Background: an optimization exercise with open tools, aiming at small area, a short achievable clock period and few clock cycles. Do not read the settings as production practice. At most, simulation tests tie the RTL to the original design; equivalence was not proved. Not every run is shown, and edits may drop behaviour that the tests do not exercise. Function not checked in runs 7 to 12, 14 and 15: the RTL went through the layout flow alone.

==> flow/design.v <==
module JAM (
input CLK,
input RST,
output reg [2:0] W,
output reg [2:0] J,
input [6:0] Cost,
output reg [3:0] MatchCount,
output reg [9:0] MinCost,
output reg Valid );
localparam S_SCAN  = 3'd0;
localparam S_TRANS = 3'd1;
localparam S_UPD   = 3'd2;
localparam S_AUG   = 3'd3;
localparam S_CNT   = 3'd4;
localparam S_IDLE  = 3'd5;
reg [2:0] st;
reg [2:0] i;                  
reg [6:0] uq [0:7];           
reg [6:0] nv [0:7];           
reg [6:0] m  [0:7];           
reg [7:0] minf;               
reg [2:0] way [0:7];          
reg [2:0] p  [0:7];           
reg [7:0] pv;                 
reg [7:0] used;               
reg [63:0] bm;                
reg       bdone;              
reg [2:0] lv;                 
reg [7:0] a;                  
reg [9:0] s;                  
reg [6:0] mj;                 
reg       mjinf;
reg [6:0] bestm;
reg       bestinf;
reg [2:0] bestj;
reg [3:0] f;                  
function [3:0] first_zero;    
	input [7:0] msk;
	input [3:0] lo;
	integer k;
	begin
		first_zero = 4'd0;
		for (k = 7; k >= 0; k = k - 1)
			if (!msk[k] && k >= lo)
				first_zero = {1'b1, k[2:0]};
	end
endfunction
function [3:0] first_one;
	input [7:0] msk;
	integer k;
	begin
		first_one = 4'd0;
		for (k = 7; k >= 0; k = k - 1)
			if (msk[k])
				first_one = {1'b1, k[2:0]};
	end
endfunction
wire [9:0] key  = {3'd0, Cost} + s;
wire       kfin = (key[9:7] == 3'd0);
wire       klt  = key[6:0] < mj;
wire       kltb = key[6:0] < bestm;
wire       kupd = kfin & (mjinf | klt);
wire       better = kupd ? (bestinf | kltb) : (~mjinf & (bestinf | (mj < bestm)));
wire [3:0] nxt  = first_zero(used, {1'b0, J} + 4'd1);
wire [7:0] usedb = used | (8'd1 << bestj);
wire [3:0] fzb  = first_zero(usedb, 4'd0);
wire [3:0] fou  = first_one(used);
wire [7:0] anew = {1'b0, uq[bestj]} - {1'b0, bestm};
wire [3:0] jn   = first_one(used & ~(8'd1 << J));
wire [6:0] diff = bestm - mj;
wire [2:0] wr = way[J];
reg  [2:0] nxc;
integer k;
always @(*) begin
	nxc = 3'd0;
	for (k = 0; k < 8; k = k + 1)
		if (pv[k] && p[k] == wr)
			nxc = k[2:0];
end
wire [2:0] in1 = i + 3'd1;
wire [3:0] jp1 = {1'b0, J} + 4'd1;
wire [3:0] jnb = (jp1 == {1'b0, i}) ? jp1 + 4'd1 : jp1;    
wire       rowend = jnb[3];
wire [2:0] jfirst = (in1 == 3'd0) ? 3'd1 : 3'd0;           
reg  [63:0] bmw;
reg  [7:0] rdy;              
integer q;
always @(*) begin
	bmw = bm;
	for (q = 0; q < 8; q = q + 1) begin
		bmw[q * 9] = 1'b1;
		rdy[q] = bdone | (q < i);
	end
end
wire [7:0] row  = bmw[{lv, 3'd0} +: 8];
wire [7:0] ge   = 8'hff << f[2:0];
wire [7:0] cand = row & ~used & (f[3] ? 8'd0 : ge);
wire [3:0] c1   = first_one(cand);
wire [7:0] nu   = used | (8'd1 << c1[2:0]);
reg        ok;
always @(*) begin
	ok = 1'b1;
	for (q = 0; q < 8; q = q + 1)
		if (q > lv && rdy[q] && ((bmw[q * 8 +: 8] & ~nu) == 8'd0))
			ok = 1'b0;
end
wire [2:0] lm1  = lv - 3'd1;
wire [2:0] sp   = way[lm1];
reg  [2:0] nidx;
reg  [2:0] qidx;
reg  [7:0] sub;
always @(*) begin
	nidx = nxt[2:0];
	qidx = in1;
	sub = a;
	case (st)
	S_SCAN:  begin nidx = nxt[2:0]; sub = a; end
	S_TRANS: begin nidx = pv[bestj] ? fzb[2:0] : fou[2:0]; sub = pv[bestj] ? anew : 8'd0; end
	S_UPD:   begin nidx = jn[2:0];  sub = 8'd0; end
	S_AUG:   begin nidx = (i == 3'd7) ? 3'd1 : 3'd0;     qidx = 3'd0; sub = (i != 3'd7) ? 8'd0 : (J == 3'd0) ? {1'b0, bestm} : {1'b0, uq[0]}; end
	default: begin nidx = rowend ? jfirst : jnb[2:0]; qidx = rowend ? in1 : i; sub = {1'b0, uq[qidx]}; end
	endcase
end
wire [6:0] nport = nv[nidx];
wire [6:0] mport = m[nidx];
wire [9:0] snext = {3'd0, nport} - {{2{sub[7]}}, sub};
always @(posedge CLK or posedge RST) begin
	if (RST) begin
		st <= S_SCAN;
		i <= 3'd0;
		W <= 3'd0;
		J <= 3'd0;
		a <= 8'd0;
		s <= 10'd0;
		mj <= 7'd0;
		mjinf <= 1'b1;
		minf <= 8'hff;
		bestinf <= 1'b1;
		bestm <= 7'd0;
		bestj <= 3'd0;
		used <= 8'd0;
		pv <= 8'd0;
		f <= 4'd0;
		bdone <= 1'b0;
		lv <= 3'd0;
		for (k = 0; k < 8; k = k + 1)
			nv[k] <= 7'd0;
		MinCost <= 10'd0;
		MatchCount <= 4'd0;
		Valid <= 1'b0;
	end else begin
		case (st)
		S_SCAN: begin
			if (kupd) begin
				m[J] <= key[6:0];
				minf[J] <= 1'b0;
				way[J] <= W;
			end
			if (better) begin
				bestm <= kupd ? key[6:0] : mj;
				bestj <= J;
				bestinf <= 1'b0;
			end
			if (nxt[3]) begin
				J <= nxt[2:0];
				s <= snext;
				mj <= mport;
				mjinf <= minf[nxt[2:0]];
			end else
				st <= S_TRANS;
		end
		S_TRANS: begin
			bestinf <= 1'b1;
			if (pv[bestj]) begin
				a <= anew;
				used[bestj] <= 1'b1;
				W <= p[bestj];
				J <= fzb[2:0];
				s <= snext;
				mj <= mport;
				mjinf <= minf[fzb[2:0]];
				st <= S_SCAN;
			end else begin
				MinCost <= MinCost + {3'd0, bestm};
				if (fou[3]) begin
					J <= fou[2:0];
					s <= snext;
					mj <= mport;
					st <= S_UPD;
				end else begin
					J <= bestj;
					st <= S_AUG;
				end
			end
		end
		S_UPD: begin
			nv[J] <= s[6:0] + diff;
			uq[J] <= uq[J] + diff;
			used[J] <= 1'b0;
			if (jn[3]) begin
				J <= jn[2:0];
				s <= snext;
				mj <= mport;
			end else begin
				J <= bestj;
				st <= S_AUG;
			end
		end
		S_AUG: begin
			p[J] <= wr;
			pv[J] <= 1'b1;
			if (wr == i) begin
				uq[J] <= bestm;
				minf <= 8'hff;
				mjinf <= 1'b1;
				a <= 8'd0;
				s <= snext;
				if (i == 3'd7) begin
					i <= 3'd0;
					J <= 3'd1;
					W <= (J == 3'd0) ? wr : p[0];
					st <= S_CNT;
				end else begin
					i <= i + 3'd1;
					J <= 3'd0;
					W <= i + 3'd1;
					st <= S_SCAN;
				end
			end else begin
				uq[J] <= uq[nxc];
				J <= nxc;
			end
		end
		S_CNT: begin
			if (!bdone) begin
				bm[{i, J}] <= (key == 10'd0);
				s <= snext;
				if (rowend) begin
					J <= jfirst;
					i <= in1;
					W <= p[in1];
					if (i == 3'd7)
						bdone <= 1'b1;
				end else
					J <= jnb[2:0];
			end
			if (rdy[lv]) begin
				if (c1[3] && !ok)
					f <= {1'b0, c1[2:0]} + 4'd1;
				else if (c1[3] && lv != 3'd7) begin
					way[lv] <= c1[2:0];
					used[c1[2:0]] <= 1'b1;
					lv <= lv + 3'd1;
					f <= 4'd0;
				end else begin
					if (c1[3])
						MatchCount <= MatchCount + 4'd1;
					if (lv == 3'd0) begin
						Valid <= 1'b1;
						st <= S_IDLE;
					end else begin
						lv <= lm1;
						used[sp] <= 1'b0;
						f <= {1'b0, sp} + 4'd1;
					end
				end
			end
		end
		default: ;
		endcase
	end
end
endmodule
==> flow/run.sh <==
#!/bin/bash
# synth_recipe.tcl (not shown) runs the flow's synth.tcl, then flattens the netlist and writes it again
# the make line also repeats each setting of config.mk as NAME=value (left out here)
make -C /OpenROAD-flow-scripts/flow DESIGN_CONFIG=/design/flow/config.mk WORK_HOME=/design/flow/orfs CLKGATE_MAP_FILE= SYNTH_SCRIPT=/design/flow/synth_recipe.tcl finish
==> flow/config.mk <==
export PLATFORM = sky130hd
export DESIGN_NAME = JAM
export DESIGN_NICKNAME = JAM
export VERILOG_FILES = /design/flow/design.v
export SDC_FILE = /design/flow/constraint.sdc
export NUM_CORES = 4
export LEC_CHECK = 0
export CAP_MARGIN = 20
export CORE_MARGIN = 2
export CORE_UTILIZATION = 40
export PLACE_DENSITY = 0.6
export SLEW_MARGIN = 20
==> flow/constraint.sdc <==
create_clock -name core_clock -period 5.0 [get_ports {CLK}]
set_input_delay 1.0000 -clock core_clock [delete_from_list [all_inputs] [get_ports {CLK}]]
set_output_delay 1.0000 -clock core_clock [all_outputs]
set_load 0.01 [all_outputs]
==> flow_summary_export.csv, run 1 <==
group,metric,value,unit
critical_path,r2r_end,"uq[5][2]$_DFFE_PP_",
clock_tree,post_cts_buffers,0,
clock_tree,cts.sinks,367,
global_route,grt_max_degree,116,
detailed_routing,dr.pass1.iters,7,
run_status,status,"timing/DRC/antenna clean",
synth,synthMuxAreaShare,0.0581,
critical_path,critical_path.top_delay_family,"compound AO/OA/AOI/OAI gates",
global_route,antenna_found_initial,1,
timing,final_hold_viol_count,0,
synth,synth-adder-area-share,0.0609,
clock_tree,path_clk_slew,60,ps
layout,post-route-util,0.484,
critical_path,cpMostUsedCell,"buf_4",
global_route,globalRouteOverflowTotal,0,
synth,synthesis.area,23000,µm²
critical_path,reg2reg_depth,17,
critical_path,r2r_start,"J[0]$_DFFE_PP0P_",
detailed_routing,drt_iter0_drc,2633,
synth,yosys-top-cells-count,"o21ai_0 (282), nand2_1 (280), edfxtp_1 (216), nor2_1 (158), a21oi_1 (144)",
critical_path,crit_start,"J[0]$_DFFE_PP0P_",
flow_run,maxCapViolations,0,
critical_path,crit_path_top_delay_cell,"or4_1",
timing,tightest_slew,987,ps
layout,area_share_nonclk_buffers,0.0829,
Testbench counts for the RTL of run 1, summed over its fixed seeds: cycles 3,315.
run_1/layer_met1.png
Scale: 2 px per µm. Supply wires on this layer in grey.
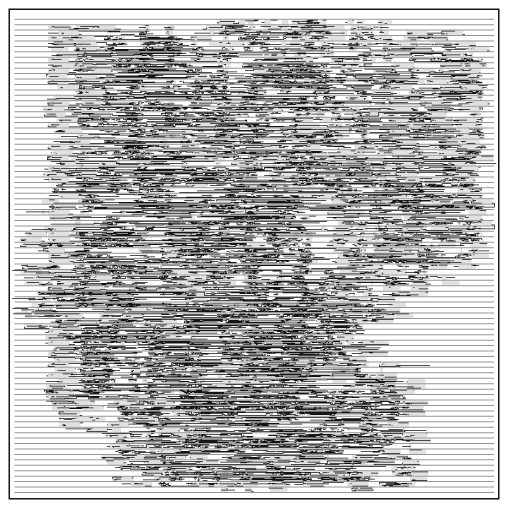
The wires run mostly horizontal. The longest straight run is 77.3 µm.
met1 usage: 0.404
WL final: 83200 µm
vias: 20900

run_1/layer_met3.png
Scale: 1.5 px per µm.
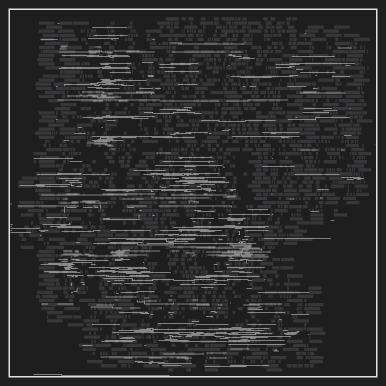
The wires run mostly horizontal. The longest straight run is 72.2 µm. The layer carries 6820 µm of wire. 344 nets have wire on it. The layer holds 8.2% of the routed length.
routing usage on met3: 0.0430

run_1/io_fan.png
Scale: 2 px per µm.
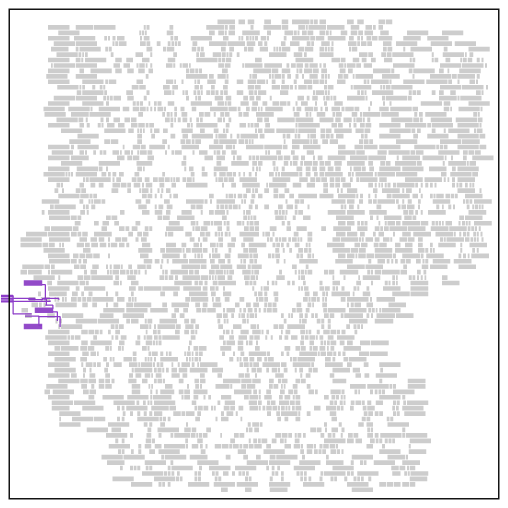
W: marked purple, bits 3, direction output, edge west, end cells 3, buffers 3, wire 122 µm.
num ports: 30
Buffers on Ports: 29

run_1/clk_routes.png
Scale: 2 px per µm.
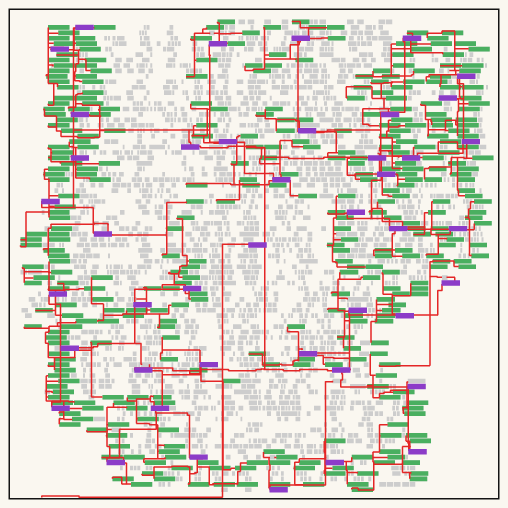

==> run 2: changes to the inputs <==
--- a/flow/design.v
+++ b/flow/design.v
@@ -108,2 +108,4 @@
 wire [2:0] sp   = way[lm1];
+wire       trmode   = (st == S_TRANS) | ((st == S_SCAN) & ~nxt[3]);
+wire       do_trans = (st == S_TRANS) | ((st == S_SCAN) & ~nxt[3] & ~better & ~bestinf);
 reg  [2:0] nidx;
@@ -115,3 +117,3 @@
 	sub = a;
-	case (st)
+	case (trmode ? S_TRANS : st)
 	S_SCAN:  begin nidx = nxt[2:0]; sub = a; end
@@ -123,3 +125,3 @@
 end
-wire [6:0] nport = nv[nidx];
+wire [6:0] nport = pv[nidx] ? nv[nidx] : 7'd0;    
 wire [6:0] mport = m[nidx];
@@ -145,4 +147,2 @@
 		lv <= 3'd0;
-		for (k = 0; k < 8; k = k + 1)
-			nv[k] <= 7'd0;
 		MinCost <= 10'd0;
@@ -168,28 +168,4 @@
 				mjinf <= minf[nxt[2:0]];
-			end else
+			end else if (better | bestinf)
 				st <= S_TRANS;
-		end
-		S_TRANS: begin
-			bestinf <= 1'b1;
-			if (pv[bestj]) begin
-				a <= anew;
-				used[bestj] <= 1'b1;
-				W <= p[bestj];
-				J <= fzb[2:0];
-				s <= snext;
-				mj <= mport;
-				mjinf <= minf[fzb[2:0]];
-				st <= S_SCAN;
-			end else begin
-				MinCost <= MinCost + {3'd0, bestm};
-				if (fou[3]) begin
-					J <= fou[2:0];
-					s <= snext;
-					mj <= mport;
-					st <= S_UPD;
-				end else begin
-					J <= bestj;
-					st <= S_AUG;
-				end
-			end
 		end
@@ -211,2 +187,4 @@
 			pv[J] <= 1'b1;
+			if (!pv[J])
+				nv[J] <= 7'd0;                 
 			if (wr == i) begin
@@ -270,2 +248,31 @@
 		endcase
+		if (do_trans) begin
+			bestinf <= 1'b1;
+			if (pv[bestj]) begin
+				a <= anew;
+				used[bestj] <= 1'b1;
+				W <= p[bestj];
+				J <= fzb[2:0];
+				s <= snext;
+				if (st == S_SCAN && fzb[2:0] == J && kupd) begin
+					mj <= key[6:0];            
+					mjinf <= 1'b0;
+				end else begin
+					mj <= mport;
+					mjinf <= minf[fzb[2:0]];
+				end
+				st <= S_SCAN;
+			end else begin
+				MinCost <= MinCost + {3'd0, bestm};
+				if (fou[3]) begin
+					J <= fou[2:0];
+					s <= snext;
+					mj <= mport;
+					st <= S_UPD;
+				end else begin
+					J <= bestj;
+					st <= S_AUG;
+				end
+			end
+				end
 	end
--- a/flow/config.mk
+++ b/flow/config.mk
@@ -11,2 +11,3 @@
 export PLACE_DENSITY = 0.6
+export SETUP_SLACK_MARGIN = 0.3
 export SLEW_MARGIN = 20
run_2/clk_routes.png
Scale: 2 px per µm.
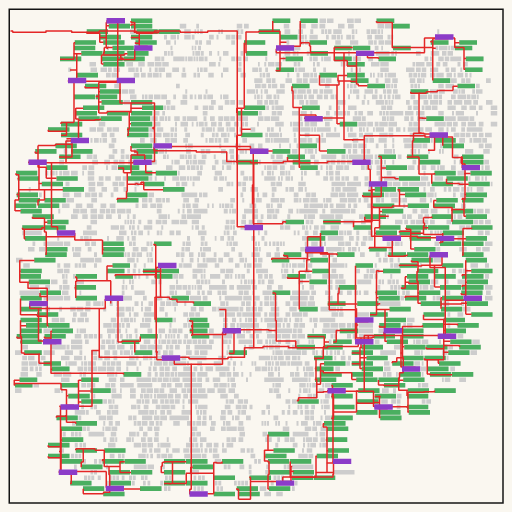
clock drivers: marked purple, count 43. clock wires: marked red, length 5390 µm. flip-flops: marked green, count 368.
There are 44 routed clock nets.
Skew-Pair Late Insertion Delay: 590 ps
Clock Skew: 21.0 ps

run_2/io_fan.png
Scale: 2 px per µm.
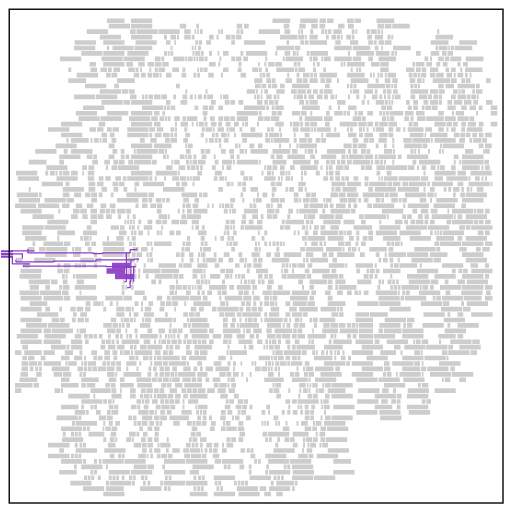

==> flow_summary_export.csv, run 2 <==
group,metric,value,unit
timing,finalSetupViolations,17,
clock_tree,cts.sinks,368,
place,port_buffers,29,
global_route,use_met1,0.421,
clock_tree,path_clk_slew,50,ps
layout,area_share_nonclk_buffers,0.121,
timing,final_hold_viol_count,0,
synth,synthCells,2354,
synth,syn_area_per_cell,9.96,µm²
floorplan,n_tap_cell,765,
critical_path,cpMostUsedCell,"buf_4",
synth,synthMuxAreaShare,0.0576,
floorplan,die_height,246,µm
critical_path,crit_end,"lv[1]$_DFFE_PP0P_",
layout,post-route-util,0.520,
detailed_routing,drt_iter0_drc,2881,
global_route,grt_max_degree,57,
detailed_routing,via_count,21800,
critical_path,crit_buf_inv,9,
global_route,antenna_found_initial,4,
run_status,violatedChecks,"setup timing",
run_status,status,"complete, but fails checks",
synth,synth-adder-area-share,0.0615,
critical_path,crit_start,"lv[1]$_DFFE_PP0P_",
detailed_routing,dr.pass1.iters,9,
timing,layout_setup_ws,-67.6,ps
clock_tree,post_cts_buffers,37,
synth,yosys-top-cells-count,"edfxtp_1 (272), nand2_1 (226), o21ai_0 (212), nor2_1 (173), a21oi_1 (155)",
critical_path,reg2reg_depth,25,
critical_path,critical_path.top_delay_family,"compound AO/OA/AOI/OAI gates",
critical_path,crit_path_top_delay_cell,"dfrtp_4",
critical_path,r2r_end,"lv[1]$_DFFE_PP0P_",
floorplan,ios,30,
synth,yosysSeqAreaShare,0.451,
global_route,globalRouteOverflowTotal,0,
critical_path,r2r_start,"lv[1]$_DFFE_PP0P_",
Testbench counts for the RTL of run 2, summed over its fixed seeds: cycles 3,111.
run_2/layer_met3.png
Scale: 1.5 px per µm.
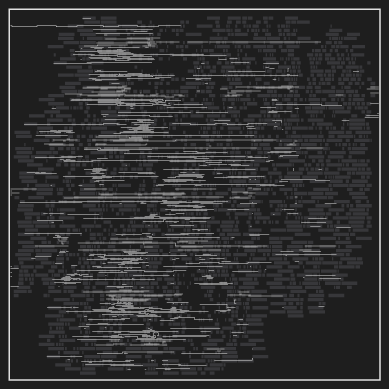

==> run 3: changes to the inputs <==
--- a/flow/design.v
+++ b/flow/design.v
@@ -26,3 +26,3 @@
 reg [63:0] bm;                
-reg       bdone;              
+reg [7:0] rdy;                
 reg [2:0] lv;                 
@@ -35,3 +35,3 @@
 reg [2:0] bestj;
-reg [3:0] f;                  
+reg [7:0] fm;                 
 function [3:0] first_zero;    
@@ -85,14 +85,11 @@
 reg  [63:0] bmw;
-reg  [7:0] rdy;              
 integer q;
+wire [7:0] deeper = 8'hfe << lv;
 always @(*) begin
 	bmw = bm;
-	for (q = 0; q < 8; q = q + 1) begin
+	for (q = 0; q < 8; q = q + 1)
 		bmw[q * 9] = 1'b1;
-		rdy[q] = bdone | (q < i);
-	end
 end
 wire [7:0] row  = bmw[{lv, 3'd0} +: 8];
-wire [7:0] ge   = 8'hff << f[2:0];
-wire [7:0] cand = row & ~used & (f[3] ? 8'd0 : ge);
+wire [7:0] cand = row & ~used & fm;
 wire [3:0] c1   = first_one(cand);
@@ -103,3 +100,3 @@
 	for (q = 0; q < 8; q = q + 1)
-		if (q > lv && rdy[q] && ((bmw[q * 8 +: 8] & ~nu) == 8'd0))
+		if (deeper[q] && rdy[q] && ((bmw[q * 8 +: 8] & ~nu) == 8'd0))
 			ok = 1'b0;
@@ -144,4 +141,4 @@
 		pv <= 8'd0;
-		f <= 4'd0;
-		bdone <= 1'b0;
+		fm <= 8'hff;
+		rdy <= 8'd0;
 		lv <= 3'd0;
@@ -212,3 +209,3 @@
 		S_CNT: begin
-			if (!bdone) begin
+			if (!rdy[7]) begin
 				bm[{i, J}] <= (key == 10'd0);
@@ -216,2 +213,3 @@
 				if (rowend) begin
+					rdy[i] <= 1'b1;
 					J <= jfirst;
@@ -219,4 +217,2 @@
 					W <= p[in1];
-					if (i == 3'd7)
-						bdone <= 1'b1;
 				end else
@@ -226,3 +222,3 @@
 				if (c1[3] && !ok)
-					f <= {1'b0, c1[2:0]} + 4'd1;
+					fm <= fm & ~(8'd1 << c1[2:0]);
 				else if (c1[3] && lv != 3'd7) begin
@@ -231,3 +227,3 @@
 					lv <= lv + 3'd1;
-					f <= 4'd0;
+					fm <= 8'hff;
 				end else begin
@@ -241,3 +237,3 @@
 						used[sp] <= 1'b0;
-						f <= {1'b0, sp} + 4'd1;
+						fm <= 8'hfe << sp;
 					end
run_3/layer_met3.png
Scale: 1.5 px per µm.
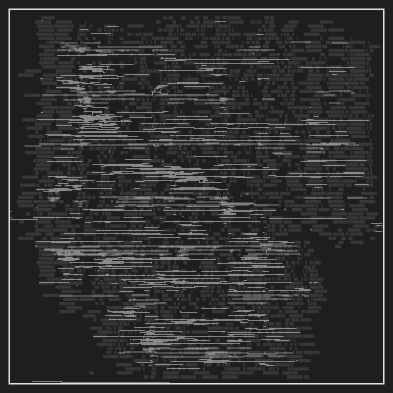
The layer carries 9760 µm of wire. The longest straight run is 144 µm. The layer holds 10% of the routed length. The wires run mostly horizontal.
WL final: 93600 µm
vias: 22400
routing usage on met3: 0.0672

run_3/congestion.png
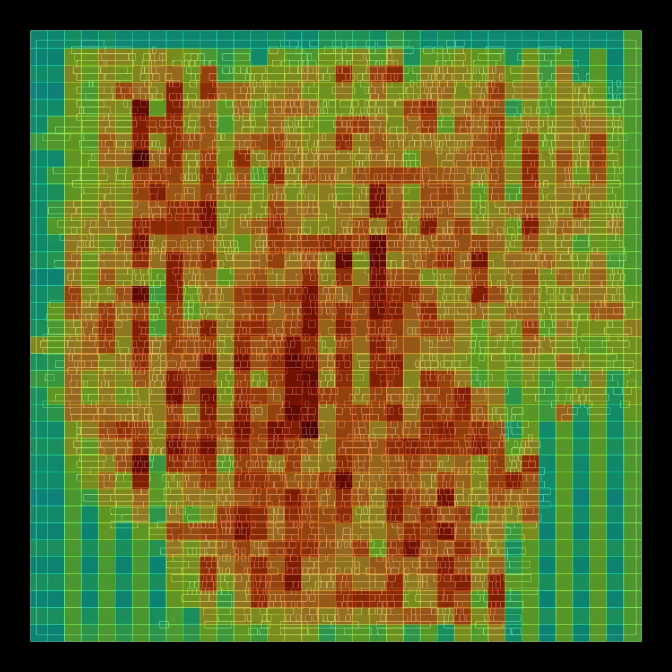
per-cell routed wire length: 26.1 µm
met1 usage: 0.414
Tot GR Track Use: 0.293
gr busiest metal: met2
GRT met2 Usage: 0.442

==> flow_summary_export.csv, run 3 <==
group,metric,value,unit
run_status,status,"complete, but fails checks",
run_status,violatedChecks,"setup timing",
detailed_routing,drt_iter0_drc,2970,
synth,synthMuxAreaShare,0.0589,
global_route,antenna_found_initial,1,
floorplan,die_height,249,µm
critical_path,crit_start,"J[1]$_DFFE_PP0P_",
critical_path,cpMostUsedCell,"a21o_1",
synth,syn_area_per_cell,9.95,µm²
critical_path,crit_buf_inv,1,
timing,finalSetupViolations,2,
clock_tree,post_cts_buffers,25,
floorplan,n_tap_cell,773,
clock_tree,path_clk_slew,60,ps
timing,tightest_slew,1120,ps
timing,layout_setup_ws,-116,ps
critical_path,reg2reg_depth,23,
flow_run,maxCapViolations,0,
synth,synth-adder-area-share,0.0628,
floorplan,ios,30,
synth,yosys-top-cells-count,"edfxtp_1 (272), o21ai_0 (237), nand2_1 (231), nor2_1 (195), a21oi_1 (115)",
critical_path,r2r_start,"J[1]$_DFFE_PP0P_",
critical_path,critical_path.top_delay_family,"compound AO/OA/AOI/OAI gates",
Testbench counts for the RTL of run 3, summed over its fixed seeds: cycles 3,111.
run_3/layer_met1.png
Scale: 2 px per µm. Supply wires on this layer in grey.
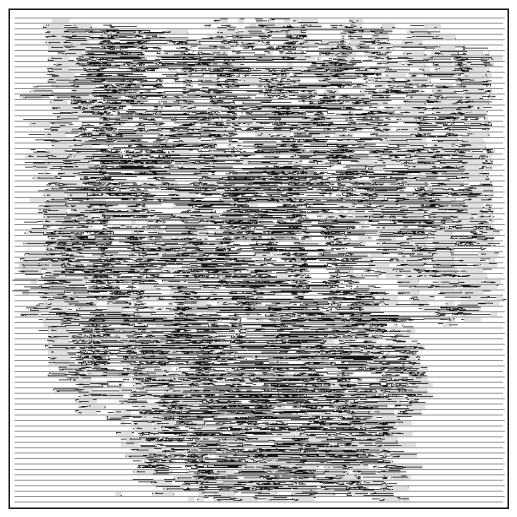

==> run 4: changes to the inputs <==
--- a/flow/config.mk
+++ b/flow/config.mk
@@ -11,3 +11,2 @@
 export PLACE_DENSITY = 0.6
-export SETUP_SLACK_MARGIN = 0.3
 export SLEW_MARGIN = 20
run_4/layer_met1.png
Scale: 2 px per µm. Supply wires on this layer in grey.
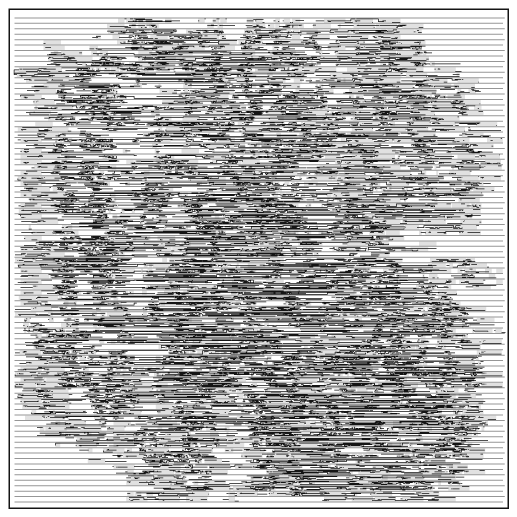
WL final: 101000 µm
met1 usage: 0.444
vias: 22800

run_4/congestion.png
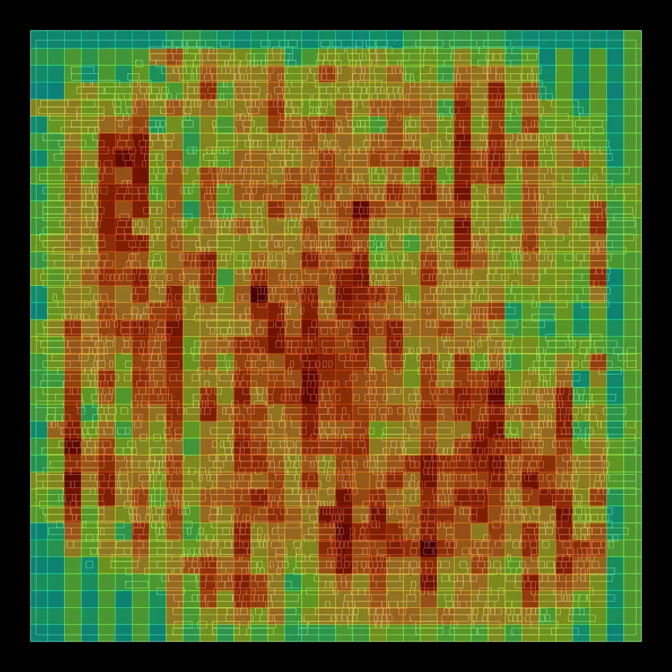
post-layout util: 0.524
Tot GR Track Use: 0.318
GRT met2 Usage: 0.493

==> flow_summary_export.csv, run 4 <==
group,metric,value,unit
run_status,status,"complete, but fails checks",
run_status,violatedChecks,"setup timing",
synth,syn_area_per_cell,9.95,µm²
global_route,met3_usage,0.0552,
global_route,grt-busiest-layer,"met2",
critical_path,r2r_end,"s[9]$_DFF_PP0_",
floorplan,core_area,59100,µm²
flow_run,maxCapViolations,0,
detailed_routing,dr.pass1.iters,20,
place,port_buffers,29,
synth,synth_nets,2534,
synth,synthesis.area,24000,µm²
critical_path,crit_end,"s[9]$_DFF_PP0_",
floorplan,die_height,249,µm
critical_path,crit_start,"J[1]$_DFFE_PP0P_",
critical_path,r2r_start,"J[1]$_DFFE_PP0P_",
timing,whs,480,ps
critical_path,crit_buf_inv,3,
global_route,grt_max_degree,62,
detailed_routing,drt_iter0_drc,2800,
floorplan,n_tap_cell,773,
synth,yosys-top-cells-count,"edfxtp_1 (272), o21ai_0 (237), nand2_1 (231), nor2_1 (195), a21oi_1 (115)",
global_route,globalRouteOverflowTotal,0,
global_route,antenna_found_initial,7,
timing,clock_skew,21.9,ps
timing,layout_setup_ws,-89.8,ps
min_path,hp-class,"reg2reg",
synth,synth_top_family_by_area,"compound AO/OA/AOI/OAI gates",
global_route,grt_pass1_vias,22100,
min_path,whs_endpoint,"MinCost[9]$_DFFE_PP0P_",
critical_path,reg2reg_depth,25,
layout,area_share_nonclk_buffers,0.137,
synth,synth-adder-area-share,0.0628,
timing,finalSetupViolations,2,
clock_tree,cts_buffer_depth,3,
detailed_routing,wl_per_cell,27.6,µm
clock_tree,cts.sinks,379,
synth,synth_top_area_share,0.341,
layout,fin_nets,2968,
timing,tightest_slew,1070,ps
timing,final_hold_viol_count,0,
timing,relSlewSlack,0.284,
detailed_routing,postRouteAntennaNets,0,
synth,yosysSeqAreaShare,0.454,
synth,synthMuxAreaShare,0.0589,
critical_path,critical_path.top_delay_family,"compound AO/OA/AOI/OAI gates",
clock_tree,post_cts_buffers,26,
clock_tree,insertion_delay,620,ps
floorplan,ios,30,
run_4/clk_routes.png
Scale: 2 px per µm.
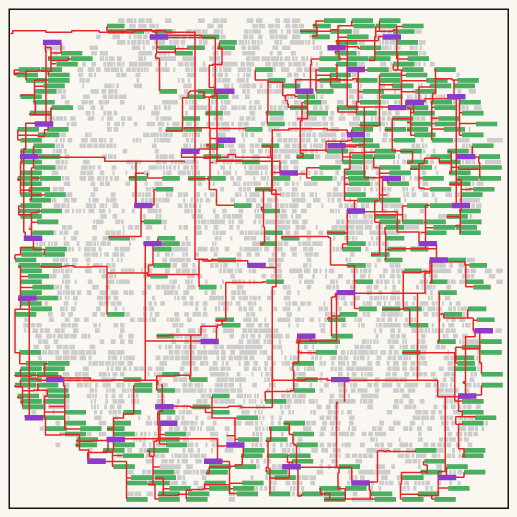

==> run 5: changes to the inputs <==
--- a/flow/design.v
+++ b/flow/design.v
@@ -122,3 +122,3 @@
 end
-wire [6:0] nport = pv[nidx] ? nv[nidx] : 7'd0;    
+wire [6:0] nport = nv[nidx];
 wire [6:0] mport = m[nidx];
@@ -144,2 +144,4 @@
 		lv <= 3'd0;
+		for (k = 0; k < 8; k = k + 1)
+			nv[k] <= 7'd0;
 		MinCost <= 10'd0;
@@ -184,4 +186,2 @@
 			pv[J] <= 1'b1;
-			if (!pv[J])
-				nv[J] <= 7'd0;                 
 			if (wr == i) begin
run_5/clk_routes.png
Scale: 2 px per µm.
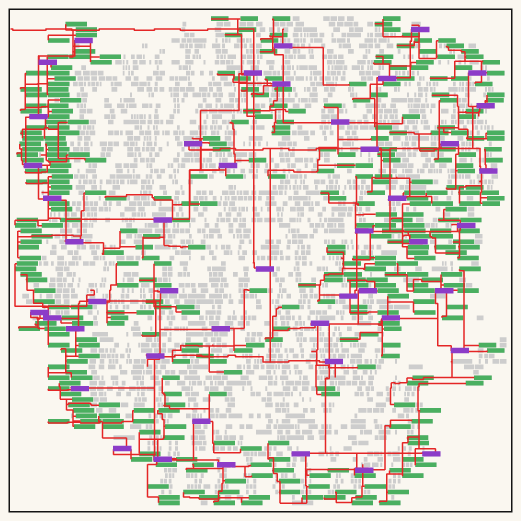
clock wires: marked red, length 5720 µm. flip-flops: marked green, count 379. clock drivers: marked purple, count 47.
Position of the flops: spread over the die.
Clock Skew: 37.0 ps
Skew-Pair Late Insertion Delay: 610 ps

==> flow_summary_export.csv, run 5 <==
group,metric,value,unit
timing,final_hold_viol_count,0,
synth,synth_top_family_by_area,"compound AO/OA/AOI/OAI gates",
timing,whs,469,ps
timing,relSlewSlack,0.219,
layout,area_share_nonclk_buffers,0.0976,
critical_path,r2r_end,"s[8]$_DFF_PP0_",
clock_tree,post_cts_buffers,5,
detailed_routing,drt_iter0_drc,2707,
detailed_routing,postRouteWirelength,91200,µm
synth,yosys-top-cells-count,"nand2_1 (284), o21ai_0 (283), edfxtp_1 (216), nor2_1 (159), dfrtp_1 (145)",
synth,syn_area_per_cell,9.78,µm²
clock_tree,path_clk_slew,60,ps
global_route,grt_pass1_vias,21500,
synth,synthMuxAreaShare,0.0694,
layout,post-route-util,0.493,
clock_tree,cts_buffer_depth,3,
critical_path,critical_path.top_delay_family,"compound AO/OA/AOI/OAI gates",
synth,synth-adder-area-share,0.0619,
synth,synth_top_area_share,0.267,
global_route,use_met1,0.392,
global_route,grt-busiest-layer,"met2",
clock_tree,cts.sinks,379,
global_route,grt.total_usage,0.284,
synth,yosysSeqAreaShare,0.436,
timing,finalSetupViolations,2,
critical_path,crit_end,"s[8]$_DFF_PP0_",
run_status,status,"complete, but fails checks",
critical_path,r2r_start,"J[1]$_DFFE_PP0P_",
run_status,violatedChecks,"setup timing",
timing,layout_setup_ws,-106,ps
Testbench counts for the RTL of run 5, summed over its fixed seeds: cycles 3,111.
run_5/layer_met3.png
Scale: 1.5 px per µm.
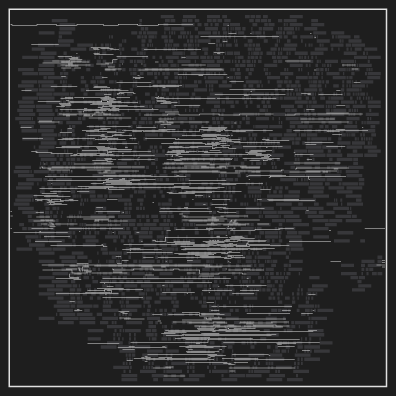
routing usage on met3: 0.0741
vias: 22200

run_5/io_fan.png
Scale: 2 px per µm.
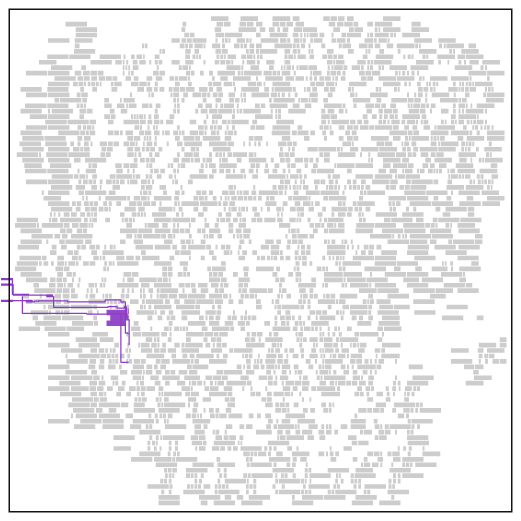

==> run 6: changes to the inputs <==
--- a/flow/design.v
+++ b/flow/design.v
@@ -47,2 +47,16 @@
 endfunction
+function amo;                 
+	input [7:0] x;
+	reg [3:0] a2, o2;
+	reg a4l, a4h, o4l, o4h;
+	begin
+		a2 = {~(x[7] & x[6]), ~(x[5] & x[4]), ~(x[3] & x[2]), ~(x[1] & x[0])};
+		o2 = {x[7] | x[6], x[5] | x[4], x[3] | x[2], x[1] | x[0]};
+		a4h = a2[3] & a2[2] & ~(o2[3] & o2[2]);
+		a4l = a2[1] & a2[0] & ~(o2[1] & o2[0]);
+		o4h = o2[3] | o2[2];
+		o4l = o2[1] | o2[0];
+		amo = a4h & a4l & ~(o4h & o4l);
+	end
+endfunction
 function [3:0] first_one;
@@ -85,2 +99,4 @@
 reg  [63:0] bmw;
+reg  [7:0] bad;               
+reg  [7:0] fr;
 integer q;
@@ -91,14 +107,12 @@
 		bmw[q * 9] = 1'b1;
+	bad = 8'd0;
+	for (q = 0; q < 8; q = q + 1) begin
+		fr = bmw[q * 8 +: 8] & ~used;
+		if (deeper[q] && rdy[q] && amo(fr))
+			bad = bad | fr | {8{fr == 8'd0}};
+	end
 end
 wire [7:0] row  = bmw[{lv, 3'd0} +: 8];
-wire [7:0] cand = row & ~used & fm;
+wire [7:0] cand = row & ~used & fm & ~bad;
 wire [3:0] c1   = first_one(cand);
-wire [7:0] nu   = used | (8'd1 << c1[2:0]);
-reg        ok;
-always @(*) begin
-	ok = 1'b1;
-	for (q = 0; q < 8; q = q + 1)
-		if (deeper[q] && rdy[q] && ((bmw[q * 8 +: 8] & ~nu) == 8'd0))
-			ok = 1'b0;
-end
 wire [2:0] lm1  = lv - 3'd1;
@@ -122,3 +136,3 @@
 end
-wire [6:0] nport = nv[nidx];
+wire [6:0] nport = pv[nidx] ? nv[nidx] : 7'd0;    
 wire [6:0] mport = m[nidx];
@@ -144,4 +158,2 @@
 		lv <= 3'd0;
-		for (k = 0; k < 8; k = k + 1)
-			nv[k] <= 7'd0;
 		MinCost <= 10'd0;
@@ -186,2 +198,4 @@
 			pv[J] <= 1'b1;
+			if (!pv[J])
+				nv[J] <= 7'd0;                 
 			if (wr == i) begin
@@ -221,5 +235,3 @@
 			if (rdy[lv]) begin
-				if (c1[3] && !ok)
-					fm <= fm & ~(8'd1 << c1[2:0]);
-				else if (c1[3] && lv != 3'd7) begin
+				if (c1[3] && lv != 3'd7) begin
 					way[lv] <= c1[2:0];
--- a/flow/config.mk
+++ b/flow/config.mk
@@ -11,2 +11,3 @@
 export PLACE_DENSITY = 0.6
+export SETUP_SLACK_MARGIN = 0.3
 export SLEW_MARGIN = 20
run_6/io_fan.png
Scale: 2 px per µm.
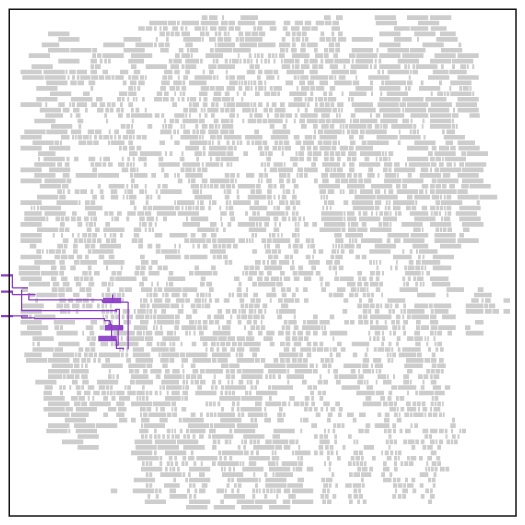

==> flow_summary_export.csv, run 6 <==
group,metric,value,unit
run_status,status,"complete, but fails checks",
run_status,violatedChecks,"setup timing",
detailed_routing,dr.pass1.iters,8,
critical_path,crit_path_top_delay_cell,"dfrtp_2",
layout,post-route-util,0.504,
critical_path,crit_end,"s[9]$_DFF_PP0_",
critical_path,r2r_start,"J[0]$_DFFE_PP0P_",
floorplan,n_tap_cell,790,
global_route,grt_max_degree,57,
global_route,grt-busiest-layer,"met1",
critical_path,crit_start,"J[0]$_DFFE_PP0P_",
global_route,met3_usage,0.0758,
global_route,antenna_found_initial,5,
synth,yosys-top-cells-count,"edfxtp_1 (272), o21ai_0 (238), nand2_1 (225), nor2_1 (207), a21oi_1 (149)",
critical_path,critical_path.top_delay_family,"compound AO/OA/AOI/OAI gates",
timing,finalSetupViolations,3,
clock_tree,cts.sinks,379,
timing,layout_setup_ws,-405,ps
floorplan,core_area,61400,µm²
min_path,hp-class,"reg2reg",
layout,area_share_nonclk_buffers,0.117,
Testbench counts for the RTL of run 6, summed over its fixed seeds: cycles 3,065.
run_6/layer_met1.png
Scale: 2 px per µm. Supply wires on this layer in grey.
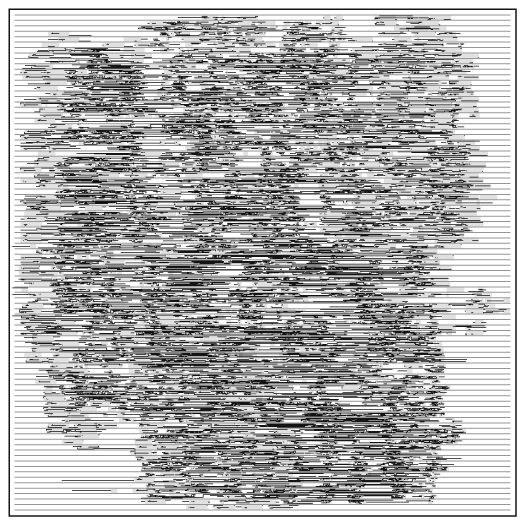
The wires run mostly horizontal. The layer carries 42.8 mm of wire. The longest straight run is 68.1 µm. The layer holds 44% of the routed length.
WL final: 97800 µm
met1 usage: 0.442

run_6/congestion.png
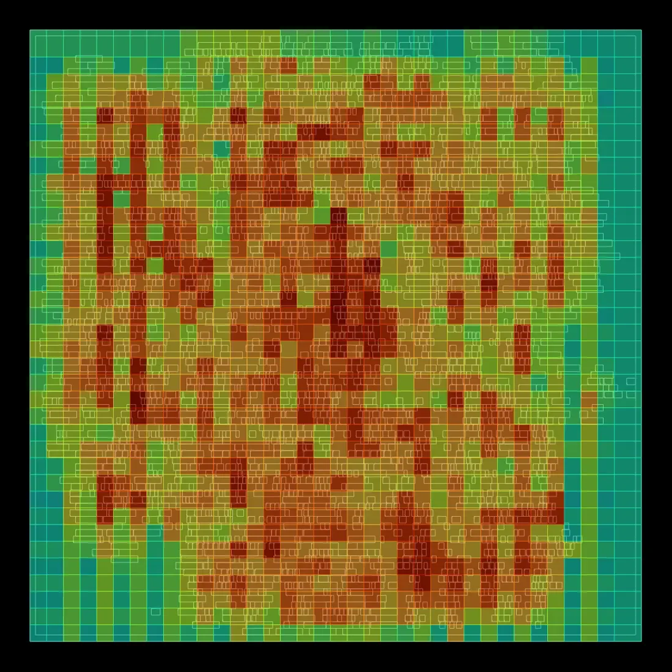

## Run 7: files that changed since run 6, shown whole
==> flow/design.v <==
module JAM (
input CLK,
input RST,
output reg [2:0] W,
output reg [2:0] J,
input [6:0] Cost,
output reg [3:0] MatchCount,
output reg [9:0] MinCost,
output reg Valid );
localparam S_SCAN  = 3'd0;
localparam S_TRANS = 3'd1;
localparam S_UPD   = 3'd2;
localparam S_AUG   = 3'd3;
localparam S_BMP   = 3'd4;
localparam S_DFS   = 3'd5;
localparam S_IDLE  = 3'd6;
reg [2:0] st;
reg [2:0] i;                  
reg [6:0] uq [0:7];           
reg [6:0] nv [0:7];           
reg [6:0] m  [0:7];           
reg [7:0] minf;               
reg [2:0] way [0:7];          
reg [2:0] p  [0:7];           
reg [7:0] pv;                 
reg [7:0] used;               
reg [63:0] bm;                
reg [7:0] a;                  
reg [9:0] s;                  
reg [6:0] mj;                 
reg       mjinf;
reg [6:0] bestm;
reg       bestinf;
reg [2:0] bestj;
reg [3:0] f;                  
function [3:0] first_zero;    
	input [7:0] msk;
	input [3:0] lo;
	integer k;
	begin
		first_zero = 4'd0;
		for (k = 7; k >= 0; k = k - 1)
			if (!msk[k] && k >= lo)
				first_zero = {1'b1, k[2:0]};
	end
endfunction
function [3:0] first_one;
	input [7:0] msk;
	integer k;
	begin
		first_one = 4'd0;
		for (k = 7; k >= 0; k = k - 1)
			if (msk[k])
				first_one = {1'b1, k[2:0]};
	end
endfunction
wire [9:0] key  = {3'd0, Cost} + s;
wire       kfin = (key[9:7] == 3'd0);
wire       klt  = key[6:0] < mj;
wire       kltb = key[6:0] < bestm;
wire       kupd = kfin & (mjinf | klt);
wire       better = kupd ? (bestinf | kltb) : (~mjinf & (bestinf | (mj < bestm)));
wire [3:0] nxt  = first_zero(used, {1'b0, J} + 4'd1);
wire [7:0] usedb = used | (8'd1 << bestj);
wire [3:0] fzb  = first_zero(usedb, 4'd0);
wire [3:0] fou  = first_one(used);
wire [7:0] anew = {1'b0, uq[bestj]} - {1'b0, bestm};
wire [3:0] jn   = first_one(used & ~(8'd1 << J));
wire [6:0] diff = bestm - mj;
wire [2:0] wr = way[J];
reg  [2:0] nxc;
integer k;
always @(*) begin
	nxc = 3'd0;
	for (k = 0; k < 8; k = k + 1)
		if (pv[k] && p[k] == wr)
			nxc = k[2:0];
end
wire [2:0] in1 = i + 3'd1;
wire [7:0] row  = bm[{W, 3'd0} +: 8];
wire [7:0] ge   = 8'hff << f[2:0];
wire [7:0] cand = row & ~used & (f[3] ? 8'd0 : ge);
wire [3:0] c1   = first_one(cand);
wire [2:0] Wm1  = W - 3'd1;
wire [2:0] sp   = way[Wm1];
reg  [2:0] nidx;
reg  [2:0] qidx;
reg  [7:0] sub;
always @(*) begin
	nidx = nxt[2:0];
	qidx = in1;
	sub = a;
	case (st)
	S_SCAN:  begin nidx = nxt[2:0]; sub = a; end
	S_TRANS: begin nidx = pv[bestj] ? fzb[2:0] : fou[2:0]; sub = pv[bestj] ? anew : 8'd0; end
	S_UPD:   begin nidx = jn[2:0];  sub = 8'd0; end
	S_AUG:   begin nidx = 3'd0;     qidx = 3'd0; sub = (i != 3'd7) ? 8'd0 : (J == 3'd0) ? {1'b0, bestm} : {1'b0, uq[0]}; end
	default: begin nidx = J + 3'd1; qidx = (J == 3'd7) ? in1 : i; sub = {1'b0, uq[qidx]}; end
	endcase
end
wire [6:0] nport = nv[nidx];
wire [6:0] mport = m[nidx];
wire [9:0] snext = {3'd0, nport} - {{2{sub[7]}}, sub};
always @(posedge CLK or posedge RST) begin
	if (RST) begin
		st <= S_SCAN;
		i <= 3'd0;
		W <= 3'd0;
		J <= 3'd0;
		a <= 8'd0;
		s <= 10'd0;
		mj <= 7'd0;
		mjinf <= 1'b1;
		minf <= 8'hff;
		bestinf <= 1'b1;
		bestm <= 7'd0;
		bestj <= 3'd0;
		used <= 8'd0;
		pv <= 8'd0;
		f <= 4'd0;
		for (k = 0; k < 8; k = k + 1)
			nv[k] <= 7'd0;
		MinCost <= 10'd0;
		MatchCount <= 4'd0;
		Valid <= 1'b0;
	end else begin
		case (st)
		S_SCAN: begin
			if (kupd) begin
				m[J] <= key[6:0];
				minf[J] <= 1'b0;
				way[J] <= W;
			end
			if (better) begin
				bestm <= kupd ? key[6:0] : mj;
				bestj <= J;
				bestinf <= 1'b0;
			end
			if (nxt[3]) begin
				J <= nxt[2:0];
				s <= snext;
				mj <= mport;
				mjinf <= minf[nxt[2:0]];
			end else
				st <= S_TRANS;
		end
		S_TRANS: begin
			bestinf <= 1'b1;
			if (pv[bestj]) begin
				a <= anew;
				used[bestj] <= 1'b1;
				W <= p[bestj];
				J <= fzb[2:0];
				s <= snext;
				mj <= mport;
				mjinf <= minf[fzb[2:0]];
				st <= S_SCAN;
			end else begin
				MinCost <= MinCost + {3'd0, bestm};
				if (fou[3]) begin
					J <= fou[2:0];
					s <= snext;
					mj <= mport;
					st <= S_UPD;
				end else begin
					J <= bestj;
					st <= S_AUG;
				end
			end
		end
		S_UPD: begin
			nv[J] <= s[6:0] + diff;
			uq[J] <= uq[J] + diff;
			used[J] <= 1'b0;
			if (jn[3]) begin
				J <= jn[2:0];
				s <= snext;
				mj <= mport;
			end else begin
				J <= bestj;
				st <= S_AUG;
			end
		end
		S_AUG: begin
			p[J] <= wr;
			pv[J] <= 1'b1;
			if (wr == i) begin
				uq[J] <= bestm;
				minf <= 8'hff;
				mjinf <= 1'b1;
				a <= 8'd0;
				J <= 3'd0;
				s <= snext;
				if (i == 3'd7) begin
					i <= 3'd0;
					W <= (J == 3'd0) ? wr : p[0];
					st <= S_BMP;
				end else begin
					i <= i + 3'd1;
					W <= i + 3'd1;
					st <= S_SCAN;
				end
			end else begin
				uq[J] <= uq[nxc];
				J <= nxc;
			end
		end
		S_BMP: begin
			bm[{i, J}] <= (key == 10'd0);
			J <= J + 3'd1;
			s <= snext;
			if (J == 3'd7) begin
				i <= in1;
				W <= p[in1];
				if (i == 3'd7) begin
					W <= 3'd0;
					f <= 4'd0;
					st <= S_DFS;
				end
			end
		end
		S_DFS: begin
			if (c1[3] && W != 3'd7) begin
				way[W] <= c1[2:0];
				used[c1[2:0]] <= 1'b1;
				W <= W + 3'd1;
				f <= 4'd0;
			end else begin
				if (c1[3])
					MatchCount <= MatchCount + 4'd1;
				if (W == 3'd0) begin
					Valid <= 1'b1;
					st <= S_IDLE;
				end else begin
					W <= Wm1;
					used[sp] <= 1'b0;
					f <= {1'b0, sp} + 4'd1;
				end
			end
		end
		default: ;
		endcase
	end
end
endmodule
==> flow/config.mk <==
export PLATFORM = sky130hd
export DESIGN_NAME = JAM
export DESIGN_NICKNAME = JAM
export VERILOG_FILES = /design/flow/design.v
export SDC_FILE = /design/flow/constraint.sdc
export NUM_CORES = 4
export LEC_CHECK = 0
export CAP_MARGIN = 20
export CORE_MARGIN = 2
export CORE_UTILIZATION = 40
export PLACE_DENSITY = 0.6
export SLEW_MARGIN = 20
run_7/congestion.png
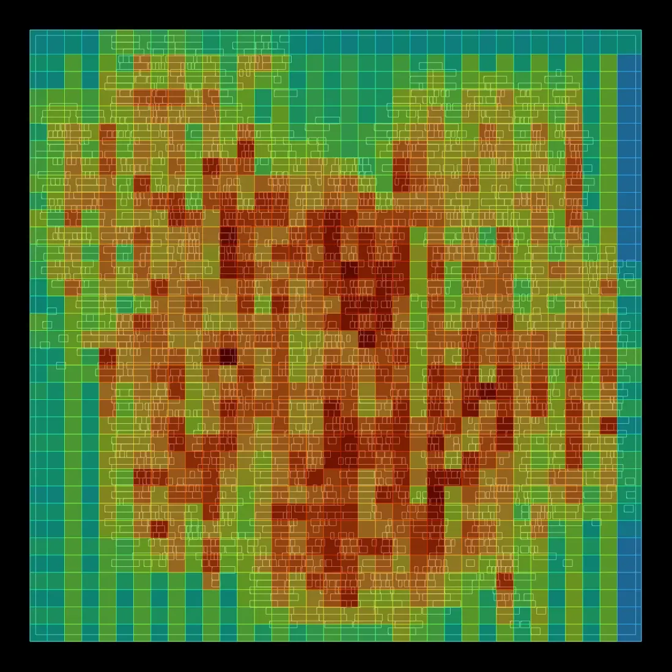
Tot GR Track Use: 0.255
per-cell routed wire length: 24.2 µm
GRT met2 Usage: 0.421
routing usage on met3: 0.0441

==> flow_summary_export.csv, run 7 <==
group,metric,value,unit
run_status,status,"timing/DRC/antenna clean",
critical_path,r2r_end,"s[7]$_DFFE_PP0P_",
critical_path,critical_path.top_delay_family,"compound AO/OA/AOI/OAI gates",
clock_tree,cts_buffer_depth,3,
critical_path,crit_cells,24,
timing,finalSetupViolations,0,
synth,synthCells,2243,
global_route,globalRouteOverflowTotal,0,
timing,final_hold_viol_count,0,
clock_tree,cts.sinks,371,
clock_tree,path_clk_slew,70,ps
clock_tree,hold_buffers,0,
clock_tree,insertion_delay,600,ps
global_route,grt_pass1_vias,19100,
layout,fin_nets,2474,
timing,relSlewSlack,0.282,
min_path,whs_endpoint,"MatchCount[3]$_DFFE_PP0P_",
timing,layout_setup_ws,175,ps
timing,tightest_slew,1070,ps
synth,synth_nets,2362,
timing,clock_skew,33.0,ps
synth,synthMuxAreaShare,0.0989,
detailed_routing,postRouteAntennaNets,0,
floorplan,core_area,57400,µm²
critical_path,r2r_start,"J[0]$_DFFE_PP0P_",
detailed_routing,dr.pass1.iters,7,
synth,yosysSeqAreaShare,0.451,
floorplan,ios,30,
detailed_routing,postRouteWirelength,76500,µm
critical_path,crit_start,"J[0]$_DFFE_PP0P_",
synth,synth_top_area_share,0.291,
critical_path,crit_buf_inv,4,
clock_tree,post_cts_buffers,0,
critical_path,reg2reg_depth,24,
min_path,hp-class,"reg2reg",
global_route,grt-busiest-layer,"met2",
place,port_buffers,29,
timing,fin_crit,4830,ps
layout,clockNetworkAreaShare,0.0543,
synth,synth-adder-area-share,0.0619,
synth,synth_top_family_by_area,"compound AO/OA/AOI/OAI gates",
synth,yosys-top-cells-count,"nand2_1 (251), edfxtp_1 (224), o21ai_0 (204), dfrtp_1 (137), nor2_1 (135)",
layout,post-route-util,0.465,
critical_path,crit_path_top_delay_cell,"dfrtp_2",
synth,syn_area_per_cell,10.3,µm²
clock_tree,htreeDepth,2,
detailed_routing,via_count,19100,
layout,area_share_nonclk_buffers,0.0591,
floorplan,die_height,244,µm
critical_path,cpMostUsedCell,"a21o_1",
flow_run,maxCapViolations,0,
run_7/io_fan.png
Scale: 2 px per µm.
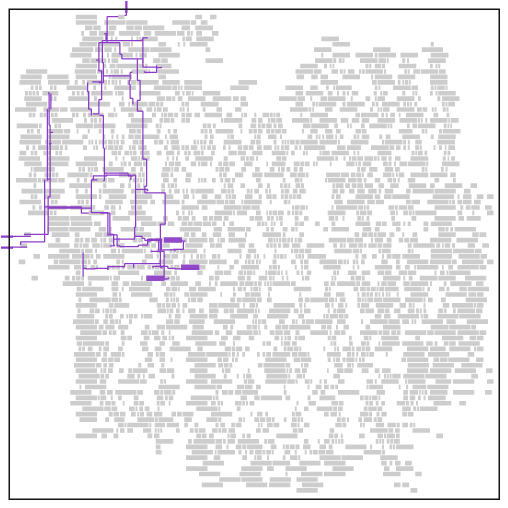
W: marked purple, bits 3, direction output, edge 2 west, 1 north, end cells 3, buffers 6, wire 985 µm.

run_7/layer_met3.png
Scale: 1.5 px per µm.
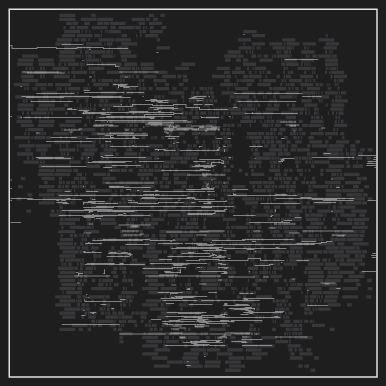

==> run 8: changes to the inputs <==
--- a/flow/design.v
+++ b/flow/design.v
@@ -18,3 +18,3 @@
 reg [2:0] i;                  
-reg [6:0] uq [0:7];           
+reg [7:0] u  [0:7];           
 reg [6:0] nv [0:7];           
@@ -26,4 +26,4 @@
 reg [7:0] used;               
+reg [7:0] rv;                 
 reg [63:0] bm;                
-reg [7:0] a;                  
 reg [9:0] s;                  
@@ -63,2 +63,3 @@
 wire [3:0] nxt  = first_zero(used, {1'b0, J} + 4'd1);
+wire [2:0] pb   = p[bestj];
 wire [7:0] usedb = used | (8'd1 << bestj);
@@ -66,5 +67,4 @@
 wire [3:0] fou  = first_one(used);
-wire [7:0] anew = {1'b0, uq[bestj]} - {1'b0, bestm};
+wire [3:0] forv = first_one(rv);
 wire [3:0] jn   = first_one(used & ~(8'd1 << J));
-wire [6:0] diff = bestm - mj;
 wire [2:0] wr = way[J];
@@ -78,3 +78,3 @@
 end
-wire [2:0] in1 = i + 3'd1;
+wire [5:0] wjn = {W, J} + 6'd1;
 wire [7:0] row  = bm[{W, 3'd0} +: 8];
@@ -85,19 +85,22 @@
 wire [2:0] sp   = way[Wm1];
+reg  [2:0] uidx;
 reg  [2:0] nidx;
-reg  [2:0] qidx;
-reg  [7:0] sub;
+reg        uzero;
 always @(*) begin
+	uidx = W;
 	nidx = nxt[2:0];
-	qidx = in1;
-	sub = a;
+	uzero = 1'b0;
 	case (st)
-	S_SCAN:  begin nidx = nxt[2:0]; sub = a; end
-	S_TRANS: begin nidx = pv[bestj] ? fzb[2:0] : fou[2:0]; sub = pv[bestj] ? anew : 8'd0; end
-	S_UPD:   begin nidx = jn[2:0];  sub = 8'd0; end
-	S_AUG:   begin nidx = 3'd0;     qidx = 3'd0; sub = (i != 3'd7) ? 8'd0 : (J == 3'd0) ? {1'b0, bestm} : {1'b0, uq[0]}; end
-	default: begin nidx = J + 3'd1; qidx = (J == 3'd7) ? in1 : i; sub = {1'b0, uq[qidx]}; end
+	S_SCAN:  begin uidx = W;          nidx = nxt[2:0]; end
+	S_TRANS: begin uidx = pb;         nidx = pv[bestj] ? fzb[2:0] : fou[2:0]; uzero = ~pv[bestj]; end
+	S_UPD:   begin uidx = forv[2:0];  nidx = jn[2:0];  uzero = 1'b1; end
+	S_AUG:   begin uidx = 3'd0;       nidx = 3'd0;     uzero = (i != 3'd7); end
+	default: begin uidx = wjn[5:3];   nidx = wjn[2:0]; end
 	endcase
 end
+wire [7:0] uport = u[uidx];
 wire [6:0] nport = nv[nidx];
 wire [6:0] mport = m[nidx];
+wire [7:0] anew  = uport - {1'b0, bestm};
+wire [7:0] sub   = (st == S_TRANS && pv[bestj]) ? anew : (uzero ? 8'd0 : uport);
 wire [9:0] snext = {3'd0, nport} - {{2{sub[7]}}, sub};
@@ -109,3 +112,2 @@
 		J <= 3'd0;
-		a <= 8'd0;
 		s <= 10'd0;
@@ -118,6 +120,9 @@
 		used <= 8'd0;
+		rv <= 8'd0;
 		pv <= 8'd0;
 		f <= 4'd0;
-		for (k = 0; k < 8; k = k + 1)
+		for (k = 0; k < 8; k = k + 1) begin
+			u[k] <= 8'd0;
 			nv[k] <= 7'd0;
+		end
 		MinCost <= 10'd0;
@@ -149,5 +154,6 @@
 			if (pv[bestj]) begin
-				a <= anew;
+				u[pb] <= anew;
+				rv[pb] <= 1'b1;
 				used[bestj] <= 1'b1;
-				W <= p[bestj];
+				W <= pb;
 				J <= fzb[2:0];
@@ -159,2 +165,3 @@
 				MinCost <= MinCost + {3'd0, bestm};
+				u[i] <= {1'b0, bestm};
 				if (fou[3]) begin
@@ -171,4 +178,5 @@
 		S_UPD: begin
-			nv[J] <= s[6:0] + diff;
-			uq[J] <= uq[J] + diff;
+			u[forv[2:0]] <= uport + {1'b0, bestm};
+			rv[forv[2:0]] <= 1'b0;
+			nv[J] <= s[6:0] + bestm - mj;
 			used[J] <= 1'b0;
@@ -187,6 +195,5 @@
 			if (wr == i) begin
-				uq[J] <= bestm;
+				i <= i + 3'd1;
 				minf <= 8'hff;
 				mjinf <= 1'b1;
-				a <= 8'd0;
 				J <= 3'd0;
@@ -194,7 +201,5 @@
 				if (i == 3'd7) begin
-					i <= 3'd0;
-					W <= (J == 3'd0) ? wr : p[0];
+					W <= 3'd0;
 					st <= S_BMP;
 				end else begin
-					i <= i + 3'd1;
 					W <= i + 3'd1;
@@ -202,19 +207,12 @@
 				end
-			end else begin
-				uq[J] <= uq[nxc];
+			end else
 				J <= nxc;
-			end
 		end
 		S_BMP: begin
-			bm[{i, J}] <= (key == 10'd0);
-			J <= J + 3'd1;
+			bm[{W, J}] <= (key == 10'd0);
+			{W, J} <= wjn;
 			s <= snext;
-			if (J == 3'd7) begin
-				i <= in1;
-				W <= p[in1];
-				if (i == 3'd7) begin
-					W <= 3'd0;
-					f <= 4'd0;
-					st <= S_DFS;
-				end
+			if ({W, J} == 6'd63) begin
+				f <= 4'd0;
+				st <= S_DFS;
 			end
run_8/layer_met3.png
Scale: 1.5 px per µm.
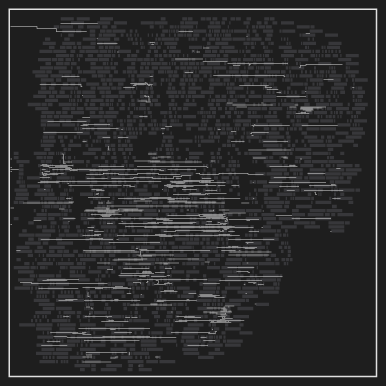
vias: 19400
routing usage on met3: 0.0383
WL final: 72800 µm

==> flow_summary_export.csv, run 8 <==
group,metric,value,unit
run_status,violatedChecks,"setup timing",
floorplan,n_tap_cell,756,
synth,synth_top_area_share,0.219,
synth,synthMuxAreaShare,0.106,
detailed_routing,dr.pass1.iters,8,
clock_tree,cts.sinks,379,
global_route,grt_pass1_vias,19000,
min_path,hp-class,"reg2reg",
min_path,whs_endpoint,"nv[1][4]$_DFFE_PP0P_",
global_route,grt_use_met2,0.380,
global_route,grt.total_usage,0.242,
detailed_routing,postRouteAntennaNets,0,
synth,yosysSeqAreaShare,0.449,
global_route,grt-busiest-layer,"met2",
timing,final_hold_viol_count,0,
synth,synthesis.area,23000,µm²
global_route,antenna_found_initial,2,
global_route,grt_max_degree,131,
flow_run,maxCapViolations,0,
critical_path,r2r_start,"bestj[1]$_DFFE_PP0P_",
layout,fin_nets,2663,
timing,tightest_slew,1030,ps
run_status,status,"complete, but fails checks",
place,port_buffers,29,
critical_path,crit_cells,25,
synth,synth_top_family_by_area,"compound AO/OA/AOI/OAI gates",
synth,syn_area_per_cell,10.2,µm²
timing,relSlewSlack,0.305,
clock_tree,path_clk_slew,60,ps
timing,finalSetupViolations,11,
critical_path,r2r_end,"s[7]$_DFFE_PP0P_",
timing,layout_setup_ws,-352,ps
synth,synth_nets,2393,
floorplan,core_area,56600,µm²
detailed_routing,drt_iter0_drc,1883,
critical_path,critical_path.top_delay_family,"compound AO/OA/AOI/OAI gates",
timing,fin_crit,5350,ps
layout,clockNetworkAreaShare,0.0545,
floorplan,die_height,244,µm
clock_tree,htreeDepth,2,
run_8/congestion.png
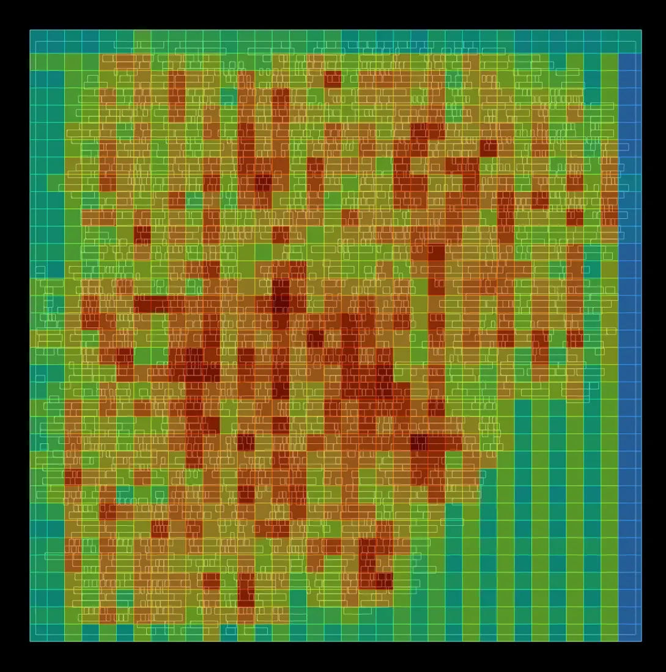
post-layout util: 0.500
per-cell routed wire length: 22.0 µm
met1 usage: 0.340

run_8/io_fan.png
Scale: 2 px per µm.
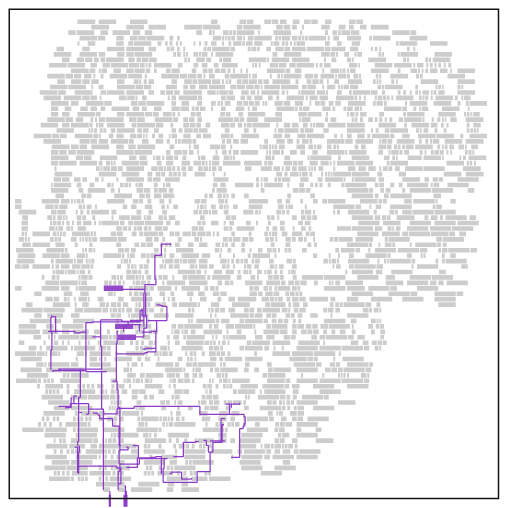

--- run 9 (changed files replaced; the others as in run 8) ---
==> flow/design.v <==
module JAM (
input CLK,
input RST,
output reg [2:0] W,
output reg [2:0] J,
input [6:0] Cost,
output reg [3:0] MatchCount,
output reg [9:0] MinCost,
output reg Valid );
localparam S_SCAN  = 3'd0;
localparam S_TRANS = 3'd1;
localparam S_UPD   = 3'd2;
localparam S_AUG   = 3'd3;
localparam S_CNT   = 3'd4;
localparam S_IDLE  = 3'd5;
reg [2:0] st;
reg [2:0] i;                  
reg [6:0] uq [0:7];           
reg [6:0] nv [0:7];           
reg [6:0] m  [0:7];           
reg [7:0] minf;               
reg [2:0] way [0:7];          
reg [2:0] p  [0:7];           
reg [7:0] pv;                 
reg [7:0] used;               
reg [7:0] rem;                
reg [63:0] bm;                
reg       bdone;              
reg [2:0] lv;                 
reg [7:0] a;                  
reg [9:0] s;                  
reg [6:0] mj;                 
reg       mjinf;
reg [6:0] bestm;
reg       bestinf;
reg [2:0] bestj;
reg [3:0] f;                  
function [3:0] first_one;     
	input [7:0] msk;
	integer k;
	begin
		first_one = 4'd0;
		for (k = 7; k >= 0; k = k - 1)
			if (msk[k])
				first_one = {1'b1, k[2:0]};
	end
endfunction
function lt_c;                
	input [6:0] c;
	input [9:0] thr;
	lt_c = $signed({4'd0, c}) < $signed({thr[9], thr});
endfunction
wire [9:0] key   = {3'd0, Cost} + s;
wire [9:0] thr_m = {2'd0, mjinf, mjinf ? 7'd0 : mj} - s;
wire [9:0] thr_b = {3'd0, bestm} - s;
wire       kupd  = lt_c(Cost, thr_m);
wire       better = kupd ? (bestinf | lt_c(Cost, thr_b)) : (~mjinf & (bestinf | (mj < bestm)));
wire [3:0] nxt   = first_one(rem);
wire [7:0] remn  = rem & (rem - 8'd1);
wire [7:0] freeb = ~(used | (8'd1 << bestj));
wire [3:0] fzb   = first_one(freeb);
wire [3:0] fou   = first_one(used);
wire [7:0] anew  = {1'b0, uq[bestj]} - {1'b0, bestm};
wire [7:0] usedn = used & (used - 8'd1);
wire [3:0] jn    = first_one(usedn);
wire [2:0] wr = way[J];
reg  [2:0] nxc;
integer k;
always @(*) begin
	nxc = 3'd0;
	for (k = 0; k < 8; k = k + 1)
		if (pv[k] && p[k] == wr)
			nxc = k[2:0];
end
wire [2:0] in1    = i + 3'd1;
wire       rowend = (rem == 8'd0);
wire [7:0] rem1   = 8'hfe & ~(8'd1 << in1);    
reg  [63:0] bmw;
reg  [7:0] rdy;              
integer q;
always @(*) begin
	bmw = bm;
	for (q = 0; q < 8; q = q + 1) begin
		bmw[q * 9] = 1'b1;
		rdy[q] = bdone | (q < i);
	end
end
wire [7:0] row  = bmw[{lv, 3'd0} +: 8];
wire [7:0] ge   = 8'hff << f[2:0];
wire [7:0] cand = row & ~used & (f[3] ? 8'd0 : ge);
wire [3:0] c1   = first_one(cand);
wire [7:0] nu   = used | (8'd1 << c1[2:0]);
reg        ok;
always @(*) begin
	ok = 1'b1;
	for (q = 0; q < 8; q = q + 1)
		if (q > lv && rdy[q] && ((bmw[q * 8 +: 8] & ~nu) == 8'd0))
			ok = 1'b0;
end
wire [2:0] lm1  = lv - 3'd1;
wire [2:0] sp   = way[lm1];
reg  [2:0] nidx;
reg  [2:0] qidx;
reg  [7:0] sub;
reg        mdiff;
always @(*) begin
	nidx = nxt[2:0];
	qidx = i;
	sub = a;
	mdiff = 1'b0;
	case (st)
	S_SCAN:  begin nidx = nxt[2:0]; sub = a; end
	S_TRANS: begin nidx = pv[bestj] ? fzb[2:0] : fou[2:0]; sub = pv[bestj] ? anew : 8'd0; mdiff = ~pv[bestj]; end
	S_UPD:   begin nidx = jn[2:0];  sub = 8'd0; mdiff = 1'b1; end
	S_AUG:   begin nidx = (i == 3'd7) ? 3'd1 : 3'd0; qidx = 3'd0;
	               sub = (i != 3'd7) ? 8'd0 : (J == 3'd0) ? {1'b0, bestm} : {1'b0, uq[0]}; end
	default: begin nidx = rowend ? 3'd0 : nxt[2:0]; qidx = rowend ? in1 : i; sub = {1'b0, uq[qidx]}; end
	endcase
end
wire [6:0] nport = nv[nidx];
wire [6:0] mport = m[nidx];
wire [9:0] snext = {3'd0, nport} - {{2{sub[7]}}, sub};
wire [6:0] mnext = mdiff ? bestm - mport : mport;
always @(posedge CLK or posedge RST) begin
	if (RST) begin
		st <= S_SCAN;
		i <= 3'd0;
		W <= 3'd0;
		J <= 3'd0;
		a <= 8'd0;
		s <= 10'd0;
		mj <= 7'd0;
		mjinf <= 1'b1;
		minf <= 8'hff;
		bestinf <= 1'b1;
		bestm <= 7'd0;
		bestj <= 3'd0;
		used <= 8'd0;
		rem <= 8'hfe;
		pv <= 8'd0;
		f <= 4'd0;
		bdone <= 1'b0;
		lv <= 3'd0;
		for (k = 0; k < 8; k = k + 1)
			nv[k] <= 7'd0;
		MinCost <= 10'd0;
		MatchCount <= 4'd0;
		Valid <= 1'b0;
	end else begin
		case (st)
		S_SCAN: begin
			if (kupd) begin
				m[J] <= key[6:0];
				minf[J] <= 1'b0;
				way[J] <= W;
			end
			if (better) begin
				bestm <= kupd ? key[6:0] : mj;
				bestj <= J;
				bestinf <= 1'b0;
			end
			if (nxt[3]) begin
				J <= nxt[2:0];
				rem <= remn;
				s <= snext;
				mj <= mnext;
				mjinf <= minf[nxt[2:0]];
			end else
				st <= S_TRANS;
		end
		S_TRANS: begin
			bestinf <= 1'b1;
			if (pv[bestj]) begin
				a <= anew;
				used[bestj] <= 1'b1;
				W <= p[bestj];
				J <= fzb[2:0];
				rem <= freeb & (freeb - 8'd1);
				s <= snext;
				mj <= mnext;
				mjinf <= minf[fzb[2:0]];
				st <= S_SCAN;
			end else begin
				MinCost <= MinCost + {3'd0, bestm};
				if (fou[3]) begin
					J <= fou[2:0];
					s <= snext;
					mj <= mnext;
					st <= S_UPD;
				end else begin
					J <= bestj;
					st <= S_AUG;
				end
			end
		end
		S_UPD: begin
			nv[J] <= s[6:0] + mj;
			uq[J] <= uq[J] + mj;
			used <= usedn;
			if (jn[3]) begin
				J <= jn[2:0];
				s <= snext;
				mj <= mnext;
			end else begin
				J <= bestj;
				st <= S_AUG;
			end
		end
		S_AUG: begin
			p[J] <= wr;
			pv[J] <= 1'b1;
			if (wr == i) begin
				uq[J] <= bestm;
				minf <= 8'hff;
				mjinf <= 1'b1;
				a <= 8'd0;
				s <= snext;
				if (i == 3'd7) begin
					i <= 3'd0;
					J <= 3'd1;
					rem <= 8'hfc;
					W <= (J == 3'd0) ? wr : p[0];
					st <= S_CNT;
				end else begin
					i <= i + 3'd1;
					J <= 3'd0;
					rem <= 8'hfe;
					W <= i + 3'd1;
					st <= S_SCAN;
				end
			end else begin
				uq[J] <= uq[nxc];
				J <= nxc;
			end
		end
		S_CNT: begin
			if (!bdone) begin
				bm[{i, J}] <= (key == 10'd0);
				s <= snext;
				if (rowend) begin
					J <= 3'd0;
					rem <= rem1;
					i <= in1;
					W <= p[in1];
					if (i == 3'd7)
						bdone <= 1'b1;
				end else begin
					J <= nxt[2:0];
					rem <= remn;
				end
			end
			if (rdy[lv]) begin
				if (c1[3] && !ok)
					f <= {1'b0, c1[2:0]} + 4'd1;
				else if (c1[3] && lv != 3'd7) begin
					way[lv] <= c1[2:0];
					used[c1[2:0]] <= 1'b1;
					lv <= lv + 3'd1;
					f <= 4'd0;
				end else begin
					if (c1[3])
						MatchCount <= MatchCount + 4'd1;
					if (lv == 3'd0) begin
						Valid <= 1'b1;
						st <= S_IDLE;
					end else begin
						lv <= lm1;
						used[sp] <= 1'b0;
						f <= {1'b0, sp} + 4'd1;
					end
				end
			end
		end
		default: ;
		endcase
	end
end
endmodule
==> flow/config.mk <==
export PLATFORM = sky130hd
export DESIGN_NAME = JAM
export DESIGN_NICKNAME = JAM
export VERILOG_FILES = /design/flow/design.v
export SDC_FILE = /design/flow/constraint.sdc
export NUM_CORES = 4
export LEC_CHECK = 0
export CAP_MARGIN = 20
export CORE_MARGIN = 2
export CORE_UTILIZATION = 40
export PLACE_DENSITY = 0.6
export SETUP_SLACK_MARGIN = 1.5
export SLEW_MARGIN = 20
run_9/io_fan.png
Scale: 2 px per µm.
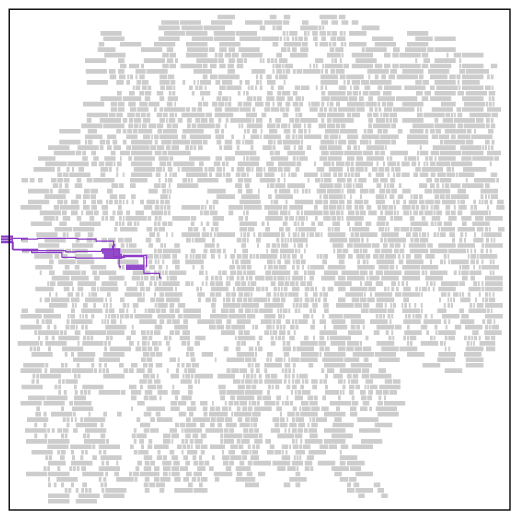
W: marked purple, bits 3, direction output, edge west, end cells 3, buffers 3, wire 264 µm.

run_9/layer_met1.png
Scale: 2 px per µm. Supply wires on this layer in grey.
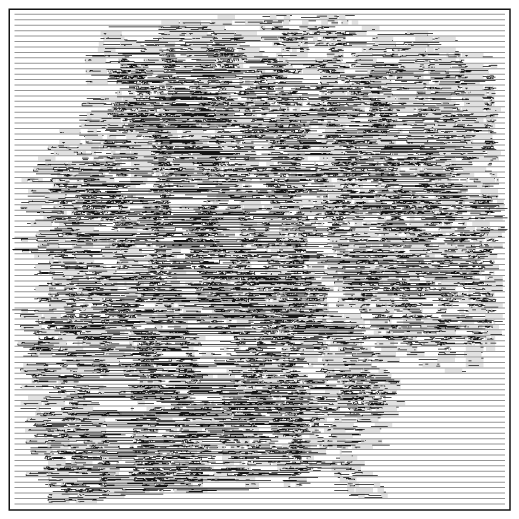
The longest straight run is 76.4 µm. The layer carries 39.9 mm of wire. 2872 nets have wire on it. The wires run mostly horizontal. The layer holds 42% of the routed length.
met1 usage: 0.405
WL final: 94100 µm
vias: 23100

==> flow_summary_export.csv, run 9 <==
group,metric,value,unit
global_route,grt_max_degree,159,
critical_path,reg2reg_depth,23,
clock_tree,post_cts_buffers,120,
critical_path,r2r_start,"lv[0]$_DFFE_PP0P_",
synth,synth_top_family_by_area,"compound AO/OA/AOI/OAI gates",
global_route,grt_use_met2,0.444,
min_path,hp-class,"reg2reg",
clock_tree,path_clk_slew,70,ps
timing,whs,459,ps
global_route,antenna_found_initial,0,
critical_path,crit_start,"lv[0]$_DFFE_PP0P_",
synth,synth_nets,2682,
clock_tree,hold_buffers,0,
synth,syn_area_per_cell,9.50,µm²
clock_tree,insertion_delay,610,ps
synth,synthesis.area,24100,µm²
layout,post-route-util,0.543,
run_status,status,"timing/DRC/antenna clean",
detailed_routing,drt_iter0_drc,2782,
clock_tree,htreeDepth,2,
critical_path,crit_path_top_delay_cell,"dfrtp_2",
timing,layout_setup_ws,271,ps
global_route,globalRouteOverflowTotal,0,
timing,relSlewSlack,0.321,
synth,synthCells,2542,
layout,area_share_nonclk_buffers,0.130,
floorplan,n_tap_cell,782,
critical_path,critical_path.top_delay_family,"compound AO/OA/AOI/OAI gates",
timing,fin_crit,4730,ps
clock_tree,cts.sinks,374,
floorplan,die_height,250,µm
place,port_buffers,29,
floorplan,ios,30,
timing,tightest_slew,1010,ps
detailed_routing,postRouteAntennaNets,0,
synth,yosysSeqAreaShare,0.433,
min_path,whs_endpoint,"minf[3]$_DFFE_PP1P_",
layout,fin_nets,3014,
synth,synthMuxAreaShare,0.0568,
detailed_routing,dr.pass1.iters,9,
timing,clock_skew,41.8,ps
synth,yosys-top-cells-count,"o21ai_0 (295), nand2_1 (281), edfxtp_1 (216), nor2_1 (201), a21oi_1 (160)",
flow_run,maxCapViolations,0,
floorplan,core_area,60000,µm²
global_route,grt-busiest-layer,"met2",
run_9/congestion.png
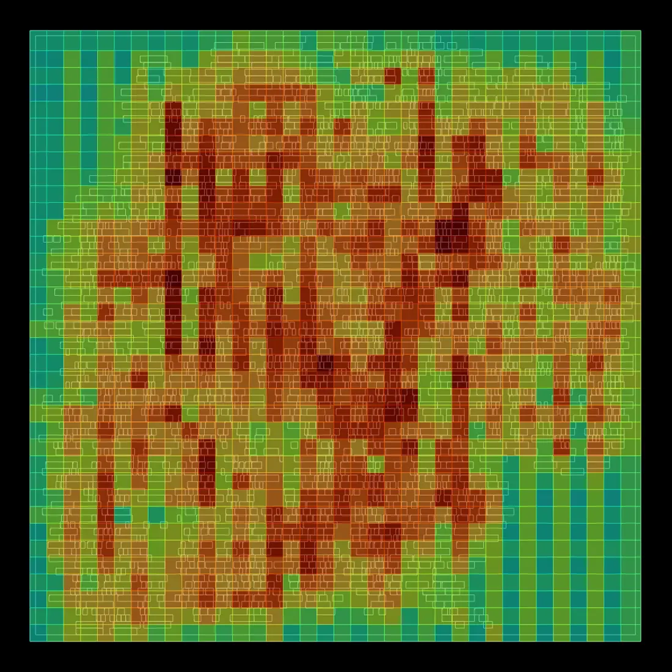

==> run 10: changes to the inputs <==
--- a/flow/config.mk
+++ b/flow/config.mk
@@ -11,3 +11,2 @@
 export PLACE_DENSITY = 0.6
-export SETUP_SLACK_MARGIN = 1.5
 export SLEW_MARGIN = 20
run_10/congestion.png
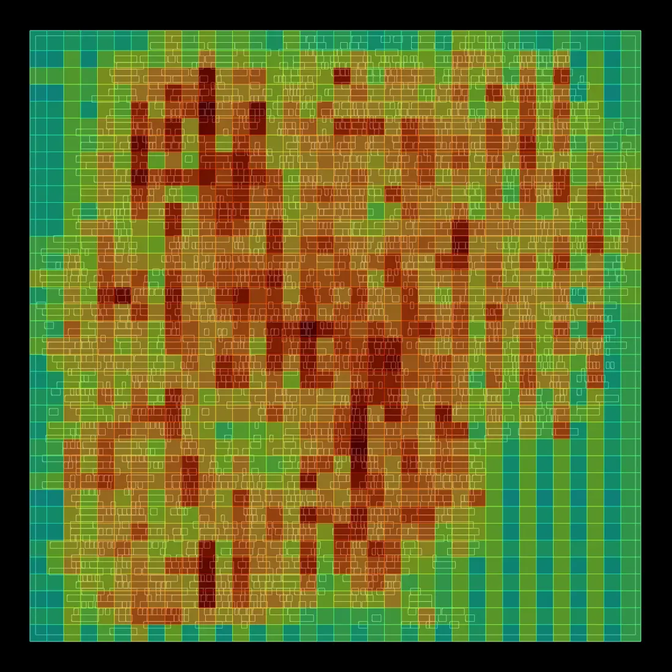
met1 usage: 0.388
per-cell routed wire length: 24.8 µm
routing usage on met3: 0.0530
Tot GR Track Use: 0.275

run_10/io_fan.png
Scale: 2 px per µm.
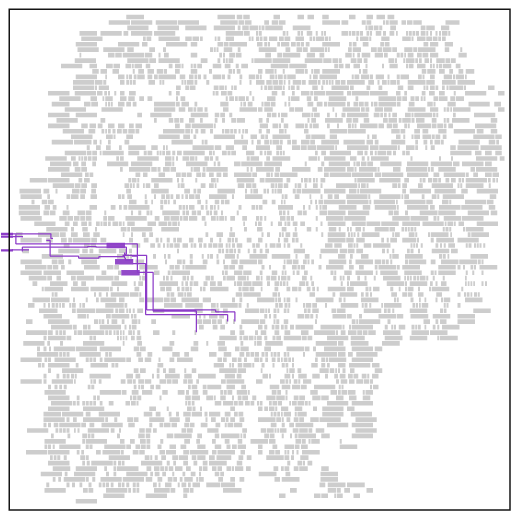
W: marked purple, bits 3, direction output, edge west, end cells 3, buffers 3, wire 461 µm.

==> flow_summary_export.csv, run 10 <==
group,metric,value,unit
layout,fin_nets,2856,
synth,yosysSeqAreaShare,0.433,
detailed_routing,via_count,21800,
min_path,hp-class,"reg2reg",
detailed_routing,drt_iter0_drc,2437,
critical_path,crit_end,"st[0]$_DFFE_PP0P_",
floorplan,core_area,60000,µm²
place,port_buffers,29,
synth,synthesis.area,24100,µm²
timing,relSlewSlack,0.332,
critical_path,crit_start,"lv[0]$_DFFE_PP0P_",
timing,fin_crit,4890,ps
clock_tree,htreeDepth,2,
timing,clock_skew,30.2,ps
detailed_routing,dr.pass1.iters,9,
global_route,globalRouteOverflowTotal,0,
floorplan,die_height,250,µm
global_route,grt_pass1_vias,21000,
critical_path,cpMostUsedCell,"buf_4",
critical_path,crit_cells,24,
critical_path,r2r_start,"lv[0]$_DFFE_PP0P_",
critical_path,r2r_end,"st[0]$_DFFE_PP0P_",
global_route,grt_max_degree,81,
global_route,grt-busiest-layer,"met2",
run_status,status,"timing/DRC/antenna clean",
synth,synth_nets,2682,
run_10/clk_routes.png
Scale: 2 px per µm.
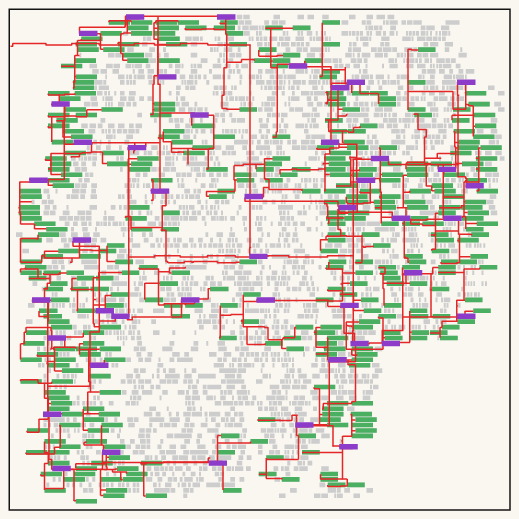

==> run 11: a larger rewrite; changed files in full <==
==> flow/design.v <==
module JAM (
input CLK,
input RST,
output reg [2:0] W,
output reg [2:0] J,
input [6:0] Cost,
output reg [3:0] MatchCount,
output reg [9:0] MinCost,
output reg Valid );
localparam S_SCAN  = 3'd0;
localparam S_TRANS = 3'd1;
localparam S_UPD   = 3'd2;
localparam S_AUG   = 3'd3;
localparam S_CNT   = 3'd4;
localparam S_IDLE  = 3'd5;
reg [2:0] st;
reg [2:0] i;                  
reg [6:0] uq [0:7];           
reg [6:0] nv [0:7];           
reg [6:0] m  [0:7];           
reg [7:0] minf;               
reg [2:0] way [0:7];          
reg [2:0] p  [0:7];           
reg [7:0] pv;                 
reg [7:0] used;               
reg [7:0] rem;                
reg [63:0] bm;                
reg [7:0] rdy;                
reg [2:0] lv;                 
reg [7:0] fm;                 
reg [7:0] a;                  
reg [9:0] s;                  
reg [6:0] mj;                 
reg       mjinf;
reg [6:0] bestm;
reg       bestinf;
reg [2:0] bestj;
reg [6:0] ubest;              
function [3:0] first_one;     
	input [7:0] msk;
	integer k;
	begin
		first_one = 4'd0;
		for (k = 7; k >= 0; k = k - 1)
			if (msk[k])
				first_one = {1'b1, k[2:0]};
	end
endfunction
function lt_c;                
	input [6:0] c;
	input [9:0] thr;
	lt_c = $signed({4'd0, c}) < $signed({thr[9], thr});
endfunction
wire [9:0] key   = {3'd0, Cost} + s;
wire [9:0] thr_m = {2'd0, mjinf, mjinf ? 7'd0 : mj} - s;
wire [9:0] thr_b = {3'd0, bestm} - s;
wire       kupd  = lt_c(Cost, thr_m);
wire       better = kupd ? (bestinf | lt_c(Cost, thr_b)) : (~mjinf & (bestinf | (mj < bestm)));
wire [3:0] nxt   = first_one(rem);
wire [7:0] remn  = rem & (rem - 8'd1);
wire       trmode   = (st == S_TRANS) | ((st == S_SCAN) & ~nxt[3]);
wire       do_trans = (st == S_TRANS) | ((st == S_SCAN) & ~nxt[3] & ~better & ~bestinf);
wire [7:0] freeb = ~(used | (8'd1 << bestj));
wire [3:0] fzb   = first_one(freeb);
wire [3:0] fou   = first_one(used);
wire [7:0] usedn = used & (used - 8'd1);
wire [3:0] jn    = first_one(usedn);
wire [2:0] wr = way[J];
reg  [2:0] nxc;
integer k;
always @(*) begin
	nxc = 3'd0;
	for (k = 0; k < 8; k = k + 1)
		if (pv[k] && p[k] == wr)
			nxc = k[2:0];
end
wire [2:0] in1    = i + 3'd1;
wire       rowend = (rem == 8'd0);
wire [7:0] rem1   = 8'hfe & ~(8'd1 << in1);    
reg  [63:0] bmw;
reg  [7:0] bad;               
reg  [7:0] fr;
integer q;
wire [7:0] deeper = 8'hfe << lv;
always @(*) begin
	bmw = bm;
	for (q = 0; q < 8; q = q + 1)
		bmw[q * 9] = 1'b1;
	bad = 8'd0;
	for (q = 0; q < 8; q = q + 1) begin
		fr = bmw[q * 8 +: 8] & ~used;
		if (deeper[q] && rdy[q] && ((fr & (fr - 8'd1)) == 8'd0))
			bad = bad | fr | {8{fr == 8'd0}};
	end
end
wire [7:0] row  = bmw[{lv, 3'd0} +: 8];
wire [7:0] cand = row & ~used & fm & ~bad;
wire [3:0] c1   = first_one(cand);
wire [2:0] lm1  = lv - 3'd1;
wire [2:0] sp   = way[lm1];
reg  [2:0] nidx;
reg  [2:0] qidx;
reg  [7:0] sub;
reg        mdiff;
always @(*) begin
	nidx = nxt[2:0];
	qidx = i;
	sub = a;
	mdiff = 1'b0;
	case (trmode ? S_TRANS : st)
	S_SCAN:  begin nidx = nxt[2:0]; sub = a; end
	S_TRANS: begin nidx = pv[bestj] ? fzb[2:0] : fou[2:0]; sub = 8'd0; mdiff = ~pv[bestj]; end
	S_UPD:   begin nidx = jn[2:0];  sub = 8'd0; mdiff = 1'b1; end
	S_AUG:   begin nidx = (i == 3'd7) ? 3'd1 : 3'd0; qidx = 3'd0;
	               sub = (i != 3'd7) ? 8'd0 : (J == 3'd0) ? {1'b0, bestm} : {1'b0, uq[0]}; end
	default: begin nidx = rowend ? 3'd0 : nxt[2:0]; qidx = rowend ? in1 : i; sub = {1'b0, uq[qidx]}; end
	endcase
end
wire [6:0] nport = nv[nidx];
wire [6:0] mport = m[nidx];
wire [9:0] snext = {3'd0, nport} - {{2{sub[7]}}, sub};
wire [9:0] stran = {3'd0, nport} - {3'd0, ubest} + {3'd0, bestm};
wire [6:0] mnext = mdiff ? bestm - mport : mport;
always @(posedge CLK or posedge RST) begin
	if (RST) begin
		st <= S_SCAN;
		i <= 3'd0;
		W <= 3'd0;
		J <= 3'd0;
		a <= 8'd0;
		s <= 10'd0;
		mj <= 7'd0;
		mjinf <= 1'b1;
		minf <= 8'hff;
		bestinf <= 1'b1;
		bestm <= 7'd0;
		bestj <= 3'd0;
		ubest <= 7'd0;
		used <= 8'd0;
		rem <= 8'hfe;
		pv <= 8'd0;
		fm <= 8'hff;
		rdy <= 8'd0;
		lv <= 3'd0;
		for (k = 0; k < 8; k = k + 1)
			nv[k] <= 7'd0;
		MinCost <= 10'd0;
		MatchCount <= 4'd0;
		Valid <= 1'b0;
	end else begin
		case (st)
		S_SCAN: begin
			if (kupd) begin
				m[J] <= key[6:0];
				minf[J] <= 1'b0;
				way[J] <= W;
			end
			if (better) begin
				bestm <= kupd ? key[6:0] : mj;
				bestj <= J;
				ubest <= uq[J];
				bestinf <= 1'b0;
			end
			if (nxt[3]) begin
				J <= nxt[2:0];
				rem <= remn;
				s <= snext;
				mj <= mnext;
				mjinf <= minf[nxt[2:0]];
			end else if (better | bestinf)
				st <= S_TRANS;
		end
		S_UPD: begin
			nv[J] <= s[6:0] + mj;
			uq[J] <= uq[J] + mj;
			used <= usedn;
			if (jn[3]) begin
				J <= jn[2:0];
				s <= snext;
				mj <= mnext;
			end else begin
				J <= bestj;
				st <= S_AUG;
			end
		end
		S_AUG: begin
			p[J] <= wr;
			pv[J] <= 1'b1;
			if (wr == i) begin
				uq[J] <= bestm;
				minf <= 8'hff;
				mjinf <= 1'b1;
				a <= 8'd0;
				s <= snext;
				if (i == 3'd7) begin
					i <= 3'd0;
					J <= 3'd1;
					rem <= 8'hfc;
					W <= (J == 3'd0) ? wr : p[0];
					st <= S_CNT;
				end else begin
					i <= i + 3'd1;
					J <= 3'd0;
					rem <= 8'hfe;
					W <= i + 3'd1;
					st <= S_SCAN;
				end
			end else begin
				uq[J] <= uq[nxc];
				J <= nxc;
			end
		end
		S_CNT: begin
			if (!rdy[7]) begin
				bm[{i, J}] <= (key == 10'd0);
				s <= snext;
				if (rowend) begin
					rdy[i] <= 1'b1;
					J <= 3'd0;
					rem <= rem1;
					i <= in1;
					W <= p[in1];
				end else begin
					J <= nxt[2:0];
					rem <= remn;
				end
			end
			if (rdy[lv]) begin
				if (c1[3] && lv != 3'd7) begin
					way[lv] <= c1[2:0];
					used[c1[2:0]] <= 1'b1;
					lv <= lv + 3'd1;
					fm <= 8'hff;
				end else begin
					if (c1[3])
						MatchCount <= MatchCount + 4'd1;
					if (lv == 3'd0) begin
						Valid <= 1'b1;
						st <= S_IDLE;
					end else begin
						lv <= lm1;
						used[sp] <= 1'b0;
						fm <= 8'hfe << sp;
					end
				end
			end
		end
		default: ;
		endcase
		if (do_trans) begin
			bestinf <= 1'b1;
			if (pv[bestj]) begin
				a <= {1'b0, ubest} - {1'b0, bestm};
				used[bestj] <= 1'b1;
				W <= p[bestj];
				J <= fzb[2:0];
				rem <= freeb & (freeb - 8'd1);
				s <= stran;
				if (st == S_SCAN && fzb[2:0] == J && kupd) begin
					mj <= key[6:0];            
					mjinf <= 1'b0;
				end else begin
					mj <= mnext;
					mjinf <= minf[fzb[2:0]];
				end
				st <= S_SCAN;
			end else begin
				MinCost <= MinCost + {3'd0, bestm};
				if (fou[3]) begin
					J <= fou[2:0];
					s <= snext;
					mj <= mnext;
					st <= S_UPD;
				end else begin
					J <= bestj;
					st <= S_AUG;
				end
			end
		end
	end
end
endmodule
run_11/clk_routes.png
Scale: 2 px per µm.
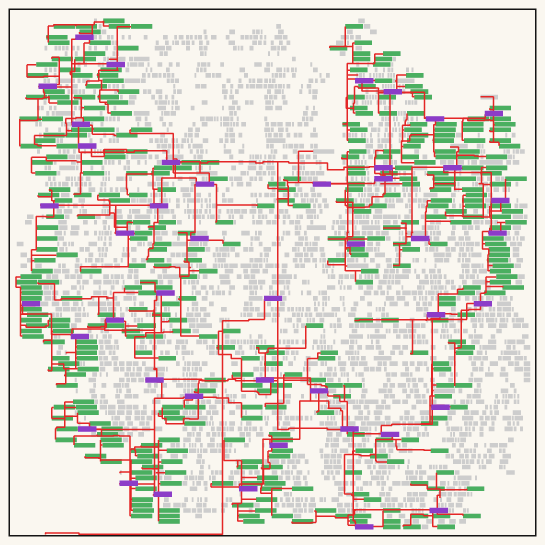
flip-flops: marked green, count 394. clock wires: marked red, length 5580 µm. clock drivers: marked purple, count 44.
Position of the flops: spread over the die.
Clock Skew: 29.5 ps

run_11/congestion.png
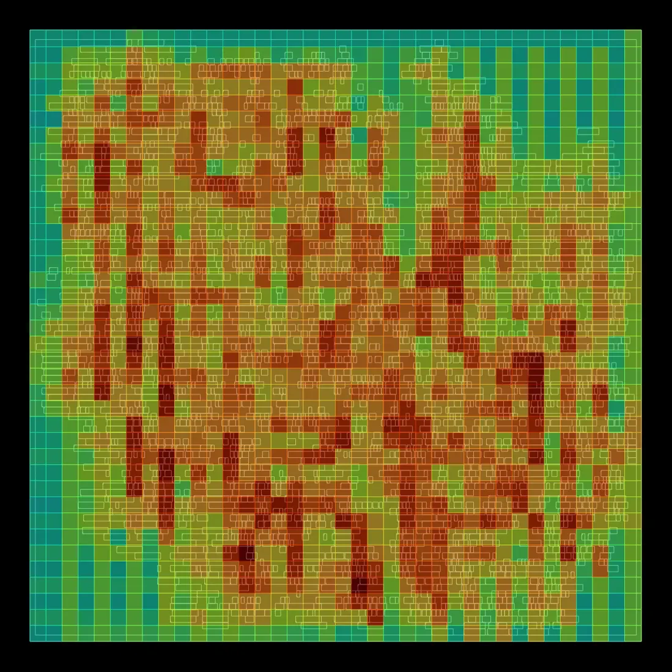
routing usage on met3: 0.0515
Tot GR Track Use: 0.284
per-cell routed wire length: 25.3 µm

==> flow_summary_export.csv, run 11 <==
group,metric,value,unit
critical_path,crit_cells,30,
clock_tree,path_clk_slew,60,ps
clock_tree,cts.sinks,394,
synth,yosys-top-cells-count,"nand2_1 (317), o21ai_0 (271), edfxtp_1 (216), nor2_1 (198), a21oi_1 (171)",
synth,yosysSeqAreaShare,0.410,
detailed_routing,postRouteWirelength,101000,µm
synth,synthMuxAreaShare,0.0635,
run_status,violatedChecks,"setup timing",
min_path,whs_endpoint,"MatchCount[3]$_DFFE_PP0P_",
global_route,globalRouteOverflowTotal,0,
synth,synth_nets,3002,
synth,synthCells,2845,
floorplan,core_area,66000,µm²
timing,layout_setup_ws,-31.4,ps
detailed_routing,postRouteAntennaNets,0,
detailed_routing,via_count,24700,
min_path,hp-class,"reg2reg",
global_route,grt_pass1_vias,23700,
timing,finalSetupViolations,4,
run_status,status,"complete, but fails checks",
critical_path,critical_path.top_delay_family,"compound AO/OA/AOI/OAI gates",
timing,fin_crit,5030,ps
place,port_buffers,29,
critical_path,crit_start,"bestj[0]$_DFFE_PP0P_",
synth,synthesis.area,26700,µm²
detailed_routing,dr.pass1.iters,8,
layout,post-route-util,0.484,
global_route,grt_max_degree,179,
flow_run,maxCapViolations,0,
timing,whs,470,ps
run_11/layer_met1.png
Scale: 2 px per µm. Supply wires on this layer in grey.
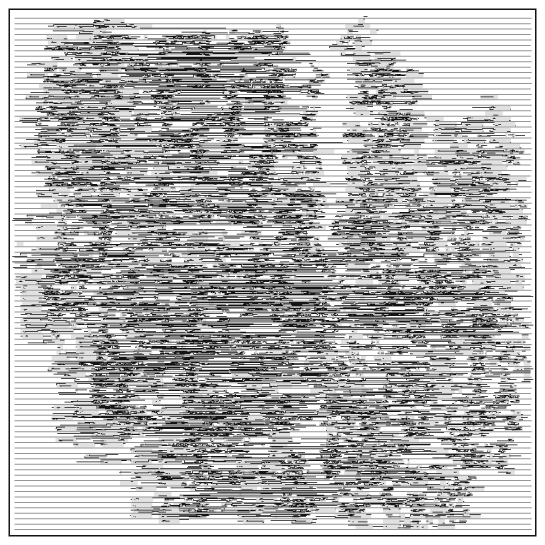

==> run 12: changes to the inputs <==
--- a/flow/design.v
+++ b/flow/design.v
@@ -31,3 +31,3 @@
 reg [7:0] a;                  
-reg [9:0] s;                  
+reg [6:0] s;                  
 reg [6:0] mj;                 
@@ -48,2 +48,16 @@
 endfunction
+function amo;                 
+	input [7:0] x;
+	reg [3:0] a2, o2;
+	reg a4l, a4h, o4l, o4h;
+	begin
+		a2 = {~(x[7] & x[6]), ~(x[5] & x[4]), ~(x[3] & x[2]), ~(x[1] & x[0])};
+		o2 = {x[7] | x[6], x[5] | x[4], x[3] | x[2], x[1] | x[0]};
+		a4h = a2[3] & a2[2] & ~(o2[3] & o2[2]);
+		a4l = a2[1] & a2[0] & ~(o2[1] & o2[0]);
+		o4h = o2[3] | o2[2];
+		o4l = o2[1] | o2[0];
+		amo = a4h & a4l & ~(o4h & o4l);
+	end
+endfunction
 function lt_c;                
@@ -53,5 +67,6 @@
 endfunction
-wire [9:0] key   = {3'd0, Cost} + s;
-wire [9:0] thr_m = {2'd0, mjinf, mjinf ? 7'd0 : mj} - s;
-wire [9:0] thr_b = {3'd0, bestm} - s;
+wire [9:0] sa    = {3'd0, s} - {{2{a[7]}}, a};          
+wire [9:0] key   = {3'd0, Cost} + sa;
+wire [9:0] thr_m = {2'd0, mjinf, mjinf ? 7'd0 : mj} - sa;
+wire [9:0] thr_b = {3'd0, bestm} - sa;
 wire       kupd  = lt_c(Cost, thr_m);
@@ -91,3 +106,3 @@
 		fr = bmw[q * 8 +: 8] & ~used;
-		if (deeper[q] && rdy[q] && ((fr & (fr - 8'd1)) == 8'd0))
+		if (deeper[q] && rdy[q] && amo(fr))
 			bad = bad | fr | {8{fr == 8'd0}};
@@ -101,4 +116,2 @@
 reg  [2:0] nidx;
-reg  [2:0] qidx;
-reg  [7:0] sub;
 reg        mdiff;
@@ -106,18 +119,13 @@
 	nidx = nxt[2:0];
-	qidx = i;
-	sub = a;
 	mdiff = 1'b0;
 	case (trmode ? S_TRANS : st)
-	S_SCAN:  begin nidx = nxt[2:0]; sub = a; end
-	S_TRANS: begin nidx = pv[bestj] ? fzb[2:0] : fou[2:0]; sub = 8'd0; mdiff = ~pv[bestj]; end
-	S_UPD:   begin nidx = jn[2:0];  sub = 8'd0; mdiff = 1'b1; end
-	S_AUG:   begin nidx = (i == 3'd7) ? 3'd1 : 3'd0; qidx = 3'd0;
-	               sub = (i != 3'd7) ? 8'd0 : (J == 3'd0) ? {1'b0, bestm} : {1'b0, uq[0]}; end
-	default: begin nidx = rowend ? 3'd0 : nxt[2:0]; qidx = rowend ? in1 : i; sub = {1'b0, uq[qidx]}; end
+	S_SCAN:  nidx = nxt[2:0];
+	S_TRANS: begin nidx = pv[bestj] ? fzb[2:0] : fou[2:0]; mdiff = ~pv[bestj]; end
+	S_UPD:   begin nidx = jn[2:0]; mdiff = 1'b1; end
+	S_AUG:   nidx = (i == 3'd7) ? 3'd1 : 3'd0;
+	default: nidx = rowend ? 3'd0 : nxt[2:0];
 	endcase
 end
-wire [6:0] nport = nv[nidx];
+wire [6:0] nport = pv[nidx] ? nv[nidx] : 7'd0;    
 wire [6:0] mport = m[nidx];
-wire [9:0] snext = {3'd0, nport} - {{2{sub[7]}}, sub};
-wire [9:0] stran = {3'd0, nport} - {3'd0, ubest} + {3'd0, bestm};
 wire [6:0] mnext = mdiff ? bestm - mport : mport;
@@ -130,3 +138,3 @@
 		a <= 8'd0;
-		s <= 10'd0;
+		s <= 7'd0;
 		mj <= 7'd0;
@@ -144,4 +152,2 @@
 		lv <= 3'd0;
-		for (k = 0; k < 8; k = k + 1)
-			nv[k] <= 7'd0;
 		MinCost <= 10'd0;
@@ -166,3 +172,3 @@
 				rem <= remn;
-				s <= snext;
+				s <= nport;
 				mj <= mnext;
@@ -178,3 +184,3 @@
 				J <= jn[2:0];
-				s <= snext;
+				s <= nport;
 				mj <= mnext;
@@ -188,2 +194,4 @@
 			pv[J] <= 1'b1;
+			if (!pv[J])
+				nv[J] <= 7'd0;                 
 			if (wr == i) begin
@@ -192,4 +200,4 @@
 				mjinf <= 1'b1;
-				a <= 8'd0;
-				s <= snext;
+				a <= (i != 3'd7) ? 8'd0 : (J == 3'd0) ? {1'b0, bestm} : {1'b0, uq[0]};
+				s <= nport;
 				if (i == 3'd7) begin
@@ -215,5 +223,6 @@
 				bm[{i, J}] <= (key == 10'd0);
-				s <= snext;
+				s <= nport;
 				if (rowend) begin
 					rdy[i] <= 1'b1;
+					a <= {1'b0, uq[in1]};
 					J <= 3'd0;
@@ -257,3 +266,3 @@
 				rem <= freeb & (freeb - 8'd1);
-				s <= stran;
+				s <= nport;
 				if (st == S_SCAN && fzb[2:0] == J && kupd) begin
@@ -270,3 +279,3 @@
 					J <= fou[2:0];
-					s <= snext;
+					s <= nport;
 					mj <= mnext;
run_12/layer_met1.png
Scale: 2 px per µm. Supply wires on this layer in grey.
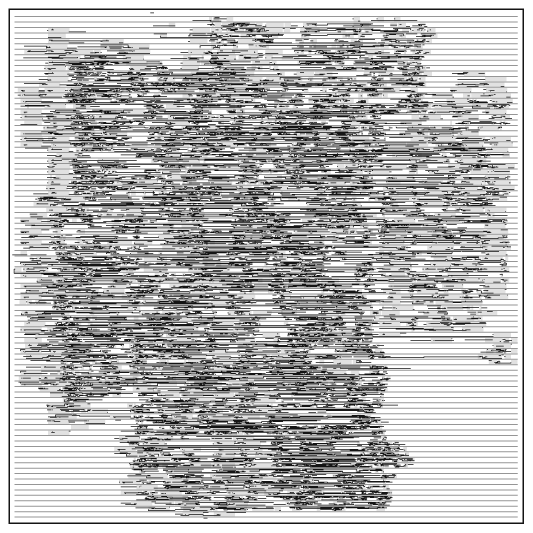
The layer carries 40.6 mm of wire. 2794 nets have wire on it. The longest straight run is 79.6 µm. The layer holds 44% of the routed length.
WL final: 91800 µm
met1 usage: 0.393

run_12/clk_routes.png
Scale: 2 px per µm.
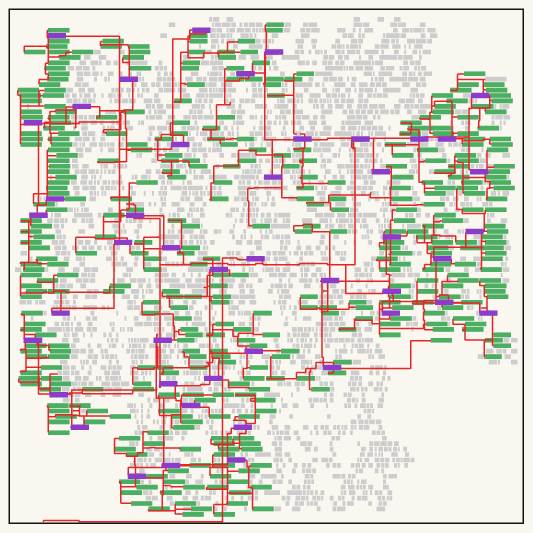
Clock Skew: 46.1 ps

==> flow_summary_export.csv, run 12 <==
group,metric,value,unit
critical_path,r2r_end,"used[0]$_DFF_PP0_",
synth,yosys-top-cells-count,"edfxtp_1 (272), nor2_1 (213), o21ai_0 (211), nand2_1 (196), a21oi_1 (155)",
global_route,grt_use_met2,0.411,
detailed_routing,via_count,22900,
timing,finalSetupViolations,5,
detailed_routing,drt_iter0_drc,2619,
run_status,violatedChecks,"setup timing",
synth,synth-adder-area-share,0.0669,
critical_path,crit_start,"a[0]$_DFF_PP0_",
min_path,whs_endpoint,"MatchCount[3]$_DFFE_PP0P_",
floorplan,n_tap_cell,846,
synth,yosysSeqAreaShare,0.439,
critical_path,crit_path_top_delay_cell,"or4_4",
timing,fin_crit,5060,ps
detailed_routing,dr.pass1.iters,8,
floorplan,die_height,256,µm
timing,layout_setup_ws,-61.9,ps
synth,synth_top_family_by_area,"compound AO/OA/AOI/OAI gates",
synth,synth_nets,2695,
timing,relSlewSlack,0.269,
timing,final_hold_viol_count,0,
clock_tree,path_clk_slew,60,ps
clock_tree,cts.sinks,391,
run_status,status,"complete, but fails checks",
layout,fin_nets,2907,
critical_path,crit_cells,22,
critical_path,crit_buf_inv,3,
global_route,grt.total_usage,0.272,
global_route,met3_usage,0.0549,
floorplan,ios,30,
critical_path,r2r_start,"a[0]$_DFF_PP0_",
global_route,grt_pass1_vias,22000,
synth,synthMuxAreaShare,0.0555,
detailed_routing,postRouteAntennaNets,0,
clock_tree,htreeDepth,2,
critical_path,critical_path.top_delay_family,"simple AND/OR/NAND/NOR gates",
global_route,antenna_found_initial,2,
floorplan,core_area,63000,µm²
clock_tree,hold_buffers,0,
run_12/layer_met3.png
Scale: 1.5 px per µm.
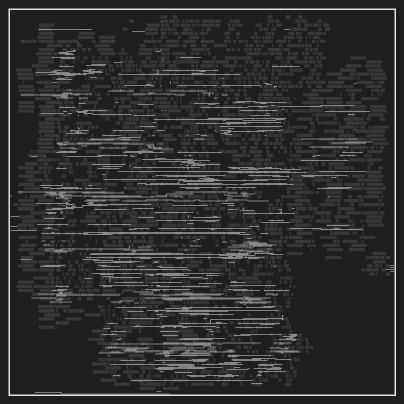

==> run 13: changes to the inputs <==
--- a/flow/design.v
+++ b/flow/design.v
@@ -65,3 +65,3 @@
 	input [9:0] thr;
-	lt_c = $signed({4'd0, c}) < $signed({thr[9], thr});
+	lt_c = ~thr[9] & ({3'd0, c} < thr);
 endfunction
run_13/layer_met3.png
Scale: 1.5 px per µm.
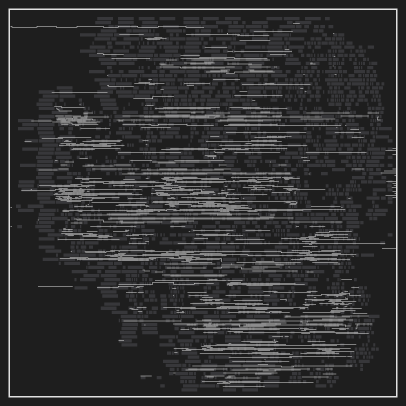
The longest straight run is 122 µm. The layer holds 12% of the routed length. 452 nets have wire on it. The layer carries 11300 µm of wire.
vias: 23000
routing usage on met3: 0.0760
WL final: 93800 µm

==> flow_summary_export.csv, run 13 <==
group,metric,value,unit
place,port_buffers,29,
timing,final_hold_viol_count,0,
layout,clockNetworkAreaShare,0.0488,
timing,fin_crit,5070,ps
floorplan,n_tap_cell,846,
layout,post-route-util,0.489,
flow_run,maxCapViolations,0,
layout,area_share_nonclk_buffers,0.0805,
timing,relSlewSlack,0.282,
global_route,use_met1,0.395,
floorplan,ios,30,
floorplan,core_area,63300,µm²
detailed_routing,dr.pass1.iters,9,
timing,layout_setup_ws,-66.3,ps
clock_tree,cts_buffer_depth,3,
clock_tree,htreeDepth,2,
global_route,grt_use_met2,0.392,
timing,finalSetupViolations,13,
timing,tightest_slew,1070,ps
global_route,grt_pass1_vias,21600,
min_path,whs_endpoint,"MinCost[9]$_DFFE_PP0P_",
detailed_routing,postRouteAntennaNets,0,
global_route,globalRouteOverflowTotal,0,
synth,yosysSeqAreaShare,0.435,
synth,synth-adder-area-share,0.0663,
critical_path,r2r_end,"W[2]$_DFF_PP0_",
critical_path,crit_end,"W[2]$_DFF_PP0_",
run_status,status,"complete, but fails checks",
run_status,violatedChecks,"setup timing",
critical_path,crit_buf_inv,4,
synth,synthesis.area,25700,µm²
timing,whs,463,ps
critical_path,crit_path_top_delay_cell,"a2111o_1",
critical_path,critical_path.top_delay_family,"compound AO/OA/AOI/OAI gates",
critical_path,crit_start,"s[1]$_DFF_PP0_",
Testbench counts for the RTL of run 13, summed over its fixed seeds: cycles 3,065.
run_13/io_fan.png
Scale: 2 px per µm.
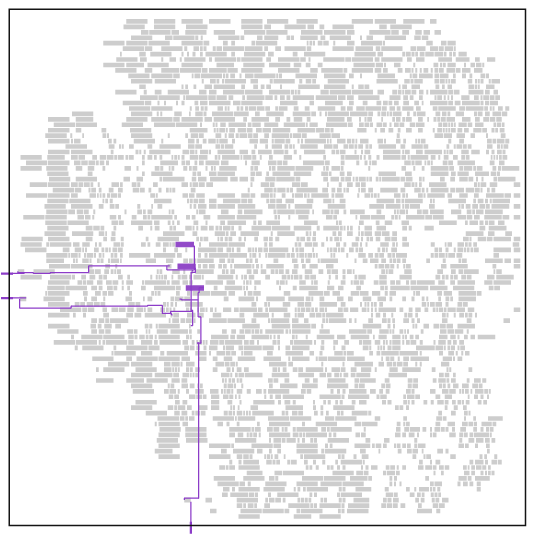
W: marked purple, bits 3, direction output, edge 2 west, 1 south, end cells 3, buffers 3, wire 395 µm.

run_13/congestion.png
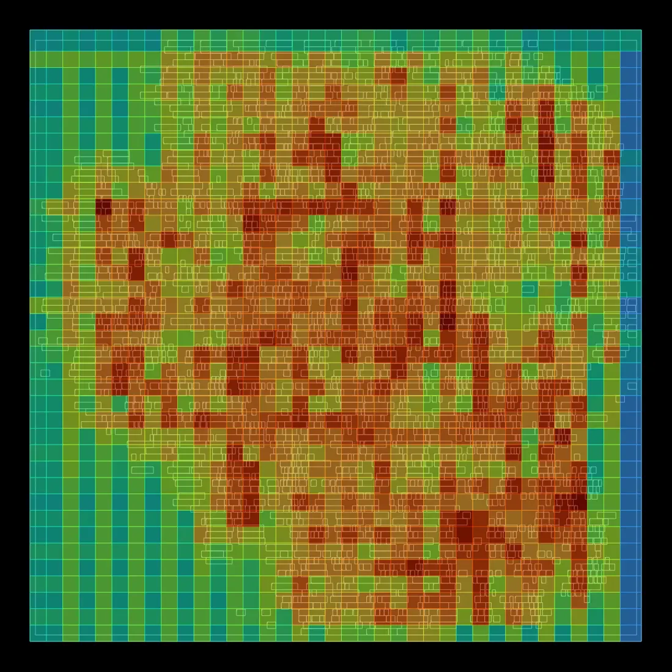

## Run 14: large edit since run 13, in outline
flow/design.v: 291 -> 337 lines; modules unchanged: 0
  JAM: edited, 291 -> 337 lines
run_14/congestion.png
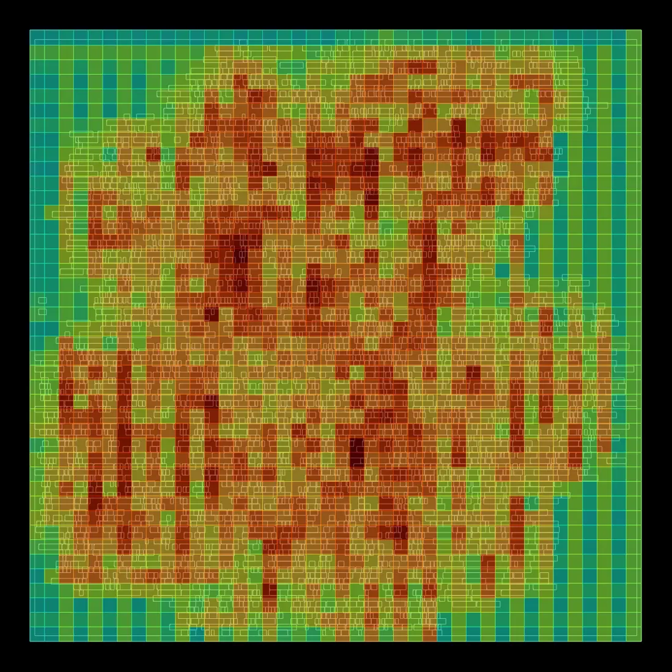
routing usage on met3: 0.0548
Tot GR Track Use: 0.293
GRT met2 Usage: 0.455
post-layout util: 0.512

==> flow_summary_export.csv, run 14 <==
group,metric,value,unit
layout,fin_nets,4262,
global_route,grt_pass1_vias,30100,
detailed_routing,postRouteAntennaNets,0,
clock_tree,post_cts_buffers,46,
detailed_routing,wl_per_cell,24.7,µm
floorplan,core_area,80800,µm²
run_status,status,"complete, but fails checks",
critical_path,crit_start,"mjinf$_DFF_PP1_",
synth,synthCells,3618,
detailed_routing,dr.pass1.iters,8,
min_path,whs_endpoint,"MinCost[9]$_DFFE_PP0P_",
synth,yosysSeqAreaShare,0.359,
flow_run,maxCapViolations,0,
synth,synth_nets,3817,
floorplan,ios,30,
critical_path,critical_path.top_delay_family,"compound AO/OA/AOI/OAI gates",
timing,layout_setup_ws,-2340,ps
synth,syn_area_per_cell,9.05,µm²
critical_path,crit_end,"nv[4][6]$_DFF_PP0_",
critical_path,crit_buf_inv,5,
clock_tree,cts.sinks,425,
layout,clockNetworkAreaShare,0.0409,
detailed_routing,drt_iter0_drc,3678,
global_route,grt-busiest-layer,"met2",
clock_tree,hold_buffers,0,
synth,synth_top_area_share,0.198,
global_route,antenna_found_initial,2,
synth,synth-adder-area-share,0.0770,
clock_tree,htreeDepth,2,
floorplan,die_height,290,µm
floorplan,n_tap_cell,1060,
synth,synth_top_family_by_area,"compound AO/OA/AOI/OAI gates",
critical_path,crit_cells,37,
timing,relSlewSlack,0.217,
timing,finalSetupViolations,116,
detailed_routing,via_count,31700,
critical_path,r2r_end,"nv[4][6]$_DFF_PP0_",
timing,whs,464,ps
global_route,use_met1,0.411,
synth,synthesis.area,32700,µm²
run_status,violatedChecks,"setup timing",
timing,fin_crit,7340,ps
critical_path,r2r_start,"mjinf$_DFF_PP1_",
min_path,hp-class,"reg2reg",
global_route,globalRouteOverflowTotal,0,
run_14/clk_routes.png
Scale: 2 px per µm.
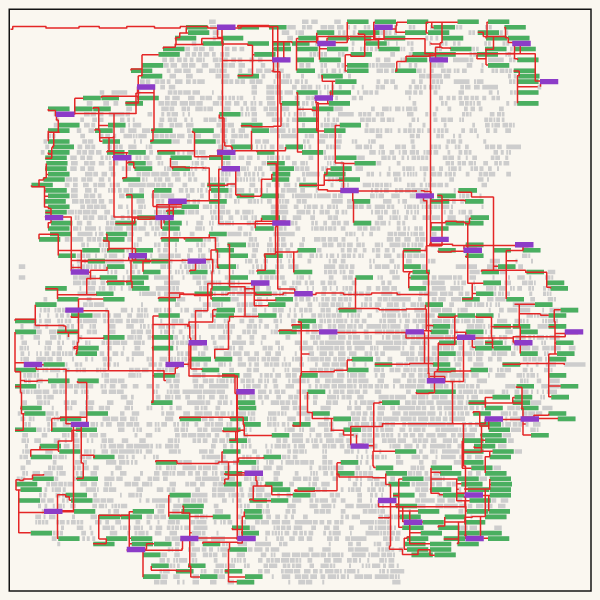
clock drivers: marked purple, count 51. flip-flops: marked green, count 425. clock wires: marked red, length 6990 µm.
Position of the flops: spread over the die.

run_14/layer_met3.png
Scale: 1 px per µm.
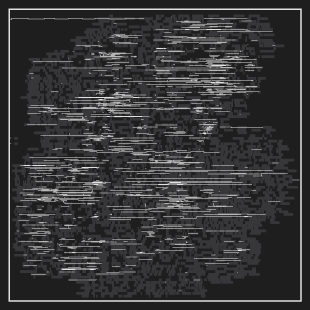

--- run 15: outline of the changes from run 14 ---
flow/design.v: 337 -> 372 lines; modules unchanged: 0
  JAM: edited, 337 -> 372 lines
run_15/layer_met3.png
Scale: 2 px per µm.
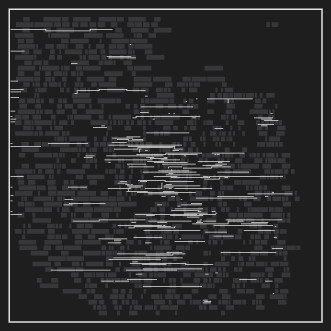
routing usage on met3: 0.0425
vias: 8289
WL final: 29100 µm

==> flow_summary_export.csv, run 15 <==
group,metric,value,unit
global_route,grt-busiest-layer,"met2",
floorplan,die_height,156,µm
clock_tree,cts.sinks,101,
floorplan,n_tap_cell,285,
layout,fin_nets,1143,
timing,finalSetupViolations,0,
critical_path,crit_start,"num[6][1]$_DFFE_PP1P_",
critical_path,crit_end,"num[1][2]$_DFFE_PP0P_",
synth,synth_top_area_share,0.180,
layout,area_share_nonclk_buffers,0.0386,
critical_path,crit_cells,10,
global_route,globalRouteOverflowTotal,0,
critical_path,cpMostUsedCell,"inv_1",
timing,layout_setup_ws,1250,ps
critical_path,r2r_start,"num[6][1]$_DFFE_PP1P_",
detailed_routing,dr.pass1.iters,5,
floorplan,core_area,22600,µm²
run_status,status,"timing/DRC/antenna clean",
global_route,grt_max_degree,68,
critical_path,critical_path.top_delay_family,"flip-flops",
clock_tree,cts_buffer_depth,2,
critical_path,crit_buf_inv,3,
timing,whs,506,ps
clock_tree,htreeDepth,3,
detailed_routing,postRouteAntennaNets,0,
global_route,antenna_found_initial,0,
critical_path,r2r_end,"num[1][2]$_DFFE_PP0P_",
run_15/congestion.png
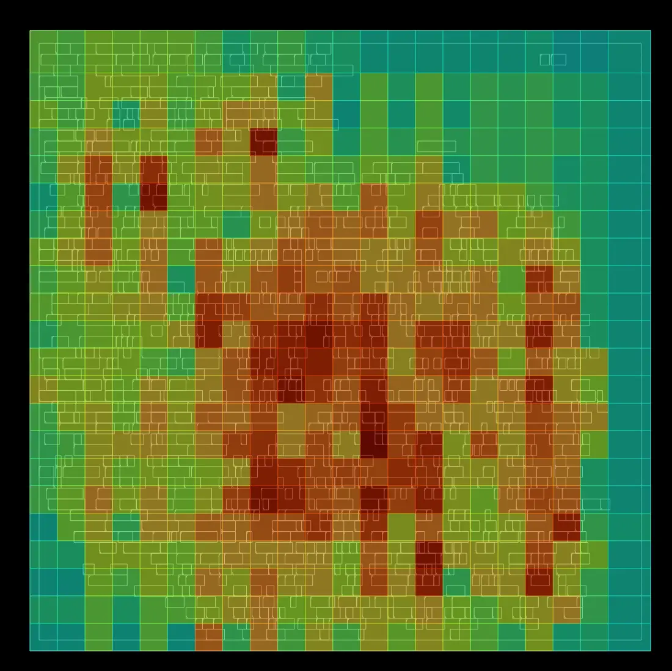
GRT met2 Usage: 0.386
Tot GR Track Use: 0.245
met1 usage: 0.335


==> gallery <==
The metal 1 layer.
Plate I
Scale: 1.5 px per µm. Supply wires on this layer in grey.
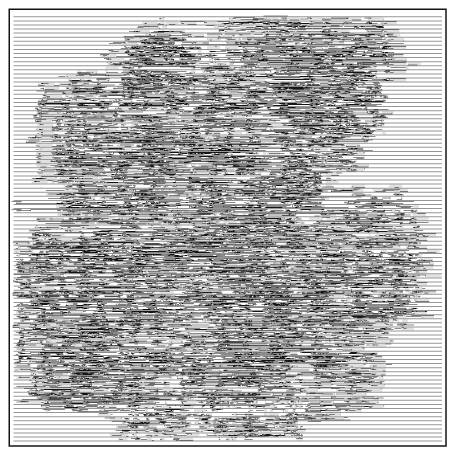
Plate II
Scale: 3 px per µm. Supply wires on this layer in grey.
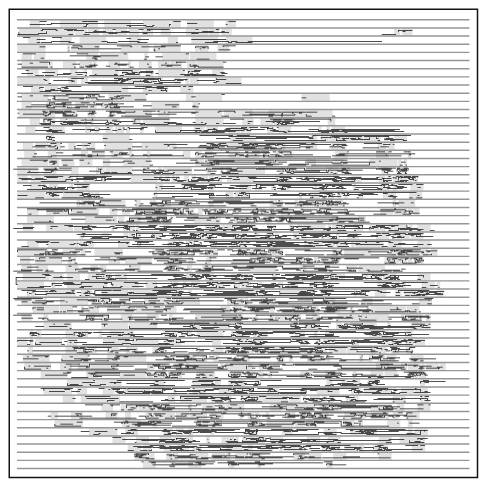
Plate III
Scale: 2 px per µm. Supply wires on this layer in grey.
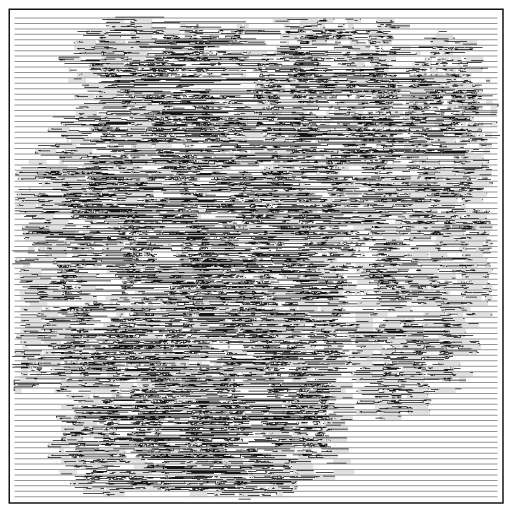
Plate IV
Scale: 2 px per µm. Supply wires on this layer in grey.
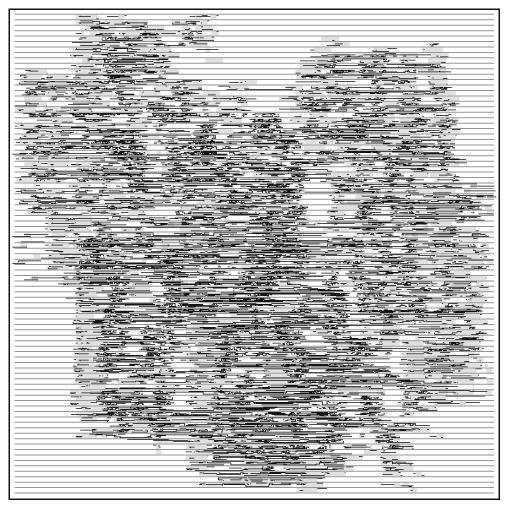
Plate V
Scale: 2 px per µm. Supply wires on this layer in grey.
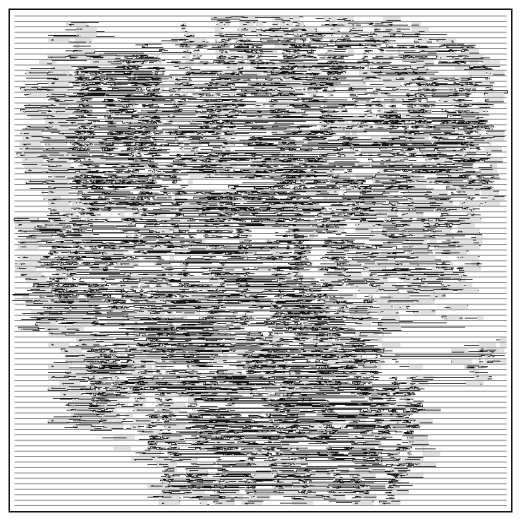
Plate VI
Scale: 2 px per µm. Supply wires on this layer in grey.
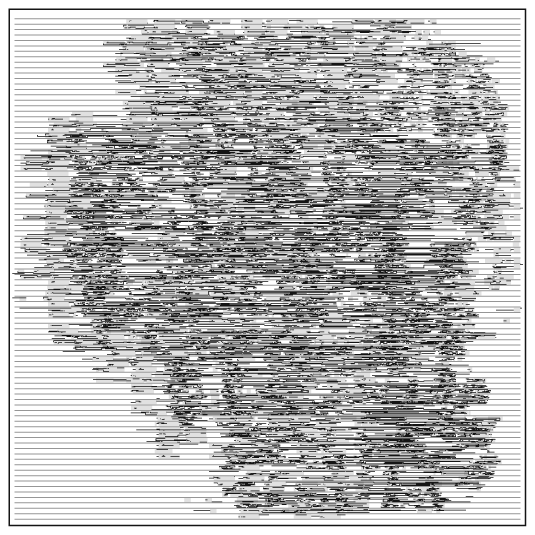
Plate VI: run 13
Plate V: run 5
Plate IV: run 7
Plate II: run 15
Plate I: run 14
Plate III: run 2

[re-timing with driven ports]
No port has a modelled driver above. Below, the same layouts with a new extraction and two added sets of constraints. Step 1 assumes that a clkbuf_16 drives the clock port and a buf_2 every other input. Step 2 moves the port delays by t, midway between the first and last clock arrival at a register: inputs arrive t later, outputs are due t later. That takes back most of the time a late clock gives input paths. Three values: no drivers, after step 1, after step 2; two values: the first two.
run	t, ns	slack for setup (ns)	hold slack, ns
run 1	0.643	0.159 / 0.159 / -0.050	0.473 / 0.473 / 0.473
run 2	0.638	-0.068 / -0.068 / -0.291	0.483 / 0.483 / 0.483
run 3	0.659	-0.116 / -0.116 / -0.190	0.468 / 0.468 / 0.468
run 4	0.673	-0.090 / -0.090 / -0.305	0.480 / 0.480 / 0.480
run 5	0.653	-0.106 / -0.106 / -0.333	0.469 / 0.469 / 0.469
run 6	0.657	-0.405 / -0.405 / -0.405	0.467 / 0.467 / 0.467
run 7	0.644	0.175 / 0.175 / -0.114	0.469 / 0.469 / 0.469
run 8	0.635	-0.352 / -0.352 / -0.352	0.473 / 0.473 / 0.473
run 9	0.651	0.271 / 0.271 / 0.271	0.459 / 0.459 / 0.459
run 10	0.647	0.106 / 0.106 / 0.106	0.462 / 0.462 / 0.462
run 11	0.636	-0.031 / -0.031 / -0.031	0.470 / 0.470 / 0.470
run 12	0.645	-0.062 / -0.062 / -0.062	0.469 / 0.469 / 0.469
run 13	0.657	-0.066 / -0.066 / -0.066	0.463 / 0.463 / 0.463
run 14	0.679	-2.340 / -2.340 / -2.340	0.464 / 0.464 / 0.464
run 15	0.397	1.245 / 1.245 / 1.245	0.506 / 0.506 / 0.506
Met with ideal ports but missed after step 2: setup timing in run 1 and run 7. For run 7, which loses most, drivers alone change the setup slack by 0.000 ns; drivers and shift together by -0.289 ns.
